What follows belongs to an exercise in optimizing a design on an open flow for small area and a short achievable clock period; a production flow would make more cautious choices.
RTL that was checked went through simulation tests only; none was proved equivalent to the original.
Some runs may be left out. An edit can pass the tests and still lose a function that they never use.
The RTL of runs 2 to 4 was laid out without a check of its function.

### Clock nets, run 1

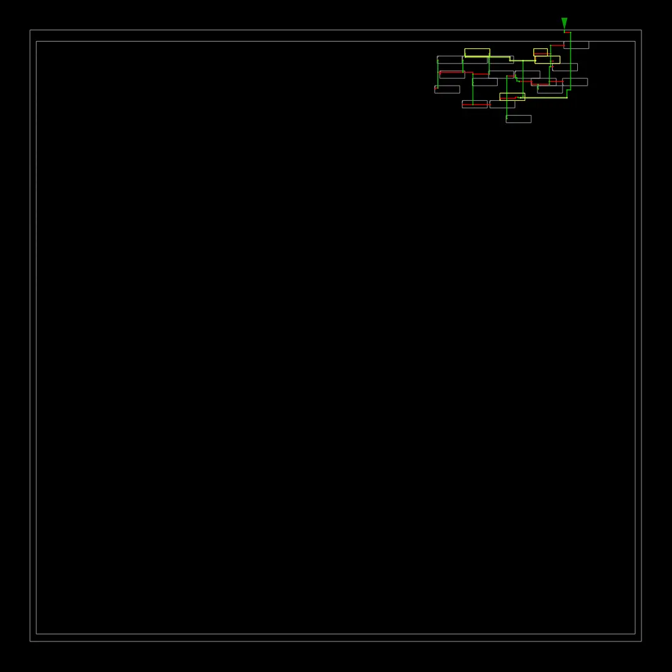
### Cell sizes after repair, run 1

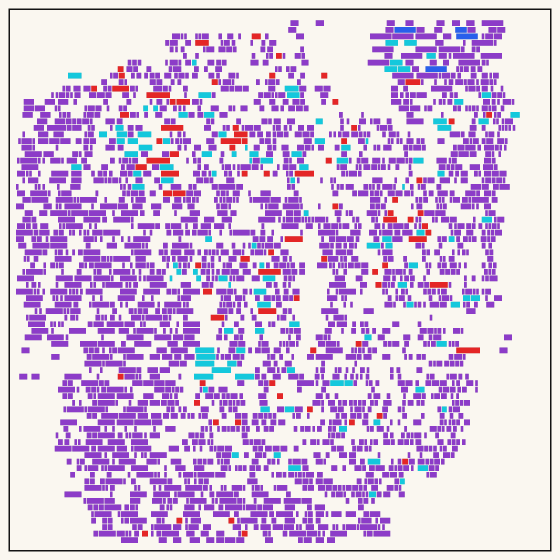
### Selected gate families, run 1

Bar = 50 um.
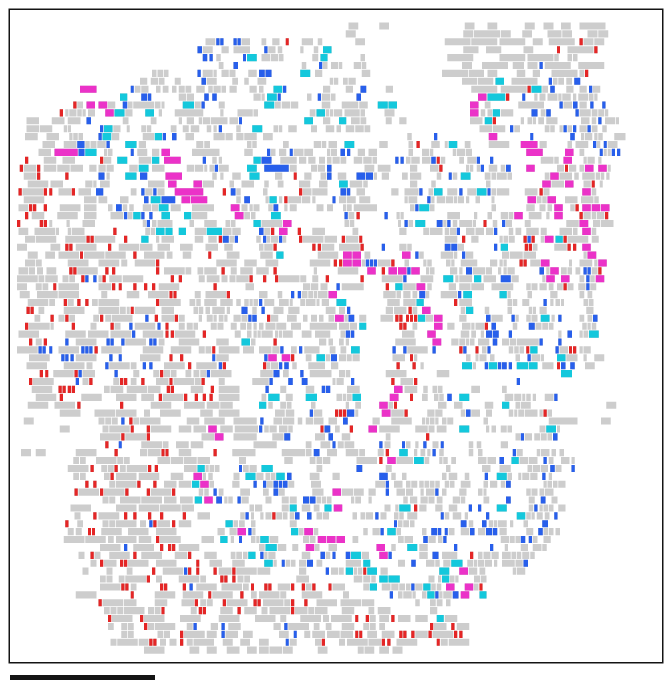
### Placement by cell class, run 1

Bar = 50 um. Fill, decap, tap and diode cells in grey.
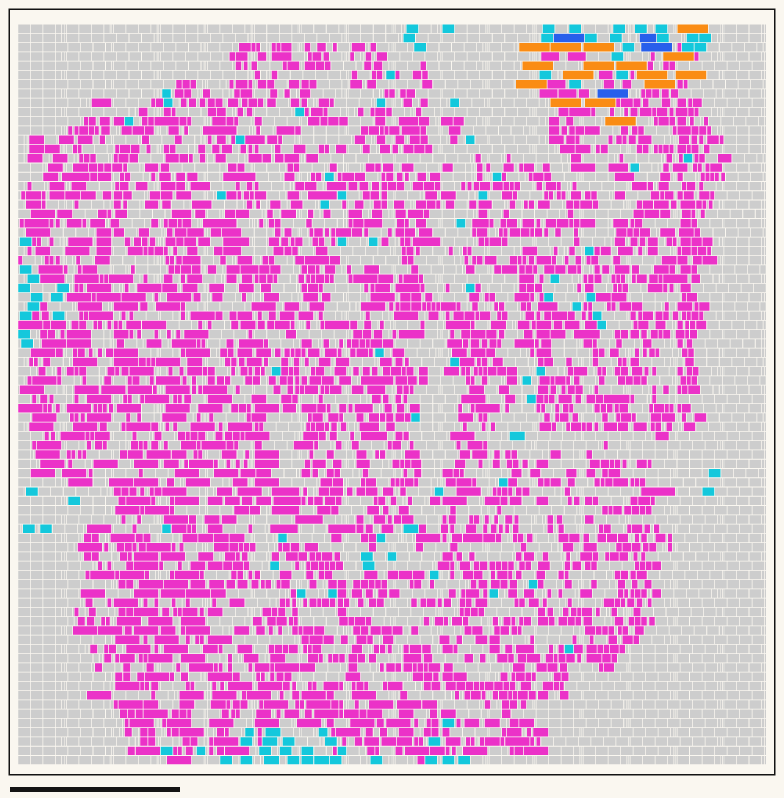
===== design.v =====
module float_larger (
  a, b, isLarger
);
  input [15:0] a, b;
  output isLarger;
  wire isEqualSign, isSign, isEx, isEqualEx, isMan;
  assign isEqualSign = a[15] ~^ b[15];
  assign isSign = ~a[15] & b[15];
  assign isEx   = a[14:10] > b[14:10];
  assign isEqualEx   = a[14:10] == b[14:10];
  assign isMan = a[9:0] > b[9:0];
  assign isLarger = isSign | (isEqualSign & (isEx | (isEqualEx & isMan)));
endmodule
module add_float (
  a, b, c
);
  input wire [15:0] a;
  input wire [15:0] b;
  output wire [15:0] c;
  wire [11:0] temp_mantisa_a1, temp_mantisa_b1, temp_mantisa_a2, temp_mantisa_b2, sum;
  wire [4:0] exponent;
  wire aIsLarger;
  float_larger fl (.a(a), .b(b), .isLarger(aIsLarger));
  assign temp_mantisa_a1 = a[9:0] | 11'h400;
  assign temp_mantisa_b1 = b[9:0] | 11'h400;
  assign temp_mantisa_a2 = aIsLarger ? temp_mantisa_a1 : temp_mantisa_a1 >> (b[14:10] - a[14:10]);
  assign temp_mantisa_b2 = ~aIsLarger ? temp_mantisa_b1 : temp_mantisa_b1 >> (a[14:10] - b[14:10]);
  assign sum = (a[15] ? (~temp_mantisa_a2 + 1) : temp_mantisa_a2) + (b[15] ? (~temp_mantisa_b2 + 1) : temp_mantisa_b2);
  assign exponent = sum[11] ? -1 :
                    sum[10] ? 4'd0 :
                    sum[9] ? 4'd1 :
                    sum[8] ? 4'd2 :
                    sum[7] ? 4'd3 :
                    sum[6] ? 4'd4 :
                    sum[5] ? 4'd5 :
                    sum[4] ? 4'd6 :
                    sum[3] ? 4'd7 :
                    sum[2] ? 4'd8 :
                    sum[1] ? 4'd9 : 
                    sum[0] ? 4'd10 : 4'd11;
  assign c[15] = aIsLarger ? a[15] : b[15];
  assign c[14:10] = exponent == 4'd11 ? 0 : ((aIsLarger ? a[14:10] : b[14:10]) - exponent);
  assign c[9:0]  = sum << exponent;
endmodule
module sub_float(
  a, b, c
);
  input wire [15:0] a, b;
  output wire [15:0] c;
  wire [15:0] n_b;
  assign n_b[15] = 1;
  assign n_b[14:0] = b[14:0];
  add_float a1(.a(a), .b(n_b), .c(c));
endmodule
module Multiply (a, b, result);
  input [15:0] a, b;
  output [15:0] result;
  wire [10:0] c1, c2;
  wire [21:0] temp, temp1;
  wire [15:0] re, fb;
  wire [4:0] ex;
  assign re[15] = a[15] ^ b[15];
  assign c1[10] = 1;
  assign c1[9:0] = a[9:0];
  assign c2[10] = 1;
  assign c2[9:0] = b[9:0];
  assign temp = c1 * c2;
  assign ex = temp[21] ? 5'h1f:  
              temp[20] ? 5'd0:
              temp[19] ? 5'd1:
              temp[18] ? 5'd2:
              temp[17] ? 5'd3:
              temp[16] ? 5'd4:
              temp[15] ? 5'd5:
              temp[14] ? 5'd6:
              temp[13] ? 5'd7:
              temp[12] ? 5'd8:
              temp[11] ? 5'd9:
              temp[10] ? 5'd10:
              temp[9] ? 5'd11:
              temp[8] ? 5'd12:
              temp[7] ? 5'd13:
              temp[6] ? 5'd14:
              temp[5] ? 5'd15:
              temp[4] ? 5'd16:
              temp[3] ? 5'd17:
              temp[2] ? 5'd18:
              temp[1] ? 5'd19: 5'd20;
  assign temp1 = temp << (ex == 5'h1f ? 1: (ex + 2));
  assign re[9:0] = temp1[21:12];
  assign re[14:10] = a[14:10] + b[14:10] - 5'd15 - ex;
  assign result = (a == 0 || b == 0) ? 0:re;
endmodule
module resize_datapath (
  clk,
  reset_n,
  enable,
  data_in1,
  data_in2,
  scale, 
  data_out
);
  input wire [15:0] data_in1, data_in2, scale;
  input wire clk, reset_n, enable;
  output reg [15:0] data_out;
  wire [15:0] fsum, fproduct1, fproduct2, sub_scale;
  Multiply  m1(.a(data_in2), .b(scale), .result(fproduct1));
  sub_float sf (.a(16'h3C00), .b(scale), .c(sub_scale));           
  Multiply  m2(.a(data_in1), .b(sub_scale), .result(fproduct2));
  add_float af (.a(fproduct1), .b(fproduct2), .c(fsum));           
  always @(posedge clk or negedge reset_n) begin
      if (~reset_n) begin
          data_out <= 0;
      end
      else begin
        if (enable) begin
          data_out = fsum;
        end
      end
  end
endmodule

===== run.sh =====
#!/bin/bash
# synth_recipe.tcl (not shown) runs the flow's synth.tcl, then flattens the netlist and writes it again
# the make line also repeats each setting of config.mk as NAME=value (left out here)
make -C /OpenROAD-flow-scripts/flow DESIGN_CONFIG=/design/flow/config.mk WORK_HOME=/design/flow/orfs CLKGATE_MAP_FILE= SYNTH_SCRIPT=/design/flow/synth_recipe.tcl finish

===== config.mk =====
export PLATFORM = sky130hd
export DESIGN_NAME = resize_datapath
export DESIGN_NICKNAME = resize_datapath
export VERILOG_FILES = /design/flow/design.v
export SDC_FILE = /design/flow/constraint.sdc
export NUM_CORES = 4
export LEC_CHECK = 0
export CAP_MARGIN = 20
export CORE_MARGIN = 2
export CORE_UTILIZATION = 40
export PLACE_DENSITY = 0.6
export SLEW_MARGIN = 20

===== constraint.sdc =====
create_clock -name core_clock -period 25.0 [get_ports {clk}]
set_input_delay 5.0000 -clock core_clock [delete_from_list [all_inputs] [get_ports {clk}]]
set_output_delay 5.0000 -clock core_clock [all_outputs]
set_load 0.01 [all_outputs]

==> impl_metrics.py, run 1 <==
metrics = {
    "outcome": {
        "run_status": "complete, no violations",
    },
    "synthesis": {
        "synthDistinctLibCells": 141,
        "number_of_enable_type_register_cells_in_the_synthesized_netlist": 0,
        "postSynth.asyncResetShare": 1.000,
        "syn_area_per_cell_um2": 7.530,
        "yosys_register_bits": 16,
        "synth_area_um2": 19440,
        "postSynthCellCount": 2582,
        "sequential_cell_area_fraction_in_the_yosys_report": 0.02059,
        "yosys_warnings": 1,
        "postSynth.topFlopCell": "dfrtp_1",
    },
    "drt": {
        "antenna_left": 0,
        "drt_pass1_iterations": 8,
        "routed_wl_um": 64400,
        "detailedRoute.firstIterationViolations": 1961,
        "detail_route.drc_violations": 0,
        "avgViaCountPerCell": 6.151,
        "detailroute.via_count": 19540,
        "avgRoutedWirePerCell_um": 20.27,
    },
    "grt": {
        "busiest_layer": "met2",
        "gr-total-overflow": 0,
        "global_route.usage.met3": 0.02247,
        "grt_start_max_net_pins": 46,
        "grt_pass1_wl_um": 104800,
        "first_global_vias": 19110,
        "groute.layer.met1.usage": 0.3604,
        "grt_antenna_before_repair": 0,
        "globalRouteTotalUtil": 0.2535,
        "grt_util_met2": 0.4179,
    },
    "timing": {
        "setup_viols_final": 0,
        "worstMarginPinSlew_ns": 0.9069,
        "final_max_slew_viol_count": 0,
        "rsz0062_at_grt": "false",
        "timing.final.crit_period_ns": 23.55,
        "final_hold_viol_count": 0,
        "post-route-period-util": 0.9419,
        "timing.clock.skew_ns": 0,
        "tns_ns": 0,
        "max_slew_margin": 0.3954,
        "timing.fmax_mhz": 42.47,
    },
    "setup_path": {
        "worstSetupEndpointType": "register",
        "crit_path_max_fanout": 15,
        "start_kind": "input pin",
        "worst_path_most_repeated_cell": "fa_1",
        "cp_data_arrival_time_ns": 23.68,
        "required_time_of_the_critical_path_ns": 25.13,
        "slowest_stage": "clkdlybuf4s50_1",
        "path_class": "in -> reg",
        "cp_slowest_stage_delay_ns": 0.62,
        "reg2reg_depth": 5,
    },
    "final_layout": {
        "fin_nets": 2954,
        "largest_register_ffs": 16,
        "biggestRegsByFlops": "data_out (16)",
        "reg_with_most_ffs": "data_out",
        "post_route_cells_drive_above_1_share": 0.07536,
    },
    "clock_tree": {
        "cts.reportedPaths.clkPinSlew_ns": 0.05,
        "root_buffer_cell": "clkbuf_16",
        "clock_sinks": 16,
        "tritoncts_clock_tree": "built",
        "max-clock-path-buffers": 2,
        "cts_hold_buf": 0,
        "total_number_of_h_tree_levels": 1,
    },
    "placed_design": {
        "placement.io_buffers": 66,
        "dpl-instance-area_um2": 20510,
        "detailed_place_hpwl_um": 52320,
        "routabilityCongestion": 0.9733,
    },
    "die": {
        "die_h_um": 224.5,
        "die_footprint_um2": 50380,
        "die_w_um": 224.5,
        "floorplan.initialDensity": 0.4064,
        "design.portCount": 67,
        "number_of_cell_rows": 80,
    },
    "min_path": {
        "worst_hold_path_cell_count": 1,
        "kind_of_path_behind_the_tightest_hold_check": "reg -> reg",
    },
    "run": {
        "maxCapViolations": 0,
    },
}
## Picture notes: 'Clock nets'
clock latency reported for the late side of the worst-skew pair: 0.24 ns
clock buffers created by TritonCTS: 3

## Picture notes: 'Cell sizes after repair'
Blue stands for x6 and larger, cells 4. Cyan stands for x2, cells 110. Purple stands for x1 and smaller, cells 2,368. Red stands for x3 and x4, cells 79.
post-synthesis to final-layout area growth: 6.538%
number of buffers other than clock buffers in the final layout: 118
area of all placed cells without fillers: 20,710 um2

## Picture notes: 'Selected gate families'
Red stands for inv cells, cells 307, most used inv_1, where all over the die. Magenta stands for xor and xnor cells, cells 95, most used xnor2_1. Cyan stands for non-inverting ao/oa cells, cells 126, most used a21o_1. Blue stands for nand cells, cells 333, most used nand2_1, where all over the die.

## Picture notes: 'Placement by cell class'
Magenta stands for remaining logic cells, cells 2,423, share of their area 92%. Cyan stands for remaining buffers and delay cells, cells 118, share of their area 5.3%. Orange stands for registers, cells 16, share of their area 2.0%. Blue stands for clock drivers and dummy loads, cells 4, share of their area 0.45%.
Util after Layout: 0.4329
core region area: 47,850 um2

## run 1: logic make-up (layout without fill, tap and decap cells)
family                   count (synthesis)  count (layout)  share of synthesized area
AO/OA/AOI/OAI                          711             711                     0.2710
other                                    0               1                          0
AND/OR/NAND/NOR                        903             903                     0.2389
adder cells (fa/ha/maj)                342             342                     0.2872
buffers and inverters                  450             429                    0.09692
flip-flops                              16              16                    0.02059
XOR/XNOR                                95              95                    0.04601
multiplexers                            65              65                    0.03932
## run 1: per-stage QoR
| stage | std cells | setup slack (ns) | hold slack [ns] |
|---|---|---|---|
| after floorplan | 2582 | 2.666 | 0.5183 |
| after global placement | 3167 | 0.9081 | 0.4805 |
| after detailed placement | 3167 | 0.3909 | 0.4794 |
| after CTS | 3171 | 0.6049 | 0.4932 |
| after global routing | 3176 | 0.01879 | 0.5091 |
| final | 3177 | 1.453 | 0.4913 |
## run 1: cells in the mapped netlist, types with 13 or more instances
library cell | count | share of area
nor3_1 | 69 | 0.018
o211ai_1 | 38 | 0.015
nor2b_1 | 13 | 0.0042
o21bai_1 | 15 | 0.0058
and3_1 | 26 | 0.0084
nor2_1 | 197 | 0.038
mux2i_1 | 39 | 0.020
a21o_1 | 34 | 0.013
o21a_1 | 13 | 0.0050
and2_1 | 157 | 0.051
a31oi_1 | 34 | 0.011
nand2b_1 | 17 | 0.0055
dfrtp_1 | 16 | 0.021
xnor2_1 | 56 | 0.025
xor2_1 | 33 | 0.015
o2111ai_1 | 16 | 0.0072
inv_1 | 299 | 0.058
mux2_2 | 18 | 0.010
o21ai_1 | 18 | 0.0046
nand2_1 | 220 | 0.042
a21oi_1 | 145 | 0.037
nor4_1 | 31 | 0.010
a211oi_1 | 33 | 0.013
a22oi_1 | 16 | 0.0062
nand3_1 | 63 | 0.016
fa_1 | 174 | 0.18
o31ai_1 | 13 | 0.0050
clkbuf_1 | 82 | 0.016
ha_1 | 167 | 0.11
buf_2 | 34 | 0.0088
o22ai_1 | 16 | 0.0051
o21ai_0 | 108 | 0.028
nand4_1 | 22 | 0.0071
## run 1: per-layer routing
layer | part of all wire | wire length (um)
met5 | 0 | 0
met2 | 0.46 | 29390
met4 | 0.024 | 1531
met3 | 0.062 | 3989
met1 | 0.46 | 29480
## run 1: layout by cell type, fill, tap and decap left out, drive strengths merged, types with 36 or more instances in the layout
master / count
a21oi: 155
nor3: 70
o211ai: 41
ha: 167
xnor2: 59
nor2: 201
a21o: 36
fa: 174
a211oi: 39
nand2: 220
nand3: 65
and2: 158
clkdlybuf4s50: 60
mux2i: 41
o21ai: 128
buf: 52
inv: 305
## run 1: layout make-up
class / count / area (um2)
diodes: 1 / 2.502
clock buffers: 4 / 88.84
fillers: 4877 / 27130
inverters: 307 / 1152
multi-input cells: 2116 / 17230
flip-flops and latches: 16 / 400.4
well taps: 615 / 769.5
repair buffers: 118 / 1066
## run 1: final timing paths
| check | end | slack [ns] | startpoint |
|---|---|---|---|
| max | data_out[14]$_DFFE_PN0P_ | 1.45 | scale[3] |
| min | data_out[11]$_DFFE_PN0P_ | 0.49 | data_out[11]$_DFFE_PN0P_ |
| max reg2reg | data_out[7]$_DFFE_PN0P_ | 23.76 | data_out[7]$_DFFE_PN0P_ |
| min reg2reg | data_out[11]$_DFFE_PN0P_ | 0.49 | data_out[11]$_DFFE_PN0P_ |
| max in group asynchronous | data_out[15]$_DFFE_PN0P_ | 19.40 | reset_n |
| min in group asynchronous | data_out[5]$_DFFE_PN0P_ | 5.17 | reset_n |
## run 1: worst max-delay path: cells and delay by family
kind | cells | cell delay, ns
XOR/XNOR | 9 | 1.49
adder cells (fa/ha/maj) | 16 | 5.81
AND/OR/NAND/NOR | 11 | 1.68
buffers and inverters | 11 | 1.54
AO/OA/AOI/OAI | 29 | 7.04
multiplexers | 3 | 1.08
## run 1: what timing repair did
action	in CTS	in global routing
resized for setup	0	25
buffers inserted	0	5
endpoints found under the setup margin	0	15
### I/O pins on the die edge, run 1

Pins as bars across the die edge, other pins in grey.
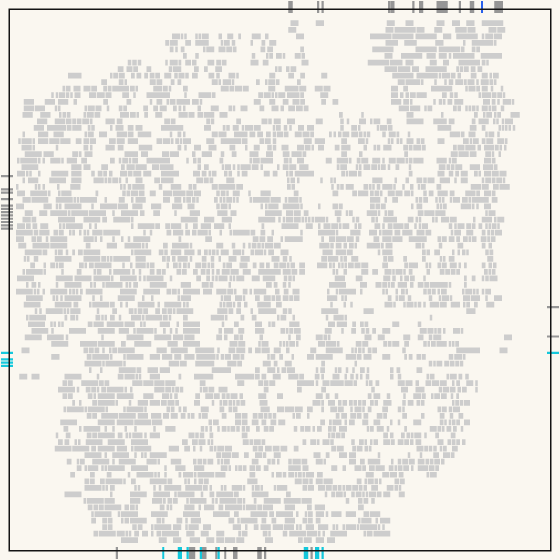

## Run 2: files that changed since run 1, shown whole
==> design.v <==
module float_larger (a, b, isLarger);
  input  [15:0] a, b;
  output        isLarger;
  assign isLarger = (~a[15] & b[15]) | ((a[15] ~^ b[15]) & (a[14:0] > b[14:0]));
endmodule
module add_float (a, b, c);
  input  [15:0] a, b;
  output [15:0] c;
  wire l;
  float_larger fl (.a(a), .b(b), .isLarger(l));
  wire        sx = l ? a[15] : b[15];
  wire        sy = l ? b[15] : a[15];
  wire [4:0]  ex = l ? a[14:10] : b[14:10];
  wire [4:0]  ey = l ? b[14:10] : a[14:10];
  wire [9:0]  mx = l ? a[9:0] : b[9:0];
  wire [9:0]  my = l ? b[9:0] : a[9:0];
  wire [4:0]  d  = ex - ey;
  wire [10:0] y0 = {1'b1, my};
  wire [10:0] y1 = d[0] ? {1'd0, y0[10:1]} : y0;
  wire [10:0] y2 = d[1] ? {2'd0, y1[10:2]} : y1;
  wire [10:0] y3 = d[2] ? {4'd0, y2[10:4]} : y2;
  wire [10:0] y4 = d[3] ? {8'd0, y3[10:8]} : y3;
  wire [10:0] ys = d[4] ? 11'd0 : y4;
  wire [11:0] s = ({1'b0, 1'b1, mx} ^ {12{sx}}) + ({1'b0, ys} ^ {12{sy}})
                  + {10'd0, sx, sy & ~sx};
  wire [10:0] x0 = s[10:0];
  wire        z8 = ~|x0[10:3];
  wire [10:0] x1 = z8 ? {x0[2:0], 8'd0} : x0;
  wire        z4 = ~|x1[10:7];
  wire [10:0] x2 = z4 ? {x1[6:0], 4'd0} : x1;
  wire        z2 = ~|x2[10:9];
  wire [10:0] x3 = z2 ? {x2[8:0], 2'd0} : x2;
  wire        z1 = ~x3[10];
  wire [10:0] x4 = z1 ? {x3[9:0], 1'd0} : x3;
  wire zero = (s == 12'd0);
  assign c[15]    = sx;
  assign c[14:10] = s[11] ? ex + 5'd1 :
                    zero  ? 5'd0 : ex - {1'b0, z8, z4, z2, z1};
  assign c[9:0]   = s[11] ? 10'd0 : x4[9:0];
endmodule
module sub_float (b, c);
  input  [14:0] b;
  output [15:0] c;
  wire [4:0]  se = b[14:10];
  wire [4:0]  k  = 5'd15 - se;
  wire [10:0] v  = {1'b1, b[9:0]} >> k;
  wire        e14 = (se == 5'd14);
  wire [8:0]  w  = -(e14 ? b[9:1] : v[8:0]);
  wire        z8 = ~|w[8:1];
  wire [8:0]  w0 = z8 ? {w[0], 8'd0} : w;
  wire        z4 = ~|w0[8:5];
  wire [8:0]  w1 = z4 ? {w0[4:0], 4'd0} : w0;
  wire        z2 = ~|w1[8:7];
  wire [8:0]  w2 = z2 ? {w1[6:0], 2'd0} : w1;
  wire        z1 = ~w2[8];
  wire [8:0]  w3 = z1 ? {w2[7:0], 1'd0} : w2;
  wire [4:0]  en = 5'd13 - {1'd0, z8, z4, z2, z1};
  wire one  = se[4] | (se <= 5'd4);
  wire e15  = (se == 5'd15);
  wire norm = e14 & (w != 9'd0);
  assign c = one  ? 16'h3C00 :
             e15  ? ((b[9:0] == 10'd0) ? 16'h0000 : 16'h4000) :
             norm ? {1'b0, en, w3[7:0], 2'd0} :
                    {1'b0, 5'd14, w, 1'b0};
endmodule
module Multiply (a, b, result);
  input  [15:0] a, b;
  output [15:0] result;
  wire [9:0] an = ~a[9:0];
  wire [9:0] bn = ~b[9:0];
  wire pn0_0 = ~(a[0] & b[0]);
  wire pn0_1 = ~(a[0] & b[1]);
  wire pn0_2 = ~(a[0] & b[2]);
  wire pn0_3 = ~(a[0] & b[3]);
  wire pn0_4 = ~(a[0] & b[4]);
  wire pn0_5 = ~(a[0] & b[5]);
  wire pn0_6 = ~(a[0] & b[6]);
  wire pn0_7 = ~(a[0] & b[7]);
  wire pn0_8 = ~(a[0] & b[8]);
  wire pn0_9 = ~(a[0] & b[9]);
  wire pn1_0 = ~(a[1] & b[0]);
  wire pn1_1 = ~(a[1] & b[1]);
  wire pn1_2 = ~(a[1] & b[2]);
  wire pn1_3 = ~(a[1] & b[3]);
  wire pn1_4 = ~(a[1] & b[4]);
  wire pn1_5 = ~(a[1] & b[5]);
  wire pn1_6 = ~(a[1] & b[6]);
  wire pn1_7 = ~(a[1] & b[7]);
  wire pn1_8 = ~(a[1] & b[8]);
  wire pn1_9 = ~(a[1] & b[9]);
  wire pn2_0 = ~(a[2] & b[0]);
  wire pn2_1 = ~(a[2] & b[1]);
  wire pn2_2 = ~(a[2] & b[2]);
  wire pn2_3 = ~(a[2] & b[3]);
  wire pn2_4 = ~(a[2] & b[4]);
  wire pn2_5 = ~(a[2] & b[5]);
  wire pn2_6 = ~(a[2] & b[6]);
  wire pn2_7 = ~(a[2] & b[7]);
  wire pn2_8 = ~(a[2] & b[8]);
  wire pn2_9 = ~(a[2] & b[9]);
  wire pn3_0 = ~(a[3] & b[0]);
  wire pn3_1 = ~(a[3] & b[1]);
  wire pn3_2 = ~(a[3] & b[2]);
  wire pn3_3 = ~(a[3] & b[3]);
  wire pn3_4 = ~(a[3] & b[4]);
  wire pn3_5 = ~(a[3] & b[5]);
  wire pn3_6 = ~(a[3] & b[6]);
  wire pn3_7 = ~(a[3] & b[7]);
  wire pn3_8 = ~(a[3] & b[8]);
  wire pn3_9 = ~(a[3] & b[9]);
  wire pn4_0 = ~(a[4] & b[0]);
  wire pn4_1 = ~(a[4] & b[1]);
  wire pn4_2 = ~(a[4] & b[2]);
  wire pn4_3 = ~(a[4] & b[3]);
  wire pn4_4 = ~(a[4] & b[4]);
  wire pn4_5 = ~(a[4] & b[5]);
  wire pn4_6 = ~(a[4] & b[6]);
  wire pn4_7 = ~(a[4] & b[7]);
  wire pn4_8 = ~(a[4] & b[8]);
  wire pn4_9 = ~(a[4] & b[9]);
  wire pn5_0 = ~(a[5] & b[0]);
  wire pn5_1 = ~(a[5] & b[1]);
  wire pn5_2 = ~(a[5] & b[2]);
  wire pn5_3 = ~(a[5] & b[3]);
  wire pn5_4 = ~(a[5] & b[4]);
  wire pn5_5 = ~(a[5] & b[5]);
  wire pn5_6 = ~(a[5] & b[6]);
  wire pn5_7 = ~(a[5] & b[7]);
  wire pn5_8 = ~(a[5] & b[8]);
  wire pn5_9 = ~(a[5] & b[9]);
  wire pn6_0 = ~(a[6] & b[0]);
  wire pn6_1 = ~(a[6] & b[1]);
  wire pn6_2 = ~(a[6] & b[2]);
  wire pn6_3 = ~(a[6] & b[3]);
  wire pn6_4 = ~(a[6] & b[4]);
  wire pn6_5 = ~(a[6] & b[5]);
  wire pn6_6 = ~(a[6] & b[6]);
  wire pn6_7 = ~(a[6] & b[7]);
  wire pn6_8 = ~(a[6] & b[8]);
  wire pn6_9 = ~(a[6] & b[9]);
  wire pn7_0 = ~(a[7] & b[0]);
  wire pn7_1 = ~(a[7] & b[1]);
  wire pn7_2 = ~(a[7] & b[2]);
  wire pn7_3 = ~(a[7] & b[3]);
  wire pn7_4 = ~(a[7] & b[4]);
  wire pn7_5 = ~(a[7] & b[5]);
  wire pn7_6 = ~(a[7] & b[6]);
  wire pn7_7 = ~(a[7] & b[7]);
  wire pn7_8 = ~(a[7] & b[8]);
  wire pn7_9 = ~(a[7] & b[9]);
  wire pn8_0 = ~(a[8] & b[0]);
  wire pn8_1 = ~(a[8] & b[1]);
  wire pn8_2 = ~(a[8] & b[2]);
  wire pn8_3 = ~(a[8] & b[3]);
  wire pn8_4 = ~(a[8] & b[4]);
  wire pn8_5 = ~(a[8] & b[5]);
  wire pn8_6 = ~(a[8] & b[6]);
  wire pn8_7 = ~(a[8] & b[7]);
  wire pn8_8 = ~(a[8] & b[8]);
  wire pn8_9 = ~(a[8] & b[9]);
  wire pn9_0 = ~(a[9] & b[0]);
  wire pn9_1 = ~(a[9] & b[1]);
  wire pn9_2 = ~(a[9] & b[2]);
  wire pn9_3 = ~(a[9] & b[3]);
  wire pn9_4 = ~(a[9] & b[4]);
  wire pn9_5 = ~(a[9] & b[5]);
  wire pn9_6 = ~(a[9] & b[6]);
  wire pn9_7 = ~(a[9] & b[7]);
  wire pn9_8 = ~(a[9] & b[8]);
  wire pn9_9 = ~(a[9] & b[9]);
  wire s0, c0;
  fa u0 (.a(pn0_9), .b(pn1_8), .c(1'b1), .s(s0), .co(c0));
  wire s1, c1;
  fa u1 (.a(pn1_9), .b(pn2_8), .c(pn3_7), .s(s1), .co(c1));
  wire s2, c2;
  fa u2 (.a(pn4_6), .b(pn5_5), .c(1'b1), .s(s2), .co(c2));
  wire s3, c3;
  fa u3 (.a(pn2_9), .b(pn3_8), .c(pn4_7), .s(s3), .co(c3));
  wire s4, c4;
  fa u4 (.a(pn5_6), .b(pn6_5), .c(1'b1), .s(s4), .co(c4));
  wire s5, c5;
  fa u5 (.a(pn3_9), .b(pn4_8), .c(pn5_7), .s(s5), .co(c5));
  wire s6, c6;
  fa u6 (.a(pn0_6), .b(pn1_5), .c(1'b1), .s(s6), .co(c6));
  wire s7, c7;
  fa u7 (.a(pn0_7), .b(pn1_6), .c(pn2_5), .s(s7), .co(c7));
  wire s8, c8;
  fa u8 (.a(pn3_4), .b(pn4_3), .c(1'b1), .s(s8), .co(c8));
  wire s9, c9;
  fa u9 (.a(pn0_8), .b(pn1_7), .c(pn2_6), .s(s9), .co(c9));
  wire s10, c10;
  fa u10 (.a(pn3_5), .b(pn4_4), .c(pn5_3), .s(s10), .co(c10));
  wire s11, c11;
  fa u11 (.a(pn6_2), .b(pn7_1), .c(1'b1), .s(s11), .co(c11));
  wire s12, c12;
  fa u12 (.a(s0), .b(pn2_7), .c(pn3_6), .s(s12), .co(c12));
  wire s13, c13;
  fa u13 (.a(pn4_5), .b(pn5_4), .c(pn6_3), .s(s13), .co(c13));
  wire s14, c14;
  fa u14 (.a(pn7_2), .b(pn8_1), .c(pn9_0), .s(s14), .co(c14));
  wire s15, c15;
  fa u15 (.a(c0), .b(s1), .c(s2), .s(s15), .co(c15));
  wire s16, c16;
  fa u16 (.a(pn6_4), .b(pn7_3), .c(pn8_2), .s(s16), .co(c16));
  wire s17, c17;
  fa u17 (.a(pn9_1), .b(an[0]), .c(bn[0]), .s(s17), .co(c17));
  wire s18, c18;
  fa u18 (.a(c1), .b(c2), .c(s3), .s(s18), .co(c18));
  wire s19, c19;
  fa u19 (.a(s4), .b(pn7_4), .c(pn8_3), .s(s19), .co(c19));
  wire s20, c20;
  fa u20 (.a(pn9_2), .b(an[1]), .c(bn[1]), .s(s20), .co(c20));
  wire s21, c21;
  fa u21 (.a(c3), .b(c4), .c(s5), .s(s21), .co(c21));
  wire s22, c22;
  fa u22 (.a(pn6_6), .b(pn7_5), .c(pn8_4), .s(s22), .co(c22));
  wire s23, c23;
  fa u23 (.a(pn9_3), .b(an[2]), .c(bn[2]), .s(s23), .co(c23));
  wire s24, c24;
  fa u24 (.a(c5), .b(pn4_9), .c(pn5_8), .s(s24), .co(c24));
  wire s25, c25;
  fa u25 (.a(pn6_7), .b(pn7_6), .c(pn8_5), .s(s25), .co(c25));
  wire s26, c26;
  fa u26 (.a(pn9_4), .b(an[3]), .c(bn[3]), .s(s26), .co(c26));
  wire s27, c27;
  fa u27 (.a(pn5_9), .b(pn6_8), .c(pn7_7), .s(s27), .co(c27));
  wire s28, c28;
  fa u28 (.a(pn8_6), .b(pn9_5), .c(an[4]), .s(s28), .co(c28));
  wire s29, c29;
  fa u29 (.a(pn6_9), .b(pn7_8), .c(pn8_7), .s(s29), .co(c29));
  wire s30, c30;
  fa u30 (.a(pn0_4), .b(pn1_3), .c(1'b1), .s(s30), .co(c30));
  wire s31, c31;
  fa u31 (.a(pn0_5), .b(pn1_4), .c(pn2_3), .s(s31), .co(c31));
  wire s32, c32;
  fa u32 (.a(pn3_2), .b(pn4_1), .c(1'b1), .s(s32), .co(c32));
  wire s33, c33;
  fa u33 (.a(s6), .b(pn2_4), .c(pn3_3), .s(s33), .co(c33));
  wire s34, c34;
  fa u34 (.a(pn4_2), .b(pn5_1), .c(pn6_0), .s(s34), .co(c34));
  wire s35, c35;
  fa u35 (.a(c6), .b(s7), .c(s8), .s(s35), .co(c35));
  wire s36, c36;
  fa u36 (.a(pn5_2), .b(pn6_1), .c(pn7_0), .s(s36), .co(c36));
  wire s37, c37;
  fa u37 (.a(c7), .b(c8), .c(s9), .s(s37), .co(c37));
  wire s38, c38;
  fa u38 (.a(s10), .b(s11), .c(pn8_0), .s(s38), .co(c38));
  wire s39, c39;
  fa u39 (.a(c9), .b(c10), .c(c11), .s(s39), .co(c39));
  wire s40, c40;
  fa u40 (.a(s12), .b(s13), .c(s14), .s(s40), .co(c40));
  wire s41, c41;
  fa u41 (.a(c12), .b(c13), .c(c14), .s(s41), .co(c41));
  wire s42, c42;
  fa u42 (.a(s15), .b(s16), .c(s17), .s(s42), .co(c42));
  wire s43, c43;
  fa u43 (.a(c15), .b(c16), .c(c17), .s(s43), .co(c43));
  wire s44, c44;
  fa u44 (.a(s18), .b(s19), .c(s20), .s(s44), .co(c44));
  wire s45, c45;
  fa u45 (.a(c18), .b(c19), .c(c20), .s(s45), .co(c45));
  wire s46, c46;
  fa u46 (.a(s21), .b(s22), .c(s23), .s(s46), .co(c46));
  wire s47, c47;
  fa u47 (.a(c21), .b(c22), .c(c23), .s(s47), .co(c47));
  wire s48, c48;
  fa u48 (.a(s24), .b(s25), .c(s26), .s(s48), .co(c48));
  wire s49, c49;
  fa u49 (.a(c24), .b(c25), .c(c26), .s(s49), .co(c49));
  wire s50, c50;
  fa u50 (.a(s27), .b(s28), .c(bn[4]), .s(s50), .co(c50));
  wire s51, c51;
  fa u51 (.a(c27), .b(c28), .c(s29), .s(s51), .co(c51));
  wire s52, c52;
  fa u52 (.a(pn9_6), .b(an[5]), .c(bn[5]), .s(s52), .co(c52));
  wire s53, c53;
  fa u53 (.a(c29), .b(pn7_9), .c(pn8_8), .s(s53), .co(c53));
  wire s54, c54;
  fa u54 (.a(pn9_7), .b(an[6]), .c(bn[6]), .s(s54), .co(c54));
  wire s55, c55;
  fa u55 (.a(pn8_9), .b(pn9_8), .c(an[7]), .s(s55), .co(c55));
  wire s56, c56;
  fa u56 (.a(pn0_3), .b(pn1_2), .c(1'b1), .s(s56), .co(c56));
  wire s57, c57;
  fa u57 (.a(s30), .b(pn2_2), .c(pn3_1), .s(s57), .co(c57));
  wire s58, c58;
  fa u58 (.a(c30), .b(s31), .c(s32), .s(s58), .co(c58));
  wire s59, c59;
  fa u59 (.a(c31), .b(c32), .c(s33), .s(s59), .co(c59));
  wire s60, c60;
  fa u60 (.a(c33), .b(c34), .c(s35), .s(s60), .co(c60));
  wire s61, c61;
  fa u61 (.a(c35), .b(c36), .c(s37), .s(s61), .co(c61));
  wire s62, c62;
  fa u62 (.a(c37), .b(c38), .c(s39), .s(s62), .co(c62));
  wire s63, c63;
  fa u63 (.a(c39), .b(c40), .c(s41), .s(s63), .co(c63));
  wire s64, c64;
  fa u64 (.a(c41), .b(c42), .c(s43), .s(s64), .co(c64));
  wire s65, c65;
  fa u65 (.a(c43), .b(c44), .c(s45), .s(s65), .co(c65));
  wire s66, c66;
  fa u66 (.a(c45), .b(c46), .c(s47), .s(s66), .co(c66));
  wire s67, c67;
  fa u67 (.a(c47), .b(c48), .c(s49), .s(s67), .co(c67));
  wire s68, c68;
  fa u68 (.a(c49), .b(c50), .c(s51), .s(s68), .co(c68));
  wire s69, c69;
  fa u69 (.a(c51), .b(c52), .c(s53), .s(s69), .co(c69));
  wire s70, c70;
  fa u70 (.a(c53), .b(c54), .c(s55), .s(s70), .co(c70));
  wire s71, c71;
  fa u71 (.a(c55), .b(pn9_9), .c(an[8]), .s(s71), .co(c71));
  wire s72, c72;
  fa u72 (.a(pn0_2), .b(pn1_1), .c(1'b1), .s(s72), .co(c72));
  wire s73, c73;
  fa u73 (.a(s56), .b(pn2_1), .c(pn3_0), .s(s73), .co(c73));
  wire s74, c74;
  fa u74 (.a(c56), .b(s57), .c(pn4_0), .s(s74), .co(c74));
  wire s75, c75;
  fa u75 (.a(c57), .b(s58), .c(pn5_0), .s(s75), .co(c75));
  wire s76, c76;
  fa u76 (.a(c58), .b(s59), .c(s34), .s(s76), .co(c76));
  wire s77, c77;
  fa u77 (.a(c59), .b(s60), .c(s36), .s(s77), .co(c77));
  wire s78, c78;
  fa u78 (.a(c60), .b(s61), .c(s38), .s(s78), .co(c78));
  wire s79, c79;
  fa u79 (.a(c61), .b(s62), .c(s40), .s(s79), .co(c79));
  wire s80, c80;
  fa u80 (.a(c62), .b(s63), .c(s42), .s(s80), .co(c80));
  wire s81, c81;
  fa u81 (.a(c63), .b(s64), .c(s44), .s(s81), .co(c81));
  wire s82, c82;
  fa u82 (.a(c64), .b(s65), .c(s46), .s(s82), .co(c82));
  wire s83, c83;
  fa u83 (.a(c65), .b(s66), .c(s48), .s(s83), .co(c83));
  wire s84, c84;
  fa u84 (.a(c66), .b(s67), .c(s50), .s(s84), .co(c84));
  wire s85, c85;
  fa u85 (.a(c67), .b(s68), .c(s52), .s(s85), .co(c85));
  wire s86, c86;
  fa u86 (.a(c68), .b(s69), .c(s54), .s(s86), .co(c86));
  wire s87, c87;
  fa u87 (.a(c69), .b(s70), .c(bn[7]), .s(s87), .co(c87));
  wire s88, c88;
  fa u88 (.a(c70), .b(s71), .c(bn[8]), .s(s88), .co(c88));
  wire s89, c89;
  fa u89 (.a(c71), .b(an[9]), .c(bn[9]), .s(s89), .co(c89));
  wire [21:0] ran = {1'b1, c89, c88, c87, c86, c85, c84, c83, c82, c81, c80, c79, c78, c77, c76, c75, c74, c73, c72, s72, pn0_1, pn0_0};
  wire [21:0] rbn = {1'b1, 1'b1, s89, s88, s87, s86, s85, s84, s83, s82, s81, s80, s79, s78, s77, s76, s75, s74, s73, pn2_0, pn1_0, 1'b1};
  wire [22:0] cn;    
  assign cn[0] = 1'b1;
  assign cn[1] = (ran[0] & rbn[0]) | (ran[0] & cn[0]) | (rbn[0] & cn[0]);
  assign cn[2] = (ran[1] & rbn[1]) | (ran[1] & cn[1]) | (rbn[1] & cn[1]);
  assign cn[3] = (ran[2] & rbn[2]) | (ran[2] & cn[2]) | (rbn[2] & cn[2]);
  assign cn[4] = (ran[3] & rbn[3]) | (ran[3] & cn[3]) | (rbn[3] & cn[3]);
  assign cn[5] = (ran[4] & rbn[4]) | (ran[4] & cn[4]) | (rbn[4] & cn[4]);
  assign cn[6] = (ran[5] & rbn[5]) | (ran[5] & cn[5]) | (rbn[5] & cn[5]);
  assign cn[7] = (ran[6] & rbn[6]) | (ran[6] & cn[6]) | (rbn[6] & cn[6]);
  assign cn[8] = (ran[7] & rbn[7]) | (ran[7] & cn[7]) | (rbn[7] & cn[7]);
  assign cn[9] = (ran[8] & rbn[8]) | (ran[8] & cn[8]) | (rbn[8] & cn[8]);
  assign cn[10] = (ran[9] & rbn[9]) | (ran[9] & cn[9]) | (rbn[9] & cn[9]);
  wire [21:0] tn;
  fa v10 (.a(ran[10]), .b(rbn[10]), .c(cn[10]), .s(tn[10]), .co(cn[11]));
  fa v11 (.a(ran[11]), .b(rbn[11]), .c(cn[11]), .s(tn[11]), .co(cn[12]));
  fa v12 (.a(ran[12]), .b(rbn[12]), .c(cn[12]), .s(tn[12]), .co(cn[13]));
  fa v13 (.a(ran[13]), .b(rbn[13]), .c(cn[13]), .s(tn[13]), .co(cn[14]));
  fa v14 (.a(ran[14]), .b(rbn[14]), .c(cn[14]), .s(tn[14]), .co(cn[15]));
  fa v15 (.a(ran[15]), .b(rbn[15]), .c(cn[15]), .s(tn[15]), .co(cn[16]));
  fa v16 (.a(ran[16]), .b(rbn[16]), .c(cn[16]), .s(tn[16]), .co(cn[17]));
  fa v17 (.a(ran[17]), .b(rbn[17]), .c(cn[17]), .s(tn[17]), .co(cn[18]));
  fa v18 (.a(ran[18]), .b(rbn[18]), .c(cn[18]), .s(tn[18]), .co(cn[19]));
  fa v19 (.a(ran[19]), .b(rbn[19]), .c(cn[19]), .s(tn[19]), .co(cn[20]));
  wire x20n, k20n;   
  fa v20 (.a(ran[20]), .b(rbn[20]), .c(cn[20]), .s(tn[20]), .co(cn[21]));
  fa v21 (.a(ran[21]), .b(rbn[21]), .c(cn[21]), .s(tn[21]), .co(cn[22]));
  wire [21:0] t = ~tn + 22'h100000;
  wire        h = t[21];
  wire [9:0]  m = h ? t[20:11] : t[19:10];
  wire [4:0]  e = a[14:10] + b[14:10] + 5'd17 + {4'd0, h};    
  assign result = (a == 16'd0 || b == 16'd0) ? 16'd0 : {a[15] ^ b[15], e, m};
endmodule
module fa (a, b, c, s, co);
  input a, b, c;
  output s, co;
  assign s  = a ^ b ^ c;
  assign co = (a & b) | (a & c) | (b & c);
endmodule
module resize_datapath (
  clk,
  reset_n,
  enable,
  data_in1,
  data_in2,
  scale,
  data_out
);
  input wire [15:0] data_in1, data_in2, scale;
  input wire clk, reset_n, enable;
  output reg [15:0] data_out;
  wire [15:0] fsum, fproduct1, fproduct2, sub_scale;
  Multiply  m1 (.a(data_in2), .b(scale), .result(fproduct1));
  sub_float sf (.b(scale[14:0]), .c(sub_scale));                   
  Multiply  m2 (.a(data_in1), .b(sub_scale), .result(fproduct2));
  add_float af (.a(fproduct1), .b(fproduct2), .c(fsum));
  always @(posedge clk or negedge reset_n) begin
    if (~reset_n)
      data_out <= 16'd0;
    else if (enable)
      data_out <= fsum;
  end
endmodule
==> config.mk <==
export PLATFORM = sky130hd
export DESIGN_NAME = resize_datapath
export DESIGN_NICKNAME = resize_datapath
export VERILOG_FILES = /design/flow/design.v
export SDC_FILE = /design/flow/constraint.sdc
export NUM_CORES = 4
export LEC_CHECK = 0
export ABC_AREA = 1
export CAP_MARGIN = 20
export CORE_MARGIN = 2
export CORE_UTILIZATION = 40
export PLACE_DENSITY = 0.6
export SETUP_SLACK_MARGIN = 5
export SLEW_MARGIN = 20
### I/O pins on the die edge, run 2

Pins as bars across the die edge, other pins in grey.
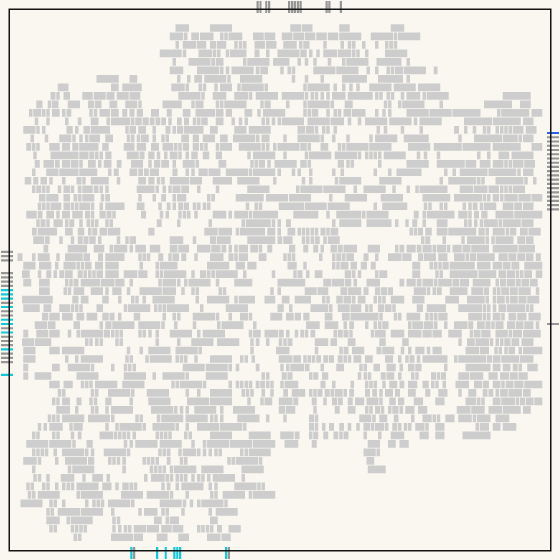
Cyan stands for `data_in2`, pins 16, direction input, edge 9 west, 7 south. Blue stands for `clk`, pins 1, direction input, edge east.

### Selected gate families, run 2

Bar = 50 um.
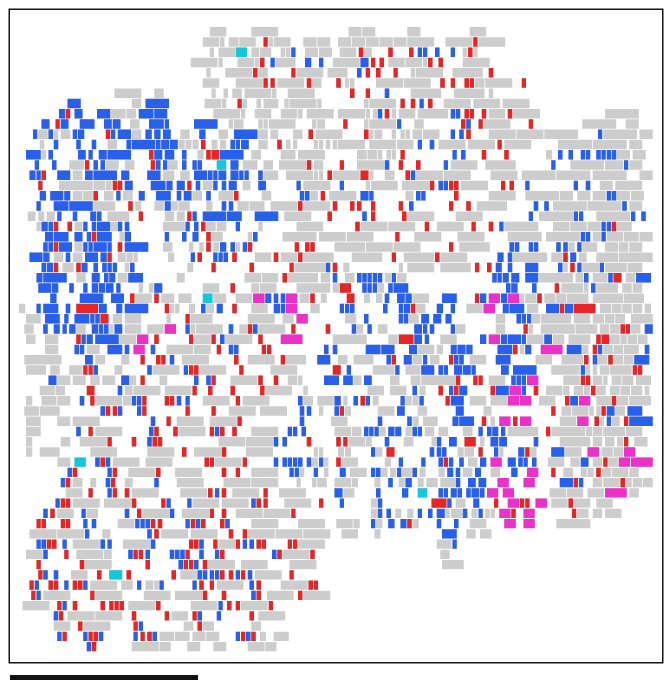
Magenta stands for xor and xnor cells, cells 38, most used xor2_1. Blue stands for nand cells, cells 621, most used nand2_1. Cyan stands for non-inverting ao/oa cells, cells 6. Red stands for inv cells, cells 376, most used inv_1, where all over the die.
Cell Count, Final, Fillers Out: 2,206
proportion of cell area occupied by multi-input gates: 0.7121
commonest non-fill, non-tap cell in the layout: nand2_1

==> run 2 against run 1 <==
Against the previous run:
- still clean on timing, DRC and antenna
- final area shrank 29%
- register-to-register slack improved by 0.56 ns
- sequential cell count did not move
- count of clock-buffer cells in the layout did not move
- die area is 41% lower
- utilization is 9.0 points higher
- critical path type unchanged
- largest cell class unchanged
- highest routed layer unchanged
==> impl_metrics.py, run 2 <==
metrics = {
    "outcome": {
        "run_status": "complete, no violations",
    },
    "synthesis": {
        "synth_top_area_cell": "fa_1",
        "postSynth.asyncResetShare": 1.000,
        "yosys_register_bits": 16,
        "postSynthCellCount": 1667,
        "synthTopCellsByCount": "456 x nand2_1, 356 x inv_1, 177 x fa_1, 114 x nor2_1",
        "synth.most_common_cell": "nand2_1",
        "synth.area.top_cells": "fa_1 31%, nand2_1 15%, inv_1 12%, ha_1 10%, nand3_1 4.0%",
        "postSynth.topFlopCell": "dfrtp_1",
        "post_synth_top_area_share": 0.3100,
        "synthDistinctLibCells": 52,
        "syn_area_per_cell_um2": 6.856,
        "synth_area_um2": 11430,
    },
    "die": {
        "design.portCount": 67,
        "die_w_um": 173.0,
        "floorplan.initialDensity": 0.4092,
        "die_footprint_um2": 29940,
        "die_h_um": 173.0,
        "core_area_um2": 27930,
    },
    "setup_path": {
        "start_kind": "input pin",
        "slowest_stage": "fa_1",
        "path_class": "in -> reg",
        "cp_slowest_stage_delay_ns": 0.56,
        "cp_data_arrival_time_ns": 20.75,
        "worstSetupEndpointType": "register",
        "required_time_of_the_critical_path_ns": 25.13,
    },
    "placed_design": {
        "post-place-ws_ns": 1.446,
        "detailed_place_hpwl_um": 25320,
        "routabilityCongestion": 0.9061,
    },
    "drt": {
        "avgViaCountPerCell": 5.069,
        "detailroute.wirelength.met2_um": 16910,
        "detailroute.via_count": 11180,
        "detailedRoute.firstIterationViolations": 790,
        "top_signal_layer_used": "met4",
        "detail_route.drc_violations": 0,
        "routed_wl_um": 34510,
        "drt_pass1_iterations": 6,
    },
    "grt": {
        "first_global_vias": 11440,
        "grt_pass1_wl_um": 55870,
        "grt_antenna_before_repair": 0,
    },
    "timing": {
        "timing.clock.skew_ns": 0,
        "final_hold_viol_count": 0,
        "hold-worst-slack_ns": 0.4749,
        "timing.fmax_mhz": 48.50,
        "worstMarginPinSlew_ns": 0.7280,
        "final_max_slew_viol_count": 0,
        "post-route-period-util": 0.8247,
        "max_slew_margin": 0.5131,
        "finalWorstSetupSlack_ns": 4.383,
        "tns_ns": 0,
        "rsz0062_at_grt": "true",
    },
    "final_layout": {
        "post_route_cells_drive_above_1_share": 0.2315,
        "finalInstanceArea_um2": 14620,
        "biggestRegsByFlops": "data_out (16)",
        "layout_common_cells": "414 x nand2_1, 327 x inv_1, 160 x fa_1",
        "layout.core_utilization": 0.5233,
        "largest_register_ffs": 16,
    },
    "clock_tree": {
        "max-clock-path-buffers": 2,
        "cts_hold_buf": 0,
        "total_number_of_h_tree_levels": 1,
        "clock_sinks": 16,
        "cts.reportedPaths.clkPinSlew_ns": 0.05,
        "worstSkewPairLatency_ns": 0.24,
    },
    "run": {
        "maxCapViolations": 0,
    },
    "min_path": {
        "kind_of_path_behind_the_tightest_hold_check": "reg -> reg",
    },
}
-- run 2: what timing repair did --
action,CTS,global route
buffers inserted,99,29
gates cloned,3,1
endpoints found under the setup margin,15,15
resized for setup,245,99
pin swaps,113,59
-- run 2: metrics by stage --
stage	std cells
2_1_floorplan	1667
3_3_place_gp	2069
3_5_place_dp	2069
4_1_cts	2175
5_1_grt	2205
6_report	2206
-- run 2: final timing paths --
kind | start | end | slack (ns) | cells past startpoint
min | data_out[10]$_DFFE_PN0P_ | data_out[10]$_DFFE_PN0P_ | 0.47 | 2
max reg2reg | data_out[15]$_DFFE_PN0P_ | data_out[15]$_DFFE_PN0P_ | 24.32 | 2
min in group asynchronous | reset_n | data_out[9]$_DFFE_PN0P_ | 5.19 | 1
max in group asynchronous | reset_n | data_out[15]$_DFFE_PN0P_ | 19.35 | 1
min reg2reg | data_out[10]$_DFFE_PN0P_ | data_out[10]$_DFFE_PN0P_ | 0.47 | 2
max | scale[13] | data_out[14]$_DFFE_PN0P_ | 4.38 | 108
-- run 2: cell type report --
class | instances | area (um2) | area share
sequential | 16 | 400.4 | 0.02739
tap | 378 | 473.0 | 0.03235
inverter | 375 | 1478 | 0.1011
clock buffer | 4 | 88.84 | 0.006077
timing repair inverter | 1 | 6.256 | 0.0004279
antenna | 1 | 2.502 | 0.0001712
timing repair buffer | 200 | 1760 | 0.1204
multi-input combinational | 1231 | 10410 | 0.7121
-- run 2: worst max-delay path: cells and delay by family --
family | cells | cell delay (ns)
fa+ha+maj | 25 | 7.71
compound gates | 12 | 1.72
simple gates | 51 | 4.58
buf+inv | 17 | 1.26
xor+xnor | 3 | 0.38
-- run 2: routing by layer --
metal,track usage,up-vias
met3,0.01693,44
li1,-,5415
met4,0.03284,0
met2,0.3908,311
met1,0.3068,5412
met5,0,-
-- run 2: logic make-up (layout without fill, tap and decap cells) --
logic type	after synthesis	after routing	share of synthesized area
simple gates	771	773	0.3022
buf+inv	422	580	0.1423
fa+ha+maj	268	268	0.4096
compound gates	151	151	0.08079
xor+xnor	38	38	0.02912
flops	16	16	0.03503
mux	1	1	0.0008758
other cells	0	1	0
### Cell sizes after repair, run 2

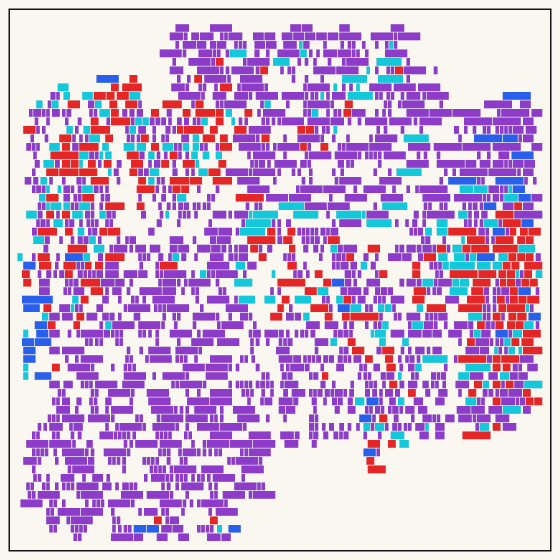

==> run 3: changes to the inputs <==
--- a/design.v
+++ b/design.v
@@ -10,2 +10,6 @@
   float_larger fl (.a(a), .b(b), .isLarger(l));
+  wire [4:0]  da = a[14:10] - b[14:10];
+  wire [4:0]  db = b[14:10] - a[14:10];
+  wire [10:0] ya = align({1'b1, b[9:0]}, da);    
+  wire [10:0] yb = align({1'b1, a[9:0]}, db);    
   wire        sx = l ? a[15] : b[15];
@@ -13,13 +17,5 @@
   wire [4:0]  ex = l ? a[14:10] : b[14:10];
-  wire [4:0]  ey = l ? b[14:10] : a[14:10];
   wire [9:0]  mx = l ? a[9:0] : b[9:0];
-  wire [9:0]  my = l ? b[9:0] : a[9:0];
-  wire [4:0]  d  = ex - ey;
-  wire [10:0] y0 = {1'b1, my};
-  wire [10:0] y1 = d[0] ? {1'd0, y0[10:1]} : y0;
-  wire [10:0] y2 = d[1] ? {2'd0, y1[10:2]} : y1;
-  wire [10:0] y3 = d[2] ? {4'd0, y2[10:4]} : y2;
-  wire [10:0] y4 = d[3] ? {8'd0, y3[10:8]} : y3;
-  wire [10:0] ys = d[4] ? 11'd0 : y4;
-  wire [11:0] s = ({1'b0, 1'b1, mx} ^ {12{sx}}) + ({1'b0, ys} ^ {12{sy}})
+  wire [10:0] ys = l ? ya : yb;
+  wire [11:0] s = ({2'b01, mx} ^ {12{sx}}) + ({1'b0, ys} ^ {12{sy}})
                   + {10'd0, sx, sy & ~sx};
@@ -39,2 +35,12 @@
   assign c[9:0]   = s[11] ? 10'd0 : x4[9:0];
+  function [10:0] align(input [10:0] m, input [4:0] d);
+    reg [10:0] t;
+    begin
+      t = d[0] ? {1'd0, m[10:1]} : m;
+      t = d[1] ? {2'd0, t[10:2]} : t;
+      t = d[2] ? {4'd0, t[10:4]} : t;
+      t = d[3] ? {8'd0, t[10:8]} : t;
+      align = d[4] ? 11'd0 : t;
+    end
+  endfunction
 endmodule
@@ -44,6 +50,6 @@
   wire [4:0]  se = b[14:10];
-  wire [4:0]  k  = 5'd15 - se;
+  wire [3:0]  k  = 4'd15 - se[3:0];
   wire [10:0] v  = {1'b1, b[9:0]} >> k;
-  wire        e14 = (se == 5'd14);
-  wire [8:0]  w  = -(e14 ? b[9:1] : v[8:0]);
+  wire [8:0]  wv = -v[8:0];
+  wire [8:0]  w  = -b[9:1];
   wire        z8 = ~|w[8:1];
@@ -57,9 +63,10 @@
   wire [4:0]  en = 5'd13 - {1'd0, z8, z4, z2, z1};
+  wire        wz = (b[9:1] == 9'd0);
   wire one  = se[4] | (se <= 5'd4);
   wire e15  = (se == 5'd15);
-  wire norm = e14 & (w != 9'd0);
+  wire e14  = (se == 5'd14);
   assign c = one  ? 16'h3C00 :
              e15  ? ((b[9:0] == 10'd0) ? 16'h0000 : 16'h4000) :
-             norm ? {1'b0, en, w3[7:0], 2'd0} :
-                    {1'b0, 5'd14, w, 1'b0};
+             e14  ? (wz ? 16'h3800 : {1'b0, en, w3[7:0], 2'd0}) :
+                    {1'b0, 5'd14, wv, 1'b0};
 endmodule
@@ -352,29 +359,119 @@
   wire [21:0] rbn = {1'b1, 1'b1, s89, s88, s87, s86, s85, s84, s83, s82, s81, s80, s79, s78, s77, s76, s75, s74, s73, pn2_0, pn1_0, 1'b1};
-  wire [22:0] cn;    
-  assign cn[0] = 1'b1;
-  assign cn[1] = (ran[0] & rbn[0]) | (ran[0] & cn[0]) | (rbn[0] & cn[0]);
-  assign cn[2] = (ran[1] & rbn[1]) | (ran[1] & cn[1]) | (rbn[1] & cn[1]);
-  assign cn[3] = (ran[2] & rbn[2]) | (ran[2] & cn[2]) | (rbn[2] & cn[2]);
-  assign cn[4] = (ran[3] & rbn[3]) | (ran[3] & cn[3]) | (rbn[3] & cn[3]);
-  assign cn[5] = (ran[4] & rbn[4]) | (ran[4] & cn[4]) | (rbn[4] & cn[4]);
-  assign cn[6] = (ran[5] & rbn[5]) | (ran[5] & cn[5]) | (rbn[5] & cn[5]);
-  assign cn[7] = (ran[6] & rbn[6]) | (ran[6] & cn[6]) | (rbn[6] & cn[6]);
-  assign cn[8] = (ran[7] & rbn[7]) | (ran[7] & cn[7]) | (rbn[7] & cn[7]);
-  assign cn[9] = (ran[8] & rbn[8]) | (ran[8] & cn[8]) | (rbn[8] & cn[8]);
-  assign cn[10] = (ran[9] & rbn[9]) | (ran[9] & cn[9]) | (rbn[9] & cn[9]);
-  wire [21:0] tn;
-  fa v10 (.a(ran[10]), .b(rbn[10]), .c(cn[10]), .s(tn[10]), .co(cn[11]));
-  fa v11 (.a(ran[11]), .b(rbn[11]), .c(cn[11]), .s(tn[11]), .co(cn[12]));
-  fa v12 (.a(ran[12]), .b(rbn[12]), .c(cn[12]), .s(tn[12]), .co(cn[13]));
-  fa v13 (.a(ran[13]), .b(rbn[13]), .c(cn[13]), .s(tn[13]), .co(cn[14]));
-  fa v14 (.a(ran[14]), .b(rbn[14]), .c(cn[14]), .s(tn[14]), .co(cn[15]));
-  fa v15 (.a(ran[15]), .b(rbn[15]), .c(cn[15]), .s(tn[15]), .co(cn[16]));
-  fa v16 (.a(ran[16]), .b(rbn[16]), .c(cn[16]), .s(tn[16]), .co(cn[17]));
-  fa v17 (.a(ran[17]), .b(rbn[17]), .c(cn[17]), .s(tn[17]), .co(cn[18]));
-  fa v18 (.a(ran[18]), .b(rbn[18]), .c(cn[18]), .s(tn[18]), .co(cn[19]));
-  fa v19 (.a(ran[19]), .b(rbn[19]), .c(cn[19]), .s(tn[19]), .co(cn[20]));
-  wire x20n, k20n;   
-  fa v20 (.a(ran[20]), .b(rbn[20]), .c(cn[20]), .s(tn[20]), .co(cn[21]));
-  fa v21 (.a(ran[21]), .b(rbn[21]), .c(cn[21]), .s(tn[21]), .co(cn[22]));
-  wire [21:0] t = ~tn + 22'h100000;
+  wire [21:0] g0 = ~(ran | rbn);
+  wire [21:0] p0 = ~(ran & rbn);
+  wire [21:0] x0 = ran ^ rbn;
+  wire G1_1 = g0[1] | (p0[1] & g0[0]);
+  wire P1_1 = p0[1] & p0[0];
+  wire G1_3 = g0[3] | (p0[3] & g0[2]);
+  wire P1_3 = p0[3] & p0[2];
+  wire G1_5 = g0[5] | (p0[5] & g0[4]);
+  wire P1_5 = p0[5] & p0[4];
+  wire G1_7 = g0[7] | (p0[7] & g0[6]);
+  wire P1_7 = p0[7] & p0[6];
+  wire G1_9 = g0[9] | (p0[9] & g0[8]);
+  wire P1_9 = p0[9] & p0[8];
+  wire G1_11 = g0[11] | (p0[11] & g0[10]);
+  wire P1_11 = p0[11] & p0[10];
+  wire G1_13 = g0[13] | (p0[13] & g0[12]);
+  wire P1_13 = p0[13] & p0[12];
+  wire G1_15 = g0[15] | (p0[15] & g0[14]);
+  wire P1_15 = p0[15] & p0[14];
+  wire G1_17 = g0[17] | (p0[17] & g0[16]);
+  wire P1_17 = p0[17] & p0[16];
+  wire G1_19 = g0[19] | (p0[19] & g0[18]);
+  wire P1_19 = p0[19] & p0[18];
+  wire G1_21 = g0[21] | (p0[21] & g0[20]);
+  wire P1_21 = p0[21] & p0[20];
+  wire G2_2 = g0[2] | (p0[2] & G1_1);
+  wire P2_2 = p0[2] & P1_1;
+  wire G2_3 = G1_3 | (P1_3 & G1_1);
+  wire P2_3 = P1_3 & P1_1;
+  wire G2_6 = g0[6] | (p0[6] & G1_5);
+  wire P2_6 = p0[6] & P1_5;
+  wire G2_7 = G1_7 | (P1_7 & G1_5);
+  wire P2_7 = P1_7 & P1_5;
+  wire G2_10 = g0[10] | (p0[10] & G1_9);
+  wire P2_10 = p0[10] & P1_9;
+  wire G2_11 = G1_11 | (P1_11 & G1_9);
+  wire P2_11 = P1_11 & P1_9;
+  wire G2_14 = g0[14] | (p0[14] & G1_13);
+  wire P2_14 = p0[14] & P1_13;
+  wire G2_15 = G1_15 | (P1_15 & G1_13);
+  wire P2_15 = P1_15 & P1_13;
+  wire G2_18 = g0[18] | (p0[18] & G1_17);
+  wire P2_18 = p0[18] & P1_17;
+  wire G2_19 = G1_19 | (P1_19 & G1_17);
+  wire P2_19 = P1_19 & P1_17;
+  wire G3_4 = g0[4] | (p0[4] & G2_3);
+  wire P3_4 = p0[4] & P2_3;
+  wire G3_5 = G1_5 | (P1_5 & G2_3);
+  wire P3_5 = P1_5 & P2_3;
+  wire G3_6 = G2_6 | (P2_6 & G2_3);
+  wire P3_6 = P2_6 & P2_3;
+  wire G3_7 = G2_7 | (P2_7 & G2_3);
+  wire P3_7 = P2_7 & P2_3;
+  wire G3_12 = g0[12] | (p0[12] & G2_11);
+  wire P3_12 = p0[12] & P2_11;
+  wire G3_13 = G1_13 | (P1_13 & G2_11);
+  wire P3_13 = P1_13 & P2_11;
+  wire G3_14 = G2_14 | (P2_14 & G2_11);
+  wire P3_14 = P2_14 & P2_11;
+  wire G3_15 = G2_15 | (P2_15 & G2_11);
+  wire P3_15 = P2_15 & P2_11;
+  wire G3_20 = g0[20] | (p0[20] & G2_19);
+  wire P3_20 = p0[20] & P2_19;
+  wire G3_21 = G1_21 | (P1_21 & G2_19);
+  wire P3_21 = P1_21 & P2_19;
+  wire G4_8 = g0[8] | (p0[8] & G3_7);
+  wire P4_8 = p0[8] & P3_7;
+  wire G4_9 = G1_9 | (P1_9 & G3_7);
+  wire P4_9 = P1_9 & P3_7;
+  wire G4_10 = G2_10 | (P2_10 & G3_7);
+  wire P4_10 = P2_10 & P3_7;
+  wire G4_11 = G2_11 | (P2_11 & G3_7);
+  wire P4_11 = P2_11 & P3_7;
+  wire G4_12 = G3_12 | (P3_12 & G3_7);
+  wire P4_12 = P3_12 & P3_7;
+  wire G4_13 = G3_13 | (P3_13 & G3_7);
+  wire P4_13 = P3_13 & P3_7;
+  wire G4_14 = G3_14 | (P3_14 & G3_7);
+  wire P4_14 = P3_14 & P3_7;
+  wire G4_15 = G3_15 | (P3_15 & G3_7);
+  wire P4_15 = P3_15 & P3_7;
+  wire G5_16 = g0[16] | (p0[16] & G4_15);
+  wire P5_16 = p0[16] & P4_15;
+  wire G5_17 = G1_17 | (P1_17 & G4_15);
+  wire P5_17 = P1_17 & P4_15;
+  wire G5_18 = G2_18 | (P2_18 & G4_15);
+  wire P5_18 = P2_18 & P4_15;
+  wire G5_19 = G2_19 | (P2_19 & G4_15);
+  wire P5_19 = P2_19 & P4_15;
+  wire G5_20 = G3_20 | (P3_20 & G4_15);
+  wire P5_20 = P3_20 & P4_15;
+  wire G5_21 = G3_21 | (P3_21 & G4_15);
+  wire P5_21 = P3_21 & P4_15;
+  wire [21:0] sm;
+  assign sm[0] = x0[0];
+  assign sm[1] = x0[1] ^ g0[0];
+  assign sm[2] = x0[2] ^ G1_1;
+  assign sm[3] = x0[3] ^ G2_2;
+  assign sm[4] = x0[4] ^ G2_3;
+  assign sm[5] = x0[5] ^ G3_4;
+  assign sm[6] = x0[6] ^ G3_5;
+  assign sm[7] = x0[7] ^ G3_6;
+  assign sm[8] = x0[8] ^ G3_7;
+  assign sm[9] = x0[9] ^ G4_8;
+  assign sm[10] = x0[10] ^ G4_9;
+  assign sm[11] = x0[11] ^ G4_10;
+  assign sm[12] = x0[12] ^ G4_11;
+  assign sm[13] = x0[13] ^ G4_12;
+  assign sm[14] = x0[14] ^ G4_13;
+  assign sm[15] = x0[15] ^ G4_14;
+  assign sm[16] = x0[16] ^ G4_15;
+  assign sm[17] = x0[17] ^ G5_16;
+  assign sm[18] = x0[18] ^ G5_17;
+  assign sm[19] = x0[19] ^ G5_18;
+  assign sm[20] = x0[20] ^ G5_19;
+  assign sm[21] = x0[21] ^ G5_20;
+  wire [21:0] t = {sm[21] ^ sm[20], ~sm[20], sm[19:0]};
   wire        h = t[21];
--- a/config.mk
+++ b/config.mk
@@ -14 +14,3 @@
 export SLEW_MARGIN = 20
+export SYNTH_HIERARCHICAL = 1
+export SYNTH_MINIMUM_KEEP_SIZE = 0
### Cell sizes after repair, run 3

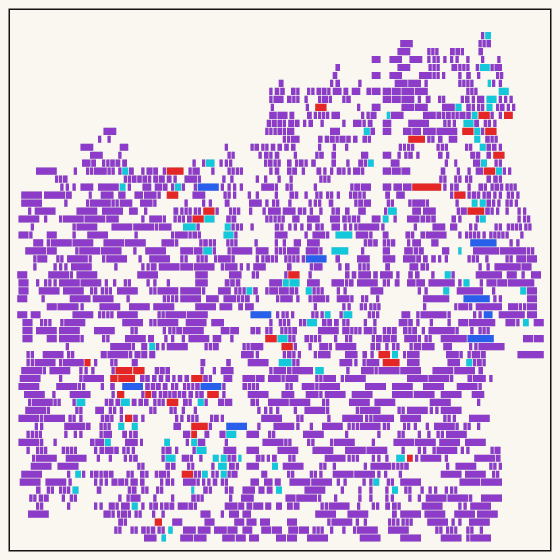
Blue stands for x6 and larger, cells 10. Red stands for x3 and x4, cells 36. Cyan stands for x2, cells 80. Purple stands for x1 and smaller, cells 1,784.
number of buffers other than clock buffers in the final layout: 70
post-synthesis to final-layout area growth: 8.614%
final setup slack of the worst path: 6.138 ns
area of all placed cells without fillers: 14,100 um2

==> run 3 against run 2 <==
Against the previous run:
- still clean
- count of clock-buffer cells in the layout fell by 1
- worst hold slack got worse by 0.0092 ns
- clock skew did not move
- sequential cell count unchanged
- die area is 13% higher
- sequential share of layout area up 0.10 points
- final cell count rose by 6.3%
- critical path depth is 24 lower
- synthesized area is 14% higher
- worst setup slack gained 1.8 ns
==> impl_metrics.py, run 3 <==
metrics = {
    "outcome": {
        "run_status": "complete, no violations",
    },
    "clock_tree": {
        "cts_buffers": 3,
        "root_buffer_cell": "clkbuf_16",
        "tritoncts_clock_tree": "built",
        "worstSkewPairLatency_ns": 0.24,
        "clock_sinks": 16,
        "cts.reportedPaths.clkPinSlew_ns": 0.05,
        "max-clock-path-buffers": 2,
        "total_number_of_h_tree_levels": 1,
    },
    "drt": {
        "detailroute.via_count": 11820,
        "drt_pass1_iterations": 5,
        "routed_wl_um": 34480,
        "antenna_left": 0,
        "top_signal_layer_used": "met4",
        "detail_route.drc_violations": 0,
        "detailedRoute.firstIterationViolations": 767,
        "met3_wirelength_um": 1425,
        "detail_route.wirelength.met1_um": 15300,
        "avgRoutedWirePerCell_um": 14.70,
        "detailroute.wirelength.met2_um": 17200,
        "avgViaCountPerCell": 5.042,
    },
    "synthesis": {
        "synthTopCellsByCount": "608 x nand2_1, 266 x inv_1, 189 x fa_1, 125 x nor2_1, 107 x ha_1",
        "postSynthCellCount": 1885,
        "synth.area.top_cells": "fa_1 29%, nand2_1 18%, ha_1 10%, inv_1 7.7%, nor2_1 3.6%",
        "synth_top_area_cell": "fa_1",
        "synth.most_common_cell": "nand2_1",
        "postSynth.topFlopCell": "dfrtp_1",
        "synth_area_um2": 12980,
        "yosys_register_bits": 16,
        "number_of_enable_type_register_cells_in_the_synthesized_netlist": 0,
        "postSynth.asyncResetShare": 1.000,
        "syn_area_per_cell_um2": 6.889,
        "sequential_cell_area_fraction_in_the_yosys_report": 0.03083,
        "yosys_warnings": 8,
        "synthDistinctLibCells": 56,
        "post_synth_top_area_share": 0.2914,
    },
    "final_layout": {
        "fillers": 3274,
        "layout_commonest_cell": "nand2_1",
        "post_layout_nonfiller_instances": 2345,
        "layout_common_cells": "607 x nand2_1, 266 x inv_1, 189 x fa_1",
        "fin_nets": 2259,
        "antenna_cells": 0,
        "biggestRegsByFlops": "data_out (16)",
        "post_route_cells_drive_above_1_share": 0.06597,
        "layout.core_utilization": 0.4435,
        "reg_with_most_ffs": "data_out",
        "largest_register_ffs": 16,
    },
    "die": {
        "floorplan.initialDensity": 0.4083,
        "die_w_um": 184.2,
        "number_of_cell_rows": 65,
        "core_area_um2": 31800,
        "die_footprint_um2": 33920,
        "die_h_um": 184.2,
        "design.portCount": 67,
    },
    "timing": {
        "max_slew_margin": 0.3646,
        "tns_ns": 0,
        "timing.fmax_mhz": 53.02,
        "rsz0062_at_grt": "false",
        "worstMarginPinSlew_ns": 0.9532,
        "setup_viols_final": 0,
        "timing.final.crit_period_ns": 18.86,
        "post-route-period-util": 0.7545,
        "final_hold_viol_count": 0,
        "timing.clock.skew_ns": 0,
        "final_max_slew_viol_count": 0,
    },
    "setup_path": {
        "required_time_of_the_critical_path_ns": 25.18,
        "path_class": "in -> reg",
        "worst-path-buf-inv": 9,
        "start_kind": "input pin",
        "timing.critical_path.max_delay_family": "simple AND/OR/NAND/NOR gates",
        "worstSetupEndpointType": "register",
        "slowest_stage": "dlymetal6s2s_1",
        "worst_path_most_repeated_cell": "nand2_1",
        "cp_data_arrival_time_ns": 19.04,
        "cp_slowest_stage_delay_ns": 0.59,
        "crit_path_max_fanout": 33,
    },
    "placed_design": {
        "placement.io_buffers": 66,
        "routabilityCongestion": 0.8948,
        "detailed_place_hpwl_um": 28960,
        "dp.cells": 2341,
        "dpl-instance-area_um2": 13930,
    },
    "grt": {
        "globalRouteTotalUtil": 0.2110,
        "grt_start_max_net_pins": 36,
        "grt_antenna_before_repair": 0,
        "gr-total-overflow": 0,
        "first_global_vias": 12180,
        "grt_pass1_wl_um": 58610,
    },
    "run": {
        "maxCapViolations": 0,
    },
    "min_path": {
        "kind_of_path_behind_the_tightest_hold_check": "reg -> reg",
    },
}
### Placement by cell class, run 3

Bar = 50 um. Fill, decap, tap and diode cells in grey.
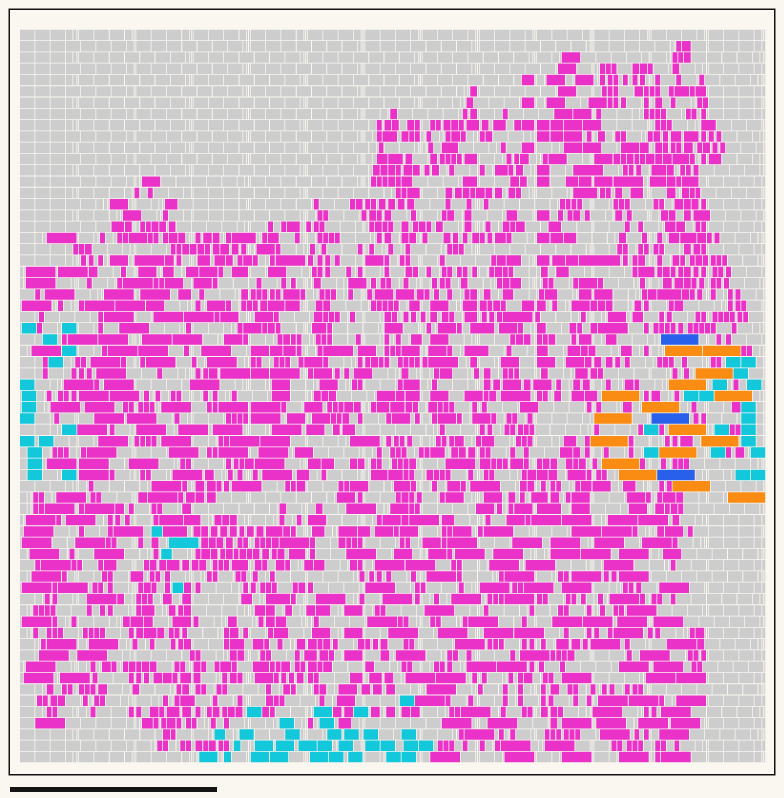
Orange stands for registers, cells 16, share of their area 3.0%. Magenta stands for remaining logic cells, cells 1,821, share of their area 91%. Blue stands for clock-net drivers, cells 3, share of their area 0.55%. Cyan stands for remaining buffers and delay cells, cells 70, share of their area 5.2%.

## run 3: path summary, 6_finish.rpt
path | endpoint | start | slack (ns) | cells after the start
max in group asynchronous | data_out[0]$_DFFE_PN0P_ | reset_n | 19.33 | 1
min in group asynchronous | data_out[6]$_DFFE_PN0P_ | reset_n | 5.20 | 1
setup reg to reg | data_out[15]$_DFFE_PN0P_ | data_out[15]$_DFFE_PN0P_ | 24.37 | 2
hold reg to reg | data_out[13]$_DFFE_PN0P_ | data_out[13]$_DFFE_PN0P_ | 0.47 | 2
setup / recovery | data_out[14]$_DFFE_PN0P_ | scale[6] | 6.14 | 84
hold / removal | data_out[13]$_DFFE_PN0P_ | data_out[13]$_DFFE_PN0P_ | 0.47 | 2
## run 3: cell type report
cell class,count,area (um2),area share
inverters,279,1062,0.07532
multi-input cells,1542,11310,0.8020
clock buffers,3,75.07,0.005323
repair buffers,70,710.7,0.05039
flip-flops and latches,16,400.4,0.02839
well taps,435,544.3,0.03859
## run 3: modules after synthesis, one instance, submodules excluded
module	flops+latches	copies in the design	cell area, um2	cells
resize_datapath	16	1	644.4	68
sub_float	0	1	1341	264
fa	0	180	20.02	1
Multiply	0	2	1943	376
float_larger	0	1	474.2	80
add_float	0	1	3035	541
## run 3: kinds of logic (layout without fill, tap and decap cells)
logic type	after synthesis	count (layout)	share of synthesized area
and+or+nand+nor	961	961	0.3274
DFF	16	16	0.03083
xor gates and xnor gates	60	60	0.04249
buffers and inverters	346	352	0.1087
adders and majority gates	296	296	0.3945
AOI/OAI and AO/OA	196	196	0.08981
other	3	22	0.0008672
muxes	7	7	0.005396
## run 3: timing repair
action	in CTS	in global routing
pin swaps	0	1
gates resized for setup	6	28
setup endpoints to repair	7	15
setup buffers	0	1
hold buffers	0	0
## run 3: through the flow
stage	hold WS [ns]	worst slack, ns
global route	0.4853	5.024
finish	0.4658	6.138
detailed placement	0.4588	3.904
floorplan	0.5053	7.269
CTS	0.4708	5.102
global placement	0.4537	4.412
## run 3: worst register-to-register path, cell delays in order, from the launching register on
cell and delay (ns):
dfrtp_1 0.39, nand2_1 0.08, nand2_1 0.05
## run 3: per-layer routing
layer | track usage | vias up
met5 | 0 | -
met4 | 0.03904 | 0
met3 | 0.008694 | 36
met2 | 0.3893 | 299
met1 | 0.2760 | 5616
li1 | - | 5872
### Selected gate families, run 3

Bar = 50 um.
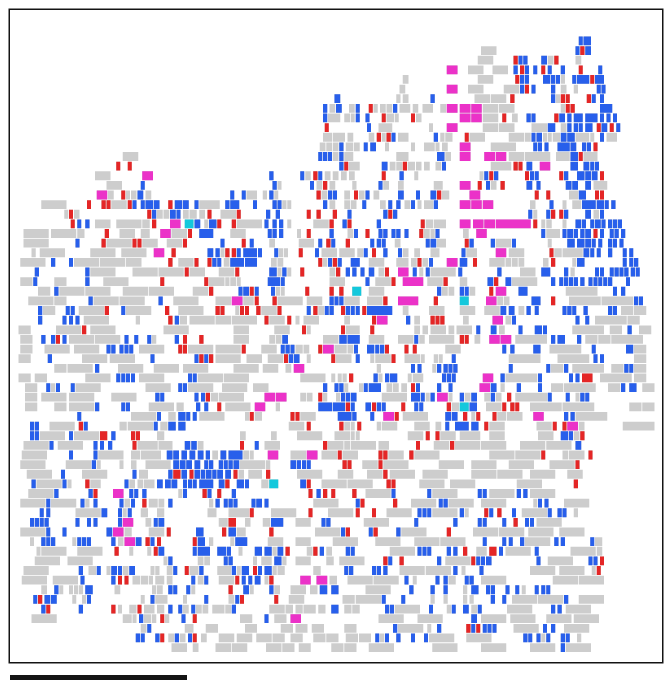

==> run 4: changes to the inputs <==
--- a/config.mk
+++ b/config.mk
@@ -14,3 +14 @@
 export SLEW_MARGIN = 20
-export SYNTH_HIERARCHICAL = 1
-export SYNTH_MINIMUM_KEEP_SIZE = 0
### Selected gate families, run 4

Bar = 50 um.
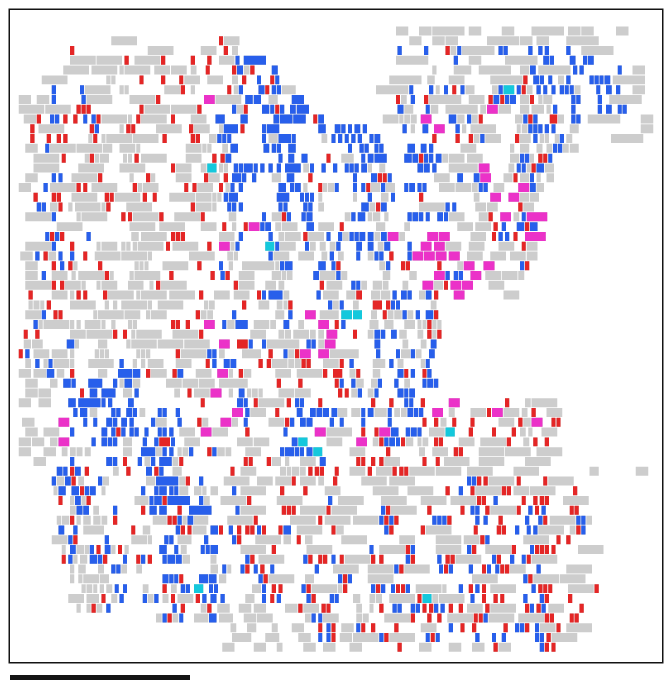
Blue stands for nand cells, cells 656, most used nand2_1, where all over the die. Magenta stands for xor and xnor cells, cells 53, most used xor2_1. Red stands for inv cells, cells 447, most used inv_1, where all over the die. Cyan stands for non-inverting ao/oa cells, cells 10, most used o21a_1.

### Cell sizes after repair, run 4

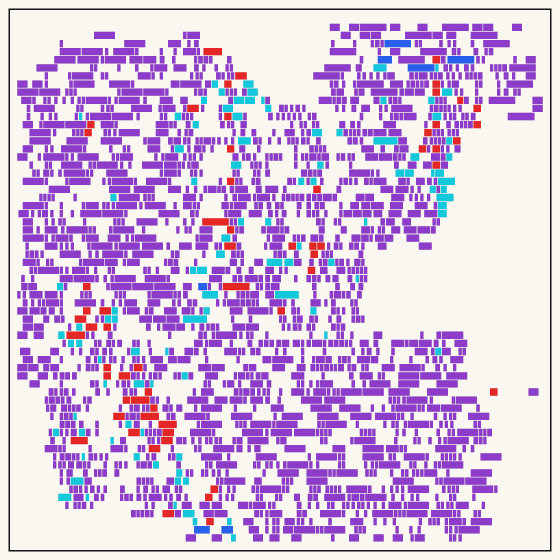
area of all placed cells without fillers: 14,060 um2
post-synthesis to final-layout area growth: 11.89%

==> run 4 against run 3 <==
Against the previous run:
- routed wire length is 2.0% lower
- global-route usage is 0.15 points lower
- highest routed layer unchanged
- register-to-register slack worse by 0.05 ns
- synthesized cell count is 1.8% higher
==> impl_metrics.py, run 4 <==
metrics = {
    "outcome": {
        "run_status": "complete, no violations",
    },
    "final_layout": {
        "post_route_cells_drive_above_1_share": 0.08384,
        "multi_input_comb_area_um2": 10450,
        "layout_common_cells": "481 x nand2_1, 415 x inv_1, 158 x fa_1",
        "reg_with_most_ffs": "data_out",
        "sequential_cell_area_um2": 400.4,
        "layout_commonest_cell": "nand2_1",
        "fillers": 3234,
        "fin_nets": 2326,
        "largest_register_ffs": 16,
        "biggestRegsByFlops": "data_out (16)",
        "antenna_cells": 0,
    },
    "die": {
        "design.portCount": 67,
        "die_h_um": 181.3,
        "core_area_um2": 30750,
        "die_footprint_um2": 32860,
        "number_of_cell_rows": 64,
        "die_w_um": 181.3,
        "floorplan.initialDensity": 0.4088,
    },
    "placed_design": {
        "post-place-ws_ns": 3.438,
        "placement.io_buffers": 66,
        "routabilityCongestion": 0.9641,
        "detailed_place_hpwl_um": 28120,
    },
    "setup_path": {
        "worst-path-stages": 94,
        "cp_slowest_stage_delay_ns": 0.54,
        "crit_path_max_fanout": 16,
        "worstSetupEndpointType": "register",
        "cp_data_arrival_time_ns": 19.23,
        "timing.critical_path.max_delay_family": "adder cells",
        "worst-path-buf-inv": 16,
        "worst_path_most_repeated_cell": "nand2_1",
        "path_class": "in -> reg",
        "reg2reg_depth": 2,
        "required_time_of_the_critical_path_ns": 25.17,
        "start_kind": "input pin",
        "slowest_stage": "fa_1",
    },
    "timing": {
        "timing.clock.skew_ns": 0,
        "timing.final.crit_period_ns": 19.06,
        "rsz0062_at_grt": "false",
        "worstMarginPinSlew_ns": 0.8696,
        "hold-worst-slack_ns": 0.4846,
        "max_slew_margin": 0.4193,
        "timing.fmax_mhz": 52.47,
        "final_max_slew_viol_count": 0,
        "finalWorstSetupSlack_ns": 5.942,
        "setup_viols_final": 0,
        "post-route-period-util": 0.7623,
        "tns_ns": 0,
        "final_hold_viol_count": 0,
    },
    "synthesis": {
        "synthDistinctLibCells": 52,
        "synth_top_area_cell": "fa_1",
        "synth_area_um2": 12570,
        "yosys_register_bits": 16,
        "post_synth_top_area_share": 0.2564,
        "sequential_cell_area_fraction_in_the_yosys_report": 0.03185,
        "synthTopCellsByCount": "487 x nand2_1, 421 x inv_1, 161 x fa_1, 157 x nor2_1, 133 x ha_1",
        "postSynthCellCount": 1918,
        "syn_area_per_cell_um2": 6.553,
        "synth.most_common_cell": "nand2_1",
        "synth.area.top_cells": "fa_1 26%, nand2_1 15%, ha_1 13%, inv_1 13%, nor2_1 4.7%",
        "yosys_warnings": 2,
        "postSynth.asyncResetShare": 1.000,
        "number_of_enable_type_register_cells_in_the_synthesized_netlist": 0,
        "postSynth.topFlopCell": "dfrtp_1",
    },
    "min_path": {
        "worst_hold_path_cell_count": 2,
        "kind_of_path_behind_the_tightest_hold_check": "reg -> reg",
    },
    "run": {
        "maxCapViolations": 0,
    },
    "grt": {
        "globalRouteTotalUtil": 0.2095,
        "grt_antenna_before_repair": 0,
        "first_global_vias": 12230,
        "grt_pass1_wl_um": 57860,
        "grt_start_max_net_pins": 25,
        "gr-total-overflow": 0,
    },
    "drt": {
        "detailedRoute.firstIterationViolations": 896,
        "drt_pass1_iterations": 7,
        "detailroute.via_count": 11900,
        "avgRoutedWirePerCell_um": 14.22,
        "antenna_left": 0,
        "routed_wl_um": 33790,
        "avgViaCountPerCell": 5.009,
        "detail_route.drc_violations": 0,
    },
    "clock_tree": {
        "total_number_of_h_tree_levels": 1,
        "cts_buffers": 3,
        "max-clock-path-buffers": 2,
        "tritoncts_clock_tree": "built",
        "cts_hold_buf": 0,
        "root_buffer_cell": "clkbuf_16",
        "cts.reportedPaths.clkPinSlew_ns": 0.05,
        "clock_sinks": 16,
        "worstSkewPairLatency_ns": 0.24,
    },
}
-- run 4: worst paths after layout --
| check | from | end | slack, ns |
|---|---|---|---|
| max | scale[3] | data_out[14]$_DFFE_PN0P_ | 5.94 |
| max reg2reg | data_out[9]$_DFFE_PN0P_ | data_out[9]$_DFFE_PN0P_ | 24.32 |
| max in group asynchronous | reset_n | data_out[2]$_DFFE_PN0P_ | 19.33 |
| min | data_out[1]$_DFFE_PN0P_ | data_out[1]$_DFFE_PN0P_ | 0.48 |
| min in group asynchronous | reset_n | data_out[15]$_DFFE_PN0P_ | 5.20 |
| min reg2reg | data_out[1]$_DFFE_PN0P_ | data_out[1]$_DFFE_PN0P_ | 0.48 |
-- run 4: area by class of cell --
type	count	share of cell area
timing repair buffer	102	0.06601
timing repair inverter	1	0.0003559
inverter	446	0.1205
clock buffer	4	0.006317
tap	396	0.03523
multi-input combinational	1411	0.7432
sequential	16	0.02847
-- run 4: cells by family (layout without fill, tap and decap cells) --
logic type,Yosys count,after routing,synth area share
fa+ha+maj,294,294,0.3888
xor+xnor,53,53,0.03693
buf+inv,493,553,0.1505
flops,16,16,0.03185
simple gates,867,869,0.3031
compound gates,191,191,0.08561
mux,4,4,0.003185
-- run 4: tightest hold or removal path, stage by stage (launching register included) --
cell and delay (ns):
dfrtp_1 0.34, nand2_1 0.05, nand2_1 0.06
-- run 4: metal layers --
metal	wire (um)	GRT usage	part of all wire	vias up
met3	1375	0.01572	0.041	50
met1	15570	0.2765	0.46	5592
met5	0	0	0	-
met4	559	0.03610	0.017	0
li1	-	-	-	5979
met2	16290	0.3787	0.48	281
-- run 4: what timing repair did --
action	CTS	global route
endpoints found under the hold margin	0	0
setup buffers	3	28
resized for setup	18	59
cloned	1	2
pin swaps	1	14
setup endpoints to repair	15	15
-- run 4: metrics by stage --
stage                     cell area (um2)    util  std cells
final                               14060  0.4574       2376
after floorplan                     12570       -       1918
after detailed placement            13560  0.4408       2338
after CTS                           13700  0.4455       2346
after global routing                14060  0.4574       2376
after global placement              13560  0.4408       2338
### I/O pins on the die edge, run 4

Pins as bars across the die edge, other pins in grey.
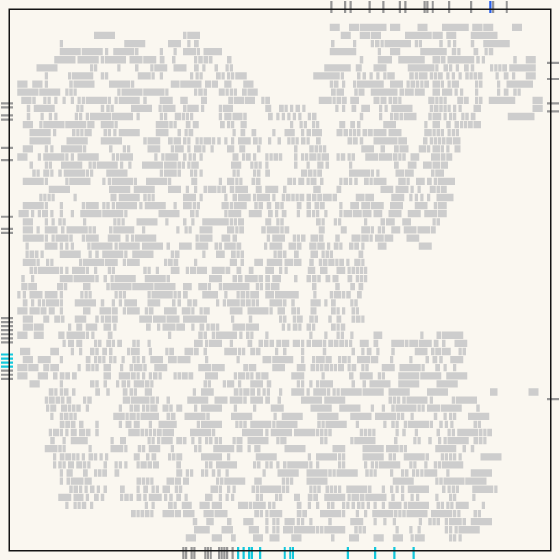

## Run 5: large edit since run 4, in outline
design.v: 511 -> 956 lines; modules unchanged: 3
  sub_float: edited, 26 -> 39 lines
  Multiply: edited, 409 -> 408 lines
  Multiply_one_minus: new, 430 lines
  resize_datapath: edited, 24 -> 27 lines
==> module resize_datapath as of run 5 <==
module resize_datapath (
  clk,
  reset_n,
  enable,
  data_in1,
  data_in2,
  scale,
  data_out
);
  input wire [15:0] data_in1, data_in2, scale;
  input wire clk, reset_n, enable;
  output reg [15:0] data_out;
  wire [15:0] fsum, fproduct1, fproduct2;
  wire [9:0] sx;
  wire [4:0] se;
  wire       zs;
  Multiply           m1 (.a(data_in2), .b(scale), .result(fproduct1));
  sub_float          sf (.b(scale[14:0]), .x(sx), .se(se), .zs(zs));   
  Multiply_one_minus m2 (.a(data_in1), .x(sx), .se(se), .zs(zs), .result(fproduct2));
  add_float af (.a(fproduct1), .b(fproduct2), .c(fsum));
  always @(posedge clk or negedge reset_n) begin
    if (~reset_n)
      data_out <= 16'd0;
    else if (enable)
      data_out <= fsum;
  end
endmodule
==> module sub_float as of run 5 <==
module sub_float (b, x, se, zs);
  input  [14:0] b;
  output [9:0]  x;
  output [4:0]  se;
  output        zs;
  wire [4:0]  e   = b[14:10];
  wire        mid = ~e[4] & (e >= 5'd5) & (e <= 5'd13);
  wire        e14 = (e == 5'd14);
  wire        e15 = (e == 5'd15);
  wire [10:0] v   = {1'b1, b[9:0]} >> ~e[3:0];
  wire [8:0]  u   = b[9:1];
  wire [9:0]  t;
  assign t[0] = 1'b1;
  genvar j;
  generate
    for (j = 1; j < 9; j = j + 1) begin : th
      assign t[j] = ~(&u[8:j] & |u[j-1:0]);
    end
  endgenerate
  assign t[9] = ~|u;
  wire [9:0]  oh  = t & ~{1'b0, t[9:1]};
  reg  [9:0]  us;
  reg  [3:0]  lz;
  integer q;
  always @* begin
    us = 10'd0;
    lz = 4'd0;
    for (q = 0; q <= 9; q = q + 1)
      if (oh[q]) begin
        us = us | ({u, 10'd0} >> q);
        lz = lz | (4'd10 - q[3:0]);
      end
  end
  assign x = mid ? {v[8:0], 1'b0} : e14 ? us : 10'd0;
  wire   xz = (x == 10'd0);
  assign se = e14 ? 5'd15 - {1'b0, lz} - {4'd0, xz} :
              e15 ? 5'd15 : 5'd14;
  assign zs = e15 & (b[9:0] == 10'd0);
endmodule
==> flow/run.sh (new file) <==
#!/bin/bash
# Own layout flow: the standard synthesis, then the combinational logic
# between the registers and the adder cells is mapped again by ABC for area,
# then the standard layout from the floorplan on.
set -euo pipefail
W=$(pwd)
R=$W/orfs/results/$FLOW_PLATFORM/resize_datapath/base
YOSYS=$FLOW_HOME/../tools/install/yosys/bin/yosys
LIB=$FLOW_HOME/platforms/sky130hd/lib/sky130_fd_sc_hd__tt_025C_1v80.lib

bash standard.sh synth > "$W/flow_synth.log" 2>&1
cp "$R/1_2_yosys.v" "$W/standard_1_2_yosys.v"

# cells the platform marks don't-use
DONT=$(sed -n '/^export DONT_USE_CELLS/,/^[^ ]/p' "$FLOW_HOME/platforms/sky130hd/config.mk" \
       | grep -o 'sky130_fd_sc_hd__[A-Za-z0-9_]*' | sed 's/^/-dont_use /' | tr '\n' ' ')
# ABC is not to map to the multi-output adder cells
MO=$(for c in fa_1 fa_2 fa_4 fah_1 fahcin_1 fahcon_1 ha_1 ha_2 ha_4; do printf -- "-dont_use sky130_fd_sc_hd__$c "; done)
printf 'set_driving_cell sky130_fd_sc_hd__buf_1\nset_load 5\n' > "$W/resyn.constr"
cat > "$W/resyn.ys" <<EOS
read_liberty -ignore_miss_func $LIB
blackbox sky130_fd_sc_hd__fa_1 sky130_fd_sc_hd__fa_2 sky130_fd_sc_hd__fa_4 sky130_fd_sc_hd__ha_1 sky130_fd_sc_hd__ha_2 sky130_fd_sc_hd__ha_4 sky130_fd_sc_hd__dfrtp_1 sky130_fd_sc_hd__dfrtp_2 sky130_fd_sc_hd__dfrtp_4
read_verilog $W/standard_1_2_yosys.v
hierarchy -top $FLOW_TOP
flatten
opt_clean -purge
abc -liberty $LIB -constr $W/resyn.constr $DONT $MO
opt_clean -purge
hilomap -singleton -hicell sky130_fd_sc_hd__conb_1 HI -locell sky130_fd_sc_hd__conb_1 LO
splitnets
opt_clean -purge
stat -liberty $LIB
write_verilog -noattr -nohex -nodec $W/resyn.v
EOS
"$YOSYS" -s "$W/resyn.ys" > "$W/flow_resyn.log" 2>&1
# read the new netlist back on its own and check it
"$YOSYS" -p "read_liberty -lib $LIB; read_verilog $W/resyn.v; hierarchy -check -top $FLOW_TOP; check -assert -mapped" > "$W/flow_resyn_check.log" 2>&1
cp "$W/resyn.v" "$R/1_2_yosys.v"
touch "$R/1_2_yosys.v"

bash standard.sh finish > "$W/flow_finish.log" 2>&1
==> standard.sh (new file) <==
#!/bin/bash
# synth_recipe.tcl (not shown) runs the flow's synth.tcl, then flattens the netlist and writes it again
# the make line also repeats each setting of config.mk as NAME=value (left out here)
make -C /OpenROAD-flow-scripts/flow DESIGN_CONFIG=/design/flow/config.mk WORK_HOME=/design/flow/orfs CLKGATE_MAP_FILE= SYNTH_SCRIPT=/design/flow/synth_recipe.tcl "${@:-finish}"
--- a/config.mk
+++ b/config.mk
@@ -13,2 +13,4 @@
 export SETUP_SLACK_MARGIN = 5
 export SLEW_MARGIN = 20
+export SYNTH_HIERARCHICAL = 1
+export SYNTH_MINIMUM_KEEP_SIZE = 0
removed: run.sh
### I/O pins on the die edge, run 5

Pins as bars across the die edge, other pins in grey.
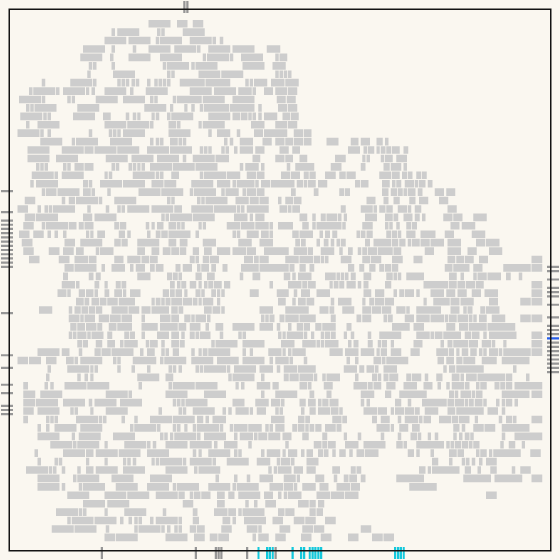
Blue stands for `clk`, pins 1, direction input, edge east. Cyan stands for `data_in2`, pins 16, direction input, edge south.
All pins by edge: 23 south, 22 west, 20 east, 2 north.

### Selected gate families, run 5

Bar = 50 um.
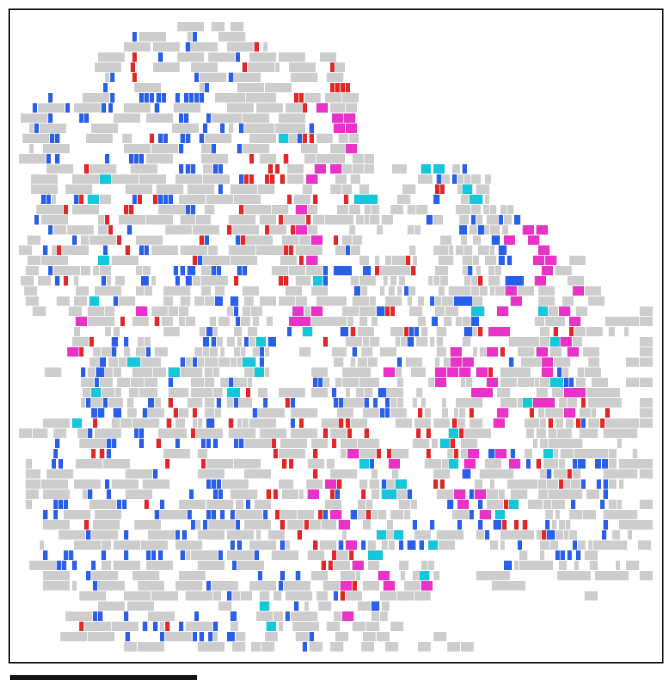
proportion of cell area occupied by multi-input gates: 0.8003
Cell Count, Final, Fillers Out: 1,884

==> run 5 against run 4 <==
Against the previous run:
- first-iteration DRC count rose by 6.9%
- worst setup slack got worse by 0.40 ns
- via count fell by 12%
- clock skew did not move
- non-clock buffer count rose by 24
- fmax fell by 2.1%
- final cell count fell by 21%
- sequential cell count did not move
- critical endpoint unchanged
- largest cell class unchanged
==> impl_metrics.py, run 5 <==
metrics = {
    "outcome": {
        "run_status": "complete, no violations",
    },
    "setup_path": {
        "worst_r2r_startpoint": "data_out[13]$_DFFE_PN0P_",
        "path_class": "in -> reg",
        "required_time_of_the_critical_path_ns": 25.17,
        "crit_path_max_fanout": 11,
        "start_kind": "input pin",
        "worst_path_most_repeated_cell": "a21oi_2",
        "cp_slowest_stage_delay_ns": 0.59,
        "cp_data_arrival_time_ns": 19.63,
        "slowest_stage": "fa_1",
        "worstSetupStartpoint": "scale[7]",
        "worstSetupEndpointType": "register",
    },
    "final_layout": {
        "reg_with_most_ffs": "data_out",
        "biggestRegsByFlops": "data_out (16)",
        "post_route_cells_drive_above_1_share": 0.1140,
        "antenna_cells": 0,
        "flow.area_growth_from_synthesis_pct": 16.27,
        "layout_common_cells": "280 x nand2_1, 191 x fa_1, 145 x inv_1",
        "fillers": 2786,
        "largest_register_ffs": 16,
        "layout_commonest_cell": "nand2_1",
        "fin_nets": 1859,
    },
    "synthesis": {
        "postSynthCellCount": 1432,
        "yosys_warnings": 9,
        "syn_area_per_cell_um2": 8.114,
        "synth_area_um2": 11620,
    },
    "drt": {
        "detailedRoute.firstIterationViolations": 958,
        "avgRoutedWirePerCell_um": 18.40,
        "antenna_left": 0,
        "routed_wl_um": 34670,
        "detailroute.via_count": 10490,
        "avgViaCountPerCell": 5.568,
        "drt_pass1_iterations": 8,
        "detail_route.drc_violations": 0,
    },
    "clock_tree": {
        "max-clock-path-buffers": 2,
        "worstSkewPairLatency_ns": 0.25,
        "clock_sinks": 16,
        "root_buffer_cell": "clkbuf_16",
        "total_number_of_h_tree_levels": 1,
        "cts_buffers": 3,
        "cts.reportedPaths.clkPinSlew_ns": 0.05,
        "tritoncts_clock_tree": "built",
    },
    "placed_design": {
        "post-place-ws_ns": 2.438,
        "routabilityCongestion": 0.9432,
        "placement.io_buffers": 66,
        "dp.cells": 1837,
        "detailed_place_hpwl_um": 27490,
    },
    "grt": {
        "grt_pass1_wl_um": 55600,
        "grt_start_max_net_pins": 32,
        "grt_antenna_before_repair": 0,
        "gr-total-overflow": 0,
        "first_global_vias": 10470,
        "globalRouteTotalUtil": 0.2263,
    },
    "timing": {
        "final_hold_viol_count": 0,
        "tns_ns": 0,
        "post-route-period-util": 0.7784,
        "setup_viols_final": 0,
        "final_max_slew_viol_count": 0,
        "rsz0062_at_grt": "true",
        "max_slew_margin": 0.3158,
        "timing.fmax_mhz": 51.39,
        "timing.final.crit_period_ns": 19.46,
        "timing.clock.skew_ns": 0,
        "worstMarginPinSlew_ns": 1.013,
        "finalWorstSetupSlack_ns": 5.539,
    },
    "die": {
        "design.portCount": 67,
        "die_h_um": 174.4,
        "number_of_cell_rows": 62,
        "die_footprint_um2": 30430,
        "floorplan.initialDensity": 0.4059,
        "core_area_um2": 28630,
        "die_w_um": 174.4,
    },
    "min_path": {
        "kind_of_path_behind_the_tightest_hold_check": "reg -> reg",
        "worst_hold_startpoint": "data_out[15]$_DFFE_PN0P_",
    },
    "run": {
        "maxCapViolations": 0,
    },
}
run 5: routing by layer:
layer | vias to the layer above | routed length (um) | track usage | part of all wire
li1 | 4900 | - | - | -
met1 | 5110 | 15270 | 0.3146 | 0.44
met2 | 432 | 16560 | 0.3866 | 0.48
met3 | 48 | 2258 | 0.02450 | 0.065
met4 | 0 | 580 | 0.03711 | 0.017
met5 | - | 0 | 0 | 0
run 5: through the flow:
stage	hold slack (ns)	instance area, um2	utilization
CTS	0.5351	12980	0.4535
finish	0.5277	13510	0.4719
detailed placement	0.5247	12660	0.4423
floorplan	0.5500	11710	-
global placement	0.5096	12660	0.4423
global route	0.5805	13510	0.4719
run 5: final timing paths:
check | endpoint | slack (ns) | depth (start not counted)
max | data_out[14]$_DFFE_PN0P_ | 5.54 | 74
min | data_out[15]$_DFFE_PN0P_ | 0.53 | 2
max reg2reg | data_out[13]$_DFFE_PN0P_ | 24.25 | 2
min reg2reg | data_out[15]$_DFFE_PN0P_ | 0.53 | 2
max in group asynchronous | data_out[1]$_DFFE_PN0P_ | 19.33 | 1
min in group asynchronous | data_out[14]$_DFFE_PN0P_ | 5.20 | 1
run 5: worst max-delay path: cells and delay by family:
kind	cells	cell delay, ns
AND/OR/NAND/NOR	19	2.90
adder cells (fa/ha/maj)	12	4.26
AO/OA/AOI/OAI	31	5.69
XOR/XNOR	4	0.53
buffers and inverters	8	1.19
run 5: final cells by class:
cell class	count	area, um2	share of cell area
clock buffer	4	88.84	0.006576
inverter	153	574.3	0.04251
multi-input combinational	1201	10810	0.8003
sequential	16	400.4	0.02964
tap	384	480.5	0.03557
timing repair buffer	126	1154	0.08539
run 5: timing repair:
| item | 4_1_cts | 5_1_grt |
|---|---|---|
| pin swaps | 12 | 46 |
| setup buffers | 11 | 29 |
| endpoints found under the hold margin | 0 | 0 |
| endpoints found under the setup margin | 15 | 15 |
| gates resized for setup | 40 | 78 |
| cloned | 1 | 2 |
| hold buffers | 0 | 0 |
### Cell sizes after repair, run 5

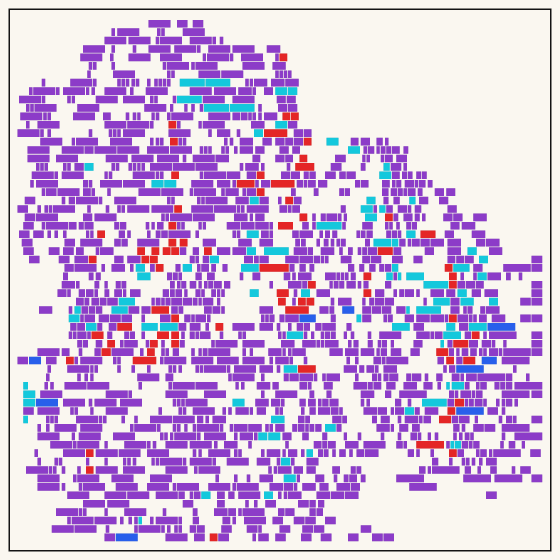

==> run 6: changes to the inputs <==
--- a/flow/run.sh
+++ b/flow/run.sh
@@ -10,2 +10,6 @@
 
+# delay cells are not to be used as port buffers (nor anywhere else)
+export DONT_USE_CELLS="sky130_fd_sc_hd__clkdlybuf4s15_1 sky130_fd_sc_hd__clkdlybuf4s15_2 sky130_fd_sc_hd__clkdlybuf4s18_1 sky130_fd_sc_hd__clkdlybuf4s18_2 sky130_fd_sc_hd__clkdlybuf4s25_1 sky130_fd_sc_hd__clkdlybuf4s25_2 sky130_fd_sc_hd__clkdlybuf4s50_1 sky130_fd_sc_hd__clkdlybuf4s50_2 sky130_fd_sc_hd__dlygate4sd1_1 sky130_fd_sc_hd__dlygate4sd2_1 sky130_fd_sc_hd__dlygate4sd3_1 sky130_fd_sc_hd__dlymetal6s2s_1 sky130_fd_sc_hd__dlymetal6s4s_1 sky130_fd_sc_hd__dlymetal6s6s_1"
+
+export SETUP_SLACK_MARGIN=8
 bash standard.sh synth > "$W/flow_synth.log" 2>&1
@@ -14,3 +18,3 @@
 # cells the platform marks don't-use
-DONT=$(sed -n '/^export DONT_USE_CELLS/,/^[^ ]/p' "$FLOW_HOME/platforms/sky130hd/config.mk" \
+DONT=$( (echo $DONT_USE_CELLS; sed -n '/^export DONT_USE_CELLS/,/^[^ ]/p' "$FLOW_HOME/platforms/sky130hd/config.mk") \
        | grep -o 'sky130_fd_sc_hd__[A-Za-z0-9_]*' | sed 's/^/-dont_use /' | tr '\n' ' ')
--- a/config.mk
+++ b/config.mk
@@ -12,3 +12,2 @@
 export PLACE_DENSITY = 0.6
-export SETUP_SLACK_MARGIN = 5
 export SLEW_MARGIN = 20
### Cell sizes after repair, run 6

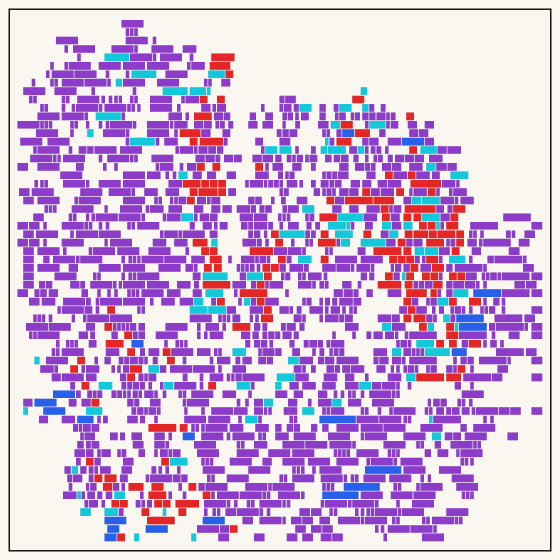
Blue stands for x6 and larger, cells 21. Cyan stands for x2, cells 92. Red stands for x3 and x4, cells 150. Purple stands for x1 and smaller, cells 1,287.
area of all placed cells without fillers: 14,380 um2
final setup slack of the worst path: 6.138 ns
number of buffers other than clock buffers in the final layout: 175
post-synthesis to final-layout area growth: 23.73%

==> run 6 against run 5 <==
Against the previous run:
- final area up 6.4%
- fmax is 3.2% higher
- synthesized cell count did not move
- critical path type unchanged
- register-to-register slack about the same
- global-route usage increased by 0.93 points
- count of clock-buffer cells in the layout unchanged
- die area stayed put
- synthesized area stayed put
==> impl_metrics.py, run 6 <==
metrics = {
    "outcome": {
        "run_status": "complete, no violations",
    },
    "synthesis": {
        "syn_area_per_cell_um2": 8.114,
        "yosys_warnings": 9,
        "postSynthCellCount": 1432,
        "synth_area_um2": 11620,
    },
    "drt": {
        "antenna_left": 0,
        "routed_wl_um": 36120,
        "met3_wirelength_um": 2379,
        "drt_pass1_iterations": 5,
        "detail_route.wirelength.met1_um": 15190,
        "detailroute.via_count": 10840,
        "avgViaCountPerCell": 5.603,
        "avgRoutedWirePerCell_um": 18.67,
        "detail_route.drc_violations": 0,
    },
    "min_path": {
        "whs_endpoint": "data_out[0]$_DFFE_PN0P_",
        "worst_hold_startpoint": "data_out[0]$_DFFE_PN0P_",
        "kind_of_path_behind_the_tightest_hold_check": "reg -> reg",
    },
    "timing": {
        "timing.final.crit_period_ns": 18.86,
        "post-route-period-util": 0.7545,
        "worstMarginPinSlew_ns": 1.018,
        "final_hold_viol_count": 0,
        "max_slew_margin": 0.3162,
        "rsz0062_at_grt": "true",
        "setup_viols_final": 0,
        "timing.clock.skew_ns": 0,
    },
    "final_layout": {
        "fillers": 2700,
        "fin_nets": 1909,
        "multi_input_comb_area_um2": 11150,
        "reg_with_most_ffs": "data_out",
        "layout_commonest_cell": "nand2_1",
        "biggestRegsByFlops": "data_out (16)",
        "post_route_cells_drive_above_1_share": 0.1697,
        "antenna_cells": 0,
    },
    "setup_path": {
        "timing.critical_path.max_delay_family": "compound AO/OA/AOI/OAI gates",
        "worst_r2r_startpoint": "data_out[12]$_DFFE_PN0P_",
        "path_class": "in -> reg",
        "worstSetupEndpointType": "register",
        "worst_path_most_repeated_cell": "buf_4",
        "reg2reg_depth": 2,
        "crit-reg2reg-capture": "data_out[12]$_DFFE_PN0P_",
        "required_time_of_the_critical_path_ns": 25.16,
        "worst-path-buf-inv": 19,
        "r2r_setup_slack_ns": 24.24,
        "slowest_stage": "fa_1",
        "start_kind": "input pin",
    },
    "grt": {
        "first_global_vias": 11300,
        "grt_pass1_wl_um": 58330,
        "globalRouteTotalUtil": 0.2356,
        "grt_antenna_before_repair": 0,
        "grt_start_max_net_pins": 32,
        "gr-total-overflow": 0,
    },
    "die": {
        "design.portCount": 67,
        "number_of_cell_rows": 62,
        "core_area_um2": 28630,
        "die_w_um": 174.4,
        "die_footprint_um2": 30430,
        "die_h_um": 174.4,
    },
    "clock_tree": {
        "cts_hold_buf": 0,
        "root_buffer_cell": "clkbuf_16",
        "total_number_of_h_tree_levels": 1,
        "clock_sinks": 16,
        "worstSkewPairLatency_ns": 0.24,
        "tritoncts_clock_tree": "built",
        "max-clock-path-buffers": 2,
        "cts_buffers": 3,
    },
    "placed_design": {
        "routabilityCongestion": 0.8576,
        "detailed_place_hpwl_um": 27330,
        "placement.io_buffers": 66,
    },
    "run": {
        "maxCapViolations": 0,
    },
}
### Placement by cell class, run 6

Bar = 50 um. Fill, decap, tap and diode cells in grey.
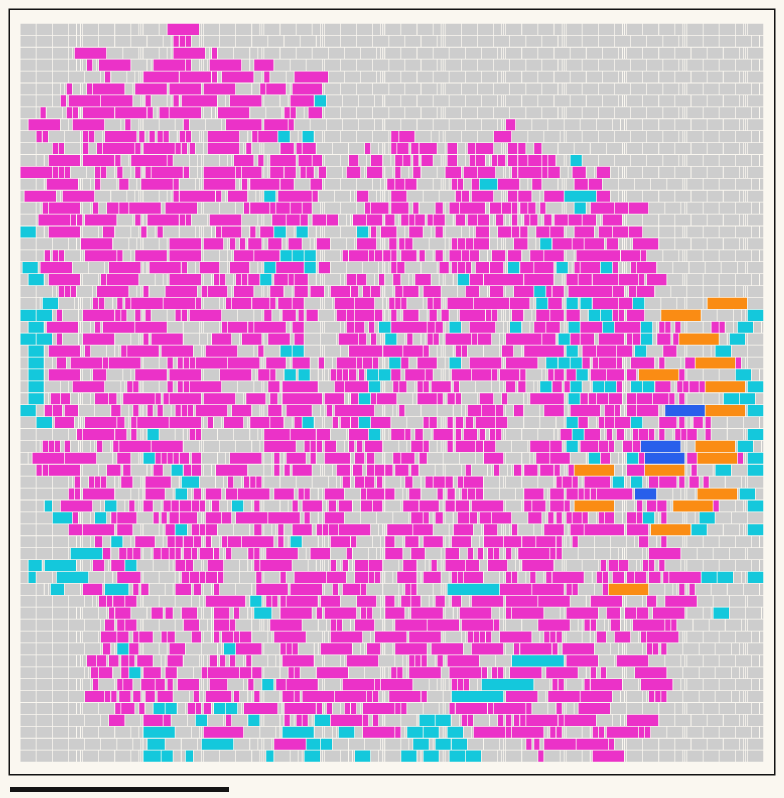
Magenta stands for remaining logic cells, cells 1,355, share of their area 85%. Cyan stands for remaining buffers and delay cells, cells 175, share of their area 12%. Orange stands for registers, cells 16, share of their area 2.9%. Blue stands for clock drivers and dummy loads, cells 4, share of their area 0.64%.

-- run 6: worst reg2reg max path, cell delays in order (launching register included) --
cell and delay (ns):
dfrtp_1 0.39, nor2_1 0.12, a31oi_1 0.07
-- run 6: per-stage QoR --
step	setup slack [ns]	cell area, um2	utilization	hold WS (ns)	instances
floorplan	6.654	12010	-	0.5499	1452
global placement	3.298	12870	0.4496	0.5105	1835
detailed placement	2.964	12870	0.4496	0.5220	1835
CTS	6.490	13940	0.4869	0.5358	1907
global route	5.597	14380	0.5022	0.5723	1934
finish	6.138	14380	0.5022	0.5331	1934
-- run 6: cell type report --
class | count | share of cell area
clock buffer | 4 | 0.006179
tap | 384 | 0.03342
sequential | 16 | 0.02785
inverter | 153 | 0.04091
timing repair buffer | 175 | 0.1158
multi-input combinational | 1202 | 0.7759
-- run 6: worst max path at each step --
stage | from | slack, ns | endpoint | cells past startpoint
floorplan | scale[6] | 6.65 | data_out[14]$_DFFE_PN0P_ | 79
global placement | scale[6] | 3.30 | data_out[14]$_DFFE_PN0P_ | 74
detailed placement | scale[6] | 2.96 | data_out[13]$_DFFE_PN0P_ | 68
CTS | scale[7] | 6.49 | data_out[14]$_DFFE_PN0P_ | 75
global route | scale[7] | 5.60 | data_out[14]$_DFFE_PN0P_ | 77
finish | scale[7] | 6.14 | data_out[14]$_DFFE_PN0P_ | 77
-- run 6: timing repair --
| item | 4_1_cts | 5_1_grt |
|---|---|---|
| endpoints found under the setup margin | 16 | 15 |
| cloned | 5 | 0 |
| pin swaps | 76 | 33 |
| gates resized for setup | 125 | 40 |
| setup buffers | 63 | 27 |
-- run 6: layer usage --
metal,track usage,vias to the layer above
met5,0,-
met4,0.04832,0
met3,0.03193,74
met2,0.4190,438
met1,0.3059,5317
li1,-,5007
### Clock nets, run 6

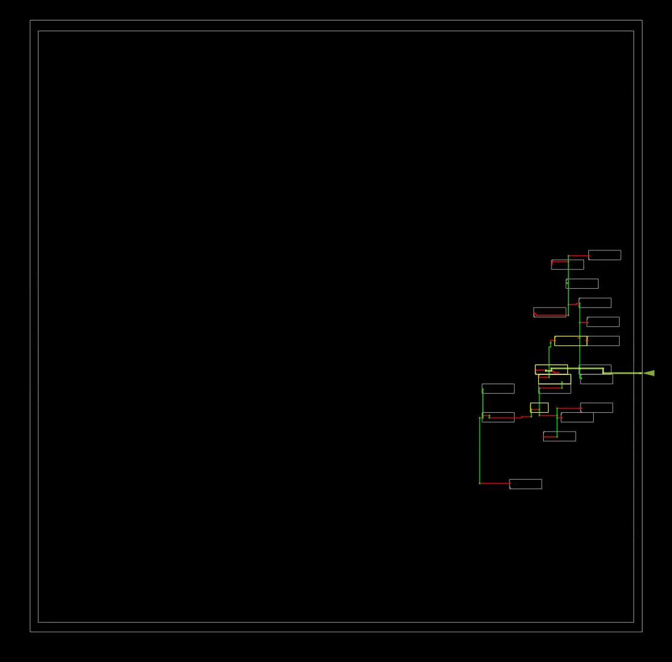

==> run 7: changes to the inputs <==
--- a/flow/run.sh
+++ b/flow/run.sh
@@ -13,3 +13,2 @@
 
-export SETUP_SLACK_MARGIN=8
 bash standard.sh synth > "$W/flow_synth.log" 2>&1
--- a/config.mk
+++ b/config.mk
@@ -12,2 +12,3 @@
 export PLACE_DENSITY = 0.6
+export SETUP_SLACK_MARGIN = 5
 export SLEW_MARGIN = 20
### Clock nets, run 7

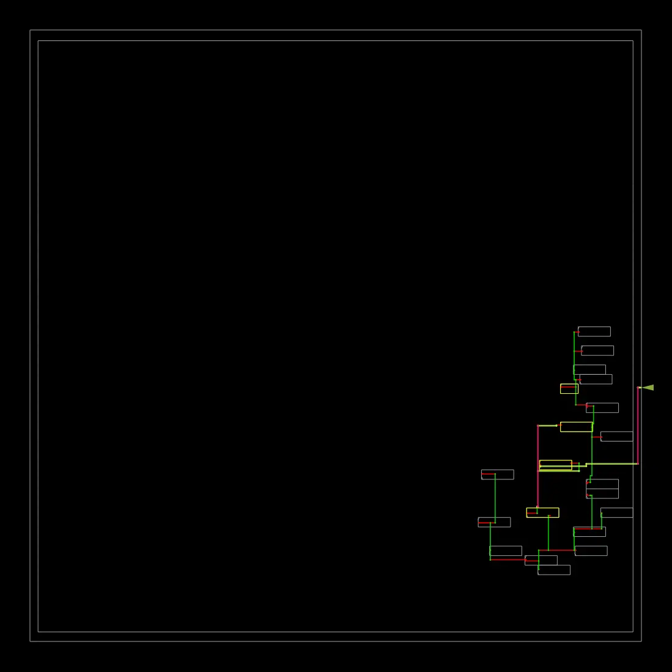
# clock sinks: 16
clock latency reported for the late side of the worst-skew pair: 0.25 ns
clock tree buffer count of the final layout: 4
count of sequential standard cells: 16

### Placement by cell class, run 7

Bar = 50 um. Fill, decap, tap and diode cells in grey.
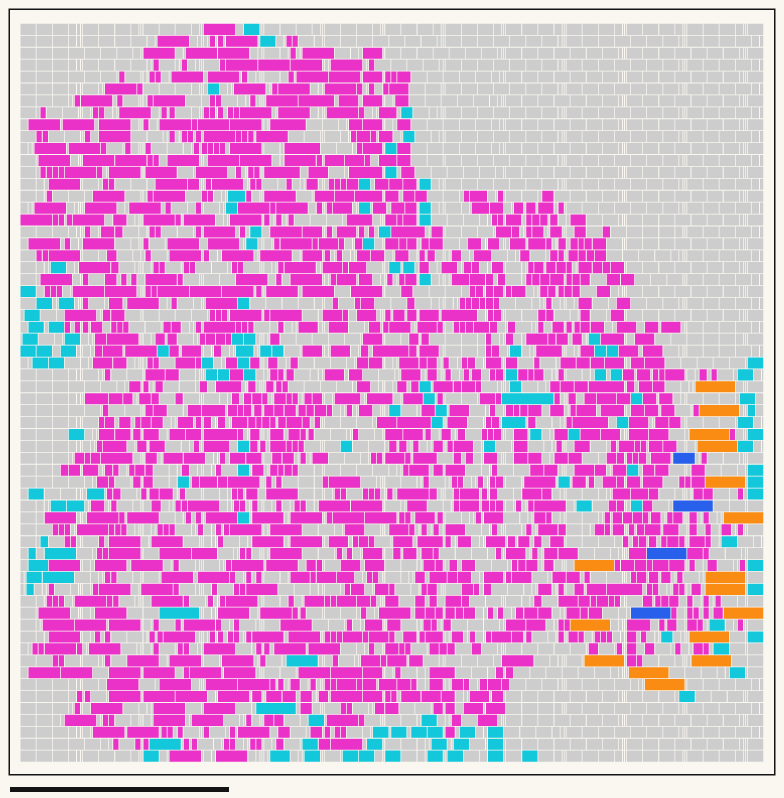
Blue stands for clock drivers and dummy loads, cells 4, share of their area 0.68%. Cyan stands for remaining buffers and delay cells, cells 134, share of their area 9.9%. Orange stands for registers, cells 16, share of their area 3.1%. Magenta stands for remaining logic cells, cells 1,354, share of their area 86%.

==> run 7 against run 6 <==
Against the previous run:
- final area shrank 5.7%
- first-iteration DRC count grew 5.7%
- sequential cell count unchanged
- utilization fell by 2.9 points
- register-to-register slack improved by 0.05 ns
- routed wire length is 4.3% lower
- count of clock-buffer cells in the layout unchanged
- fmax decreased by 3.3%
==> impl_metrics.py, run 7 <==
metrics = {
    "outcome": {
        "run_status": "complete, no violations",
    },
    "setup_path": {
        "worstSetupStartpoint": "scale[2]",
        "timing.critical_path.max_delay_family": "adder cells",
        "r2r_setup_slack_ns": 24.29,
        "worst-path-stages": 78,
        "slowest_stage": "fa_1",
        "cp_data_arrival_time_ns": 19.68,
        "crit-reg2reg-capture": "data_out[5]$_DFFE_PN0P_",
        "start_kind": "input pin",
        "worst_r2r_startpoint": "data_out[5]$_DFFE_PN0P_",
        "cp_slowest_stage_delay_ns": 0.55,
        "required_time_of_the_critical_path_ns": 25.18,
        "reg2reg_depth": 2,
        "crit_path_max_fanout": 24,
        "crit_end": "data_out[14]$_DFFE_PN0P_",
        "worstSetupEndpointType": "register",
        "path_class": "in -> reg",
        "worst-path-buf-inv": 13,
    },
    "clock_tree": {
        "tritoncts_clock_tree": "built",
        "cts.reportedPaths.clkPinSlew_ns": 0.05,
        "root_buffer_cell": "clkbuf_16",
        "cts_hold_buf": 0,
        "max-clock-path-buffers": 2,
        "cts_buffers": 3,
        "total_number_of_h_tree_levels": 1,
    },
    "grt": {
        "busiest_layer": "met2",
        "globalRouteTotalUtil": 0.2250,
        "groute.layer.met1.usage": 0.3143,
        "grt_util_met2": 0.3871,
        "grt_antenna_before_repair": 0,
        "grt_start_max_net_pins": 32,
        "grt_pass1_wl_um": 55390,
        "first_global_vias": 10610,
        "global_route.usage.met3": 0.01662,
        "gr-total-overflow": 0,
    },
    "final_layout": {
        "layout_commonest_cell": "nand2_1",
        "reg_with_most_ffs": "data_out",
        "biggestRegsByFlops": "data_out (16)",
        "finalInstanceArea_um2": 13560,
        "layout_common_cells": "282 x nand2_1, 192 x fa_1, 148 x inv_1",
        "antenna_cells": 0,
        "post_route_cells_drive_above_1_share": 0.1068,
        "fin_nets": 1867,
        "largest_register_ffs": 16,
        "flow.area_growth_from_synthesis_pct": 16.67,
    },
    "die": {
        "die_footprint_um2": 30430,
        "floorplan.initialDensity": 0.4059,
        "core_area_um2": 28630,
        "die_w_um": 174.4,
        "design.portCount": 67,
        "die_h_um": 174.4,
        "number_of_cell_rows": 62,
    },
    "timing": {
        "final_max_slew_viol_count": 0,
        "post-route-period-util": 0.7800,
        "worstMarginPinSlew_ns": 0.9803,
        "timing.clock.skew_ns": 0,
        "tns_ns": 0,
        "setup_viols_final": 0,
        "timing.final.crit_period_ns": 19.50,
        "hold-worst-slack_ns": 0.5330,
        "final_hold_viol_count": 0,
        "rsz0062_at_grt": "true",
        "timing.fmax_mhz": 51.28,
        "max_slew_margin": 0.3444,
    },
    "drt": {
        "detailroute.via_count": 10510,
        "detail_route.drc_violations": 0,
        "routed_wl_um": 34560,
        "antenna_left": 0,
        "detailedRoute.firstIterationViolations": 834,
        "avgViaCountPerCell": 5.553,
        "drt_pass1_iterations": 12,
        "avgRoutedWirePerCell_um": 18.26,
    },
    "synthesis": {
        "postSynthCellCount": 1432,
        "synth_area_um2": 11620,
        "syn_area_per_cell_um2": 8.114,
        "yosys_warnings": 9,
    },
    "placed_design": {
        "detailed_place_hpwl_um": 27300,
        "dpl-instance-area_um2": 12660,
        "routabilityCongestion": 0.9055,
        "placement.io_buffers": 66,
    },
    "run": {
        "maxCapViolations": 0,
    },
    "min_path": {
        "kind_of_path_behind_the_tightest_hold_check": "reg -> reg",
    },
}
-- run 7: how the worst min path moves through the flow --
stage | to | cells past startpoint | from | slack (ns)
final | data_out[15]$_DFFE_PN0P_ | 2 | data_out[15]$_DFFE_PN0P_ | 0.53
after global routing | data_out[4]$_DFFE_PN0P_ | 2 | data_out[4]$_DFFE_PN0P_ | 0.58
after CTS | data_out[15]$_DFFE_PN0P_ | 2 | data_out[15]$_DFFE_PN0P_ | 0.54
after detailed placement | data_out[15]$_DFFE_PN0P_ | 2 | data_out[15]$_DFFE_PN0P_ | 0.53
after global placement | data_out[15]$_DFFE_PN0P_ | 2 | data_out[15]$_DFFE_PN0P_ | 0.51
after floorplan | data_out[0]$_DFFE_PN0P_ | 2 | data_out[0]$_DFFE_PN0P_ | 0.55
-- run 7: layer usage --
metal | vias up | routed length (um)
li1 | 4911 | -
met1 | 5119 | 15200
met2 | 436 | 16630
met3 | 41 | 2175
met4 | 0 | 547
met5 | - | 0
-- run 7: metrics by stage --
stage | instances | worst slack (ns) | util
2_1_floorplan | 1452 | 5.081 | -
3_3_place_gp | 1837 | 2.618 | 0.4423
3_5_place_dp | 1837 | 2.024 | 0.4423
6_report | 1892 | 5.499 | 0.4736
5_1_grt | 1892 | 4.738 | 0.4736
4_1_cts | 1860 | 5.000 | 0.4573
-- run 7: cell type report --
class | count | area [um2]
clock buffer | 4 | 88.84
fill | 2776 | 15070
inverter | 153 | 574.3
multi-input combinational | 1201 | 10720
sequential | 16 | 400.4
tap | 384 | 480.5
timing repair buffer | 134 | 1289
-- run 7: what timing repair did --
| action | 4_1_cts | 5_1_grt |
|---|---|---|
| cloned | 1 | 3 |
| gates resized for setup | 40 | 62 |
| buffers inserted | 18 | 29 |
| pin swaps | 10 | 38 |
| endpoints found under the setup margin | 15 | 15 |
-- run 7: worst register-to-register path, delay by kind of cell (launching register included) --
family | cells | cell delay (ns)
flops | 1 | 0.40
simple gates | 1 | 0.12
compound gates | 1 | 0.05
### Cell sizes after repair, run 7

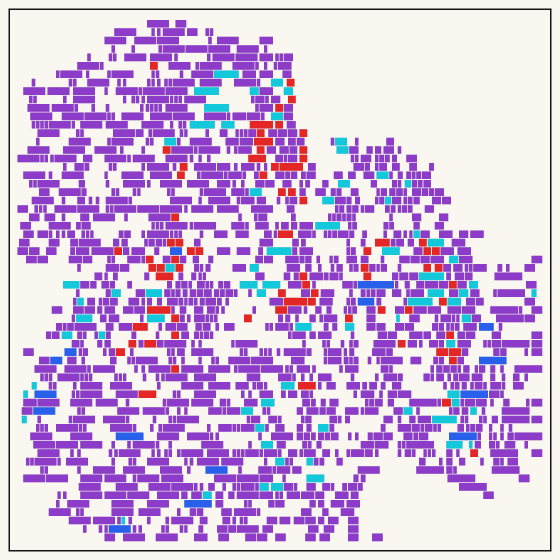

==> run 8: changes to the inputs <==
==> run.sh (new file) <==
#!/bin/bash
# synth_recipe.tcl (not shown) runs the flow's synth.tcl, then flattens the netlist and writes it again
# the make line also repeats each setting of config.mk as NAME=value (left out here)
make -C /OpenROAD-flow-scripts/flow DESIGN_CONFIG=/design/flow/config.mk WORK_HOME=/design/flow/orfs CLKGATE_MAP_FILE= SYNTH_SCRIPT=/design/flow/synth_recipe.tcl finish
removed: flow/run.sh
removed: standard.sh
### Cell sizes after repair, run 8

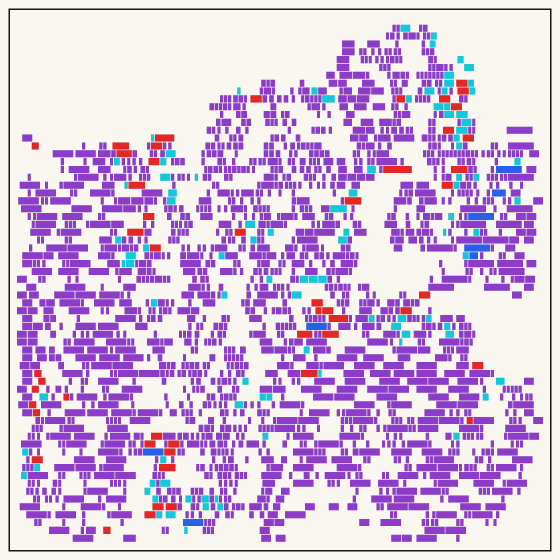
Cyan stands for x2, cells 97. Purple stands for x1 and smaller, cells 1,800. Red stands for x3 and x4, cells 50. Blue stands for x6 and larger, cells 8.
area of all placed cells without fillers: 14,540 um2
number of buffers other than clock buffers in the final layout: 73
final setup slack of the worst path: 6.277 ns
post-synthesis to final-layout area growth: 8.304%

### Selected gate families, run 8

Bar = 50 um.
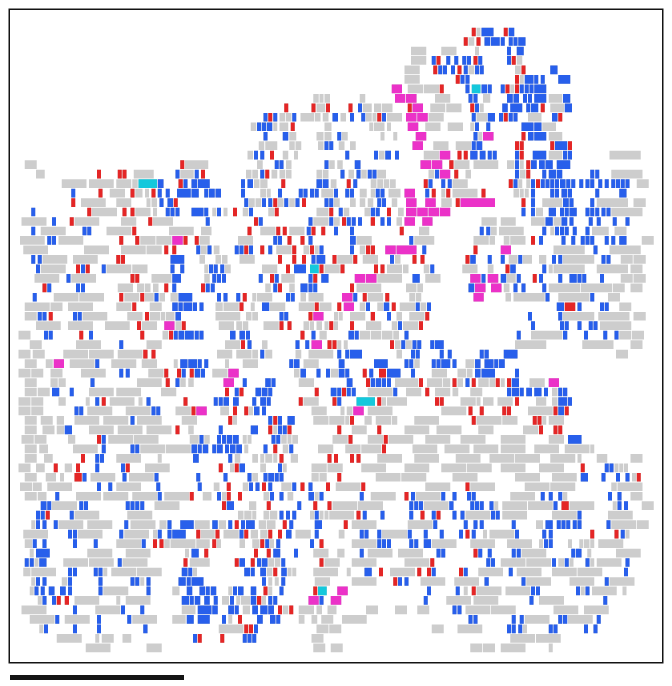
Blue stands for nand cells, cells 817, most used nand2_1, where all over the die. Magenta stands for xor and xnor cells, cells 49, most used xor2_1. Red stands for inv cells, cells 291, most used inv_1. Cyan stands for non-inverting ao/oa cells, cells 5.

==> run 8 against run 7 <==
Against the previous run:
- still clean on timing, DRC and antenna
- register-to-register slack gained 0.08 ns
- count of clock-buffer cells in the layout unchanged
- worst hold slack worse by 0.064 ns
- final area increased by 7.3%
- critical path depth decreased by 6
- first-iteration DRC count fell by 22%
- highest routed layer unchanged
==> impl_metrics.py, run 8 <==
metrics = {
    "outcome": {
        "run_status": "complete, no violations",
    },
    "clock_tree": {
        "post-cts-setup-buffer-count": 0,
        "cts.reportedPaths.clkPinSlew_ns": 0.05,
        "max-clock-path-buffers": 2,
        "cts_hold_buf": 0,
        "worstSkewPairLatency_ns": 0.25,
        "tritoncts_clock_tree": "built",
    },
    "final_layout": {
        "largest_register_ffs": 16,
        "post_layout_nonfiller_instances": 2403,
        "layout_common_cells": "634 x nand2_1, 265 x inv_1, 200 x fa_1",
        "biggestRegsByFlops": "data_out (16)",
        "reg_with_most_ffs": "data_out",
        "layout_commonest_cell": "nand2_1",
    },
    "grt": {
        "gr-total-overflow": 0,
        "grt_start_max_net_pins": 35,
        "globalRouteTotalUtil": 0.2105,
        "grt_antenna_before_repair": 0,
    },
    "setup_path": {
        "r2r_setup_slack_ns": 24.37,
        "crit_path_max_fanout": 32,
        "required_time_of_the_critical_path_ns": 25.19,
        "start_kind": "input pin",
        "worstSetupEndpointType": "register",
        "cp_slowest_stage_delay_ns": 1.08,
    },
    "die": {
        "die_h_um": 187.2,
        "die_w_um": 187.2,
        "floorplan.initialDensity": 0.4034,
        "design.portCount": 67,
        "core_area_um2": 33280,
    },
    "synthesis": {
        "number_of_enable_type_register_cells_in_the_synthesized_netlist": 0,
        "yosys_register_bits": 16,
        "postSynth.asyncResetShare": 1.000,
        "yosys_warnings": 9,
        "sequential_cell_area_fraction_in_the_yosys_report": 0.02982,
        "syn_area_per_cell_um2": 6.992,
        "synth.most_common_cell": "nand2_1",
        "post_synth_top_area_share": 0.2982,
    },
    "drt": {
        "antenna_left": 0,
        "detailedRoute.firstIterationViolations": 648,
        "routed_wl_um": 35700,
        "detail_route.drc_violations": 0,
        "avgViaCountPerCell": 5.091,
    },
    "timing": {
        "timing.fmax_mhz": 53.41,
        "timing.final.crit_period_ns": 18.72,
        "worstMarginPinSlew_ns": 0.9567,
        "final_hold_viol_count": 0,
        "setup_viols_final": 0,
        "tns_ns": 0,
        "max_slew_margin": 0.3622,
    },
    "placed_design": {
        "routabilityCongestion": 0.9210,
    },
    "run": {
        "maxCapViolations": 0,
    },
    "min_path": {
        "worst_hold_startpoint": "data_out[5]$_DFFE_PN0P_",
        "worst_hold_path_cell_count": 2,
    },
}
-- run 8: how the worst max path moves through the flow --
stage                          endpoint  slack (ns)  startpoint  depth (start not counted)
6_report       data_out[14]$_DFFE_PN0P_        6.28    scale[8]                         72
5_1_grt        data_out[14]$_DFFE_PN0P_        5.01    scale[1]                         79
4_1_cts        data_out[14]$_DFFE_PN0P_        5.17    scale[3]                         78
3_5_place_dp   data_out[14]$_DFFE_PN0P_        4.93    scale[3]                         78
3_3_place_gp   data_out[14]$_DFFE_PN0P_        5.48    scale[3]                         78
2_1_floorplan  data_out[14]$_DFFE_PN0P_        7.95    scale[4]                         81
-- run 8: modules after synthesis (local to each module, per instance) --
module | cells | area (um2) | flip-flops and latches
Multiply | 379 | 2007 | 0
Multiply_one_minus | 373 | 1972 | 0
add_float | 543 | 3070 | 0
fa | 1 | 20.02 | 0
float_larger | 80 | 474.2 | 0
resize_datapath | 68 | 644.4 | 16
sub_float | 287 | 1454 | 0
-- run 8: through the flow --
step                      setup slack, ns  area (um2)  utilization
after floorplan                     7.945       13490            -
after global placement              5.484       14440       0.4337
after detailed placement            4.929       14440       0.4337
after CTS                           5.171       14520       0.4364
after global routing                5.014       14540       0.4369
final                               6.277       14540       0.4369
-- run 8: cell families after synthesis --
family | Yosys count | share of synthesized area
and+or+nand+nor | 979 | 0.3299
buffers and inverters | 351 | 0.1070
adders and majority gates | 307 | 0.3979
AOI/OAI and AO/OA | 209 | 0.09655
xor gates and xnor gates | 49 | 0.03392
DFF | 16 | 0.02982
muxes | 5 | 0.003728
other | 4 | 0.001118
-- run 8: layout make-up --
cell class	count	area [um2]
clock buffers	4	88.84
repair buffers	73	715.7
inverters	291	1105
well taps	448	560.5
multi-input cells	1571	11670
fillers	3494	18740
flip-flops and latches	16	400.4
-- run 8: routing by layer --
layer / up-vias / global-route usage / routed length, um
met3: 58 / 0.01989 / 1799
met2: 340 / 0.3798 / 17470
met1: 5836 / 0.2714 / 15530
met4: 0 / 0.04976 / 896
li1: 5999 / - / -
met5: - / 0 / 0
-- run 8: critical path, delay by kind of cell --
| family | cells | cell delay [ns] |
|---|---|---|
| xor gates and xnor gates | 2 | 0.41 |
| buffers and inverters | 8 | 1.93 |
| AOI/OAI and AO/OA | 8 | 1.82 |
| adders and majority gates | 15 | 5.45 |
| and+or+nand+nor | 39 | 4.23 |

==> port drivers added, routing unchanged <==
How much do the figures lean on ideal ports? The routed layouts below were timed once more, with nothing changed but the port constraints. Step 1 (the two cells are an assumption about what drives the block):
set clk [get_ports {clk}]
set_driving_cell -lib_cell sky130_fd_sc_hd__clkbuf_16 $clk
set_driving_cell -lib_cell sky130_fd_sc_hd__buf_2 [delete_from_list [all_inputs] $clk]
Step 2 moves the port delays by t, midway between the first and last clock arrival at a register: inputs arrive t later, outputs are due t later. That takes back most of the time a late clock gives input paths. a / b / c = ideal / step 1 / step 2; a / b = the first two.
| run | shift t [ns] | setup slack, ns | latest minus earliest clock arrival (ns) | worst register clock-pin slew, ns |
|---|---|---|---|---|
| run 1 | 0.273 | 1.453 / 1.460 / 1.187 | 0.002 / 0.002 | 0.05 / 0.05 |
| run 2 | 0.272 | 4.383 / 4.358 / 4.086 | 0.003 / 0.003 | 0.05 / 0.05 |
| run 3 | 0.269 | 6.138 / 6.144 / 5.875 | 0.001 / 0.001 | 0.05 / 0.05 |
| run 4 | 0.273 | 5.941 / 5.950 / 5.677 | 0.002 / 0.003 | 0.05 / 0.05 |
| run 5 | 0.277 | 5.539 / 5.547 / 5.271 | 0.005 / 0.005 | 0.05 / 0.05 |
| run 6 | 0.269 | 6.138 / 6.133 / 5.864 | 0.006 / 0.006 | 0.05 / 0.05 |
| run 7 | 0.279 | 5.499 / 5.509 / 5.229 | 0.005 / 0.005 | 0.05 / 0.05 |
| run 8 | 0.274 | 6.277 / 6.283 / 6.009 | 0.002 / 0.002 | 0.05 / 0.05 |
After both steps every run listed still meets setup and hold. The setup slack of run 2, which loses most, moves by -0.025 ns with the drivers and by -0.297 ns with both steps.
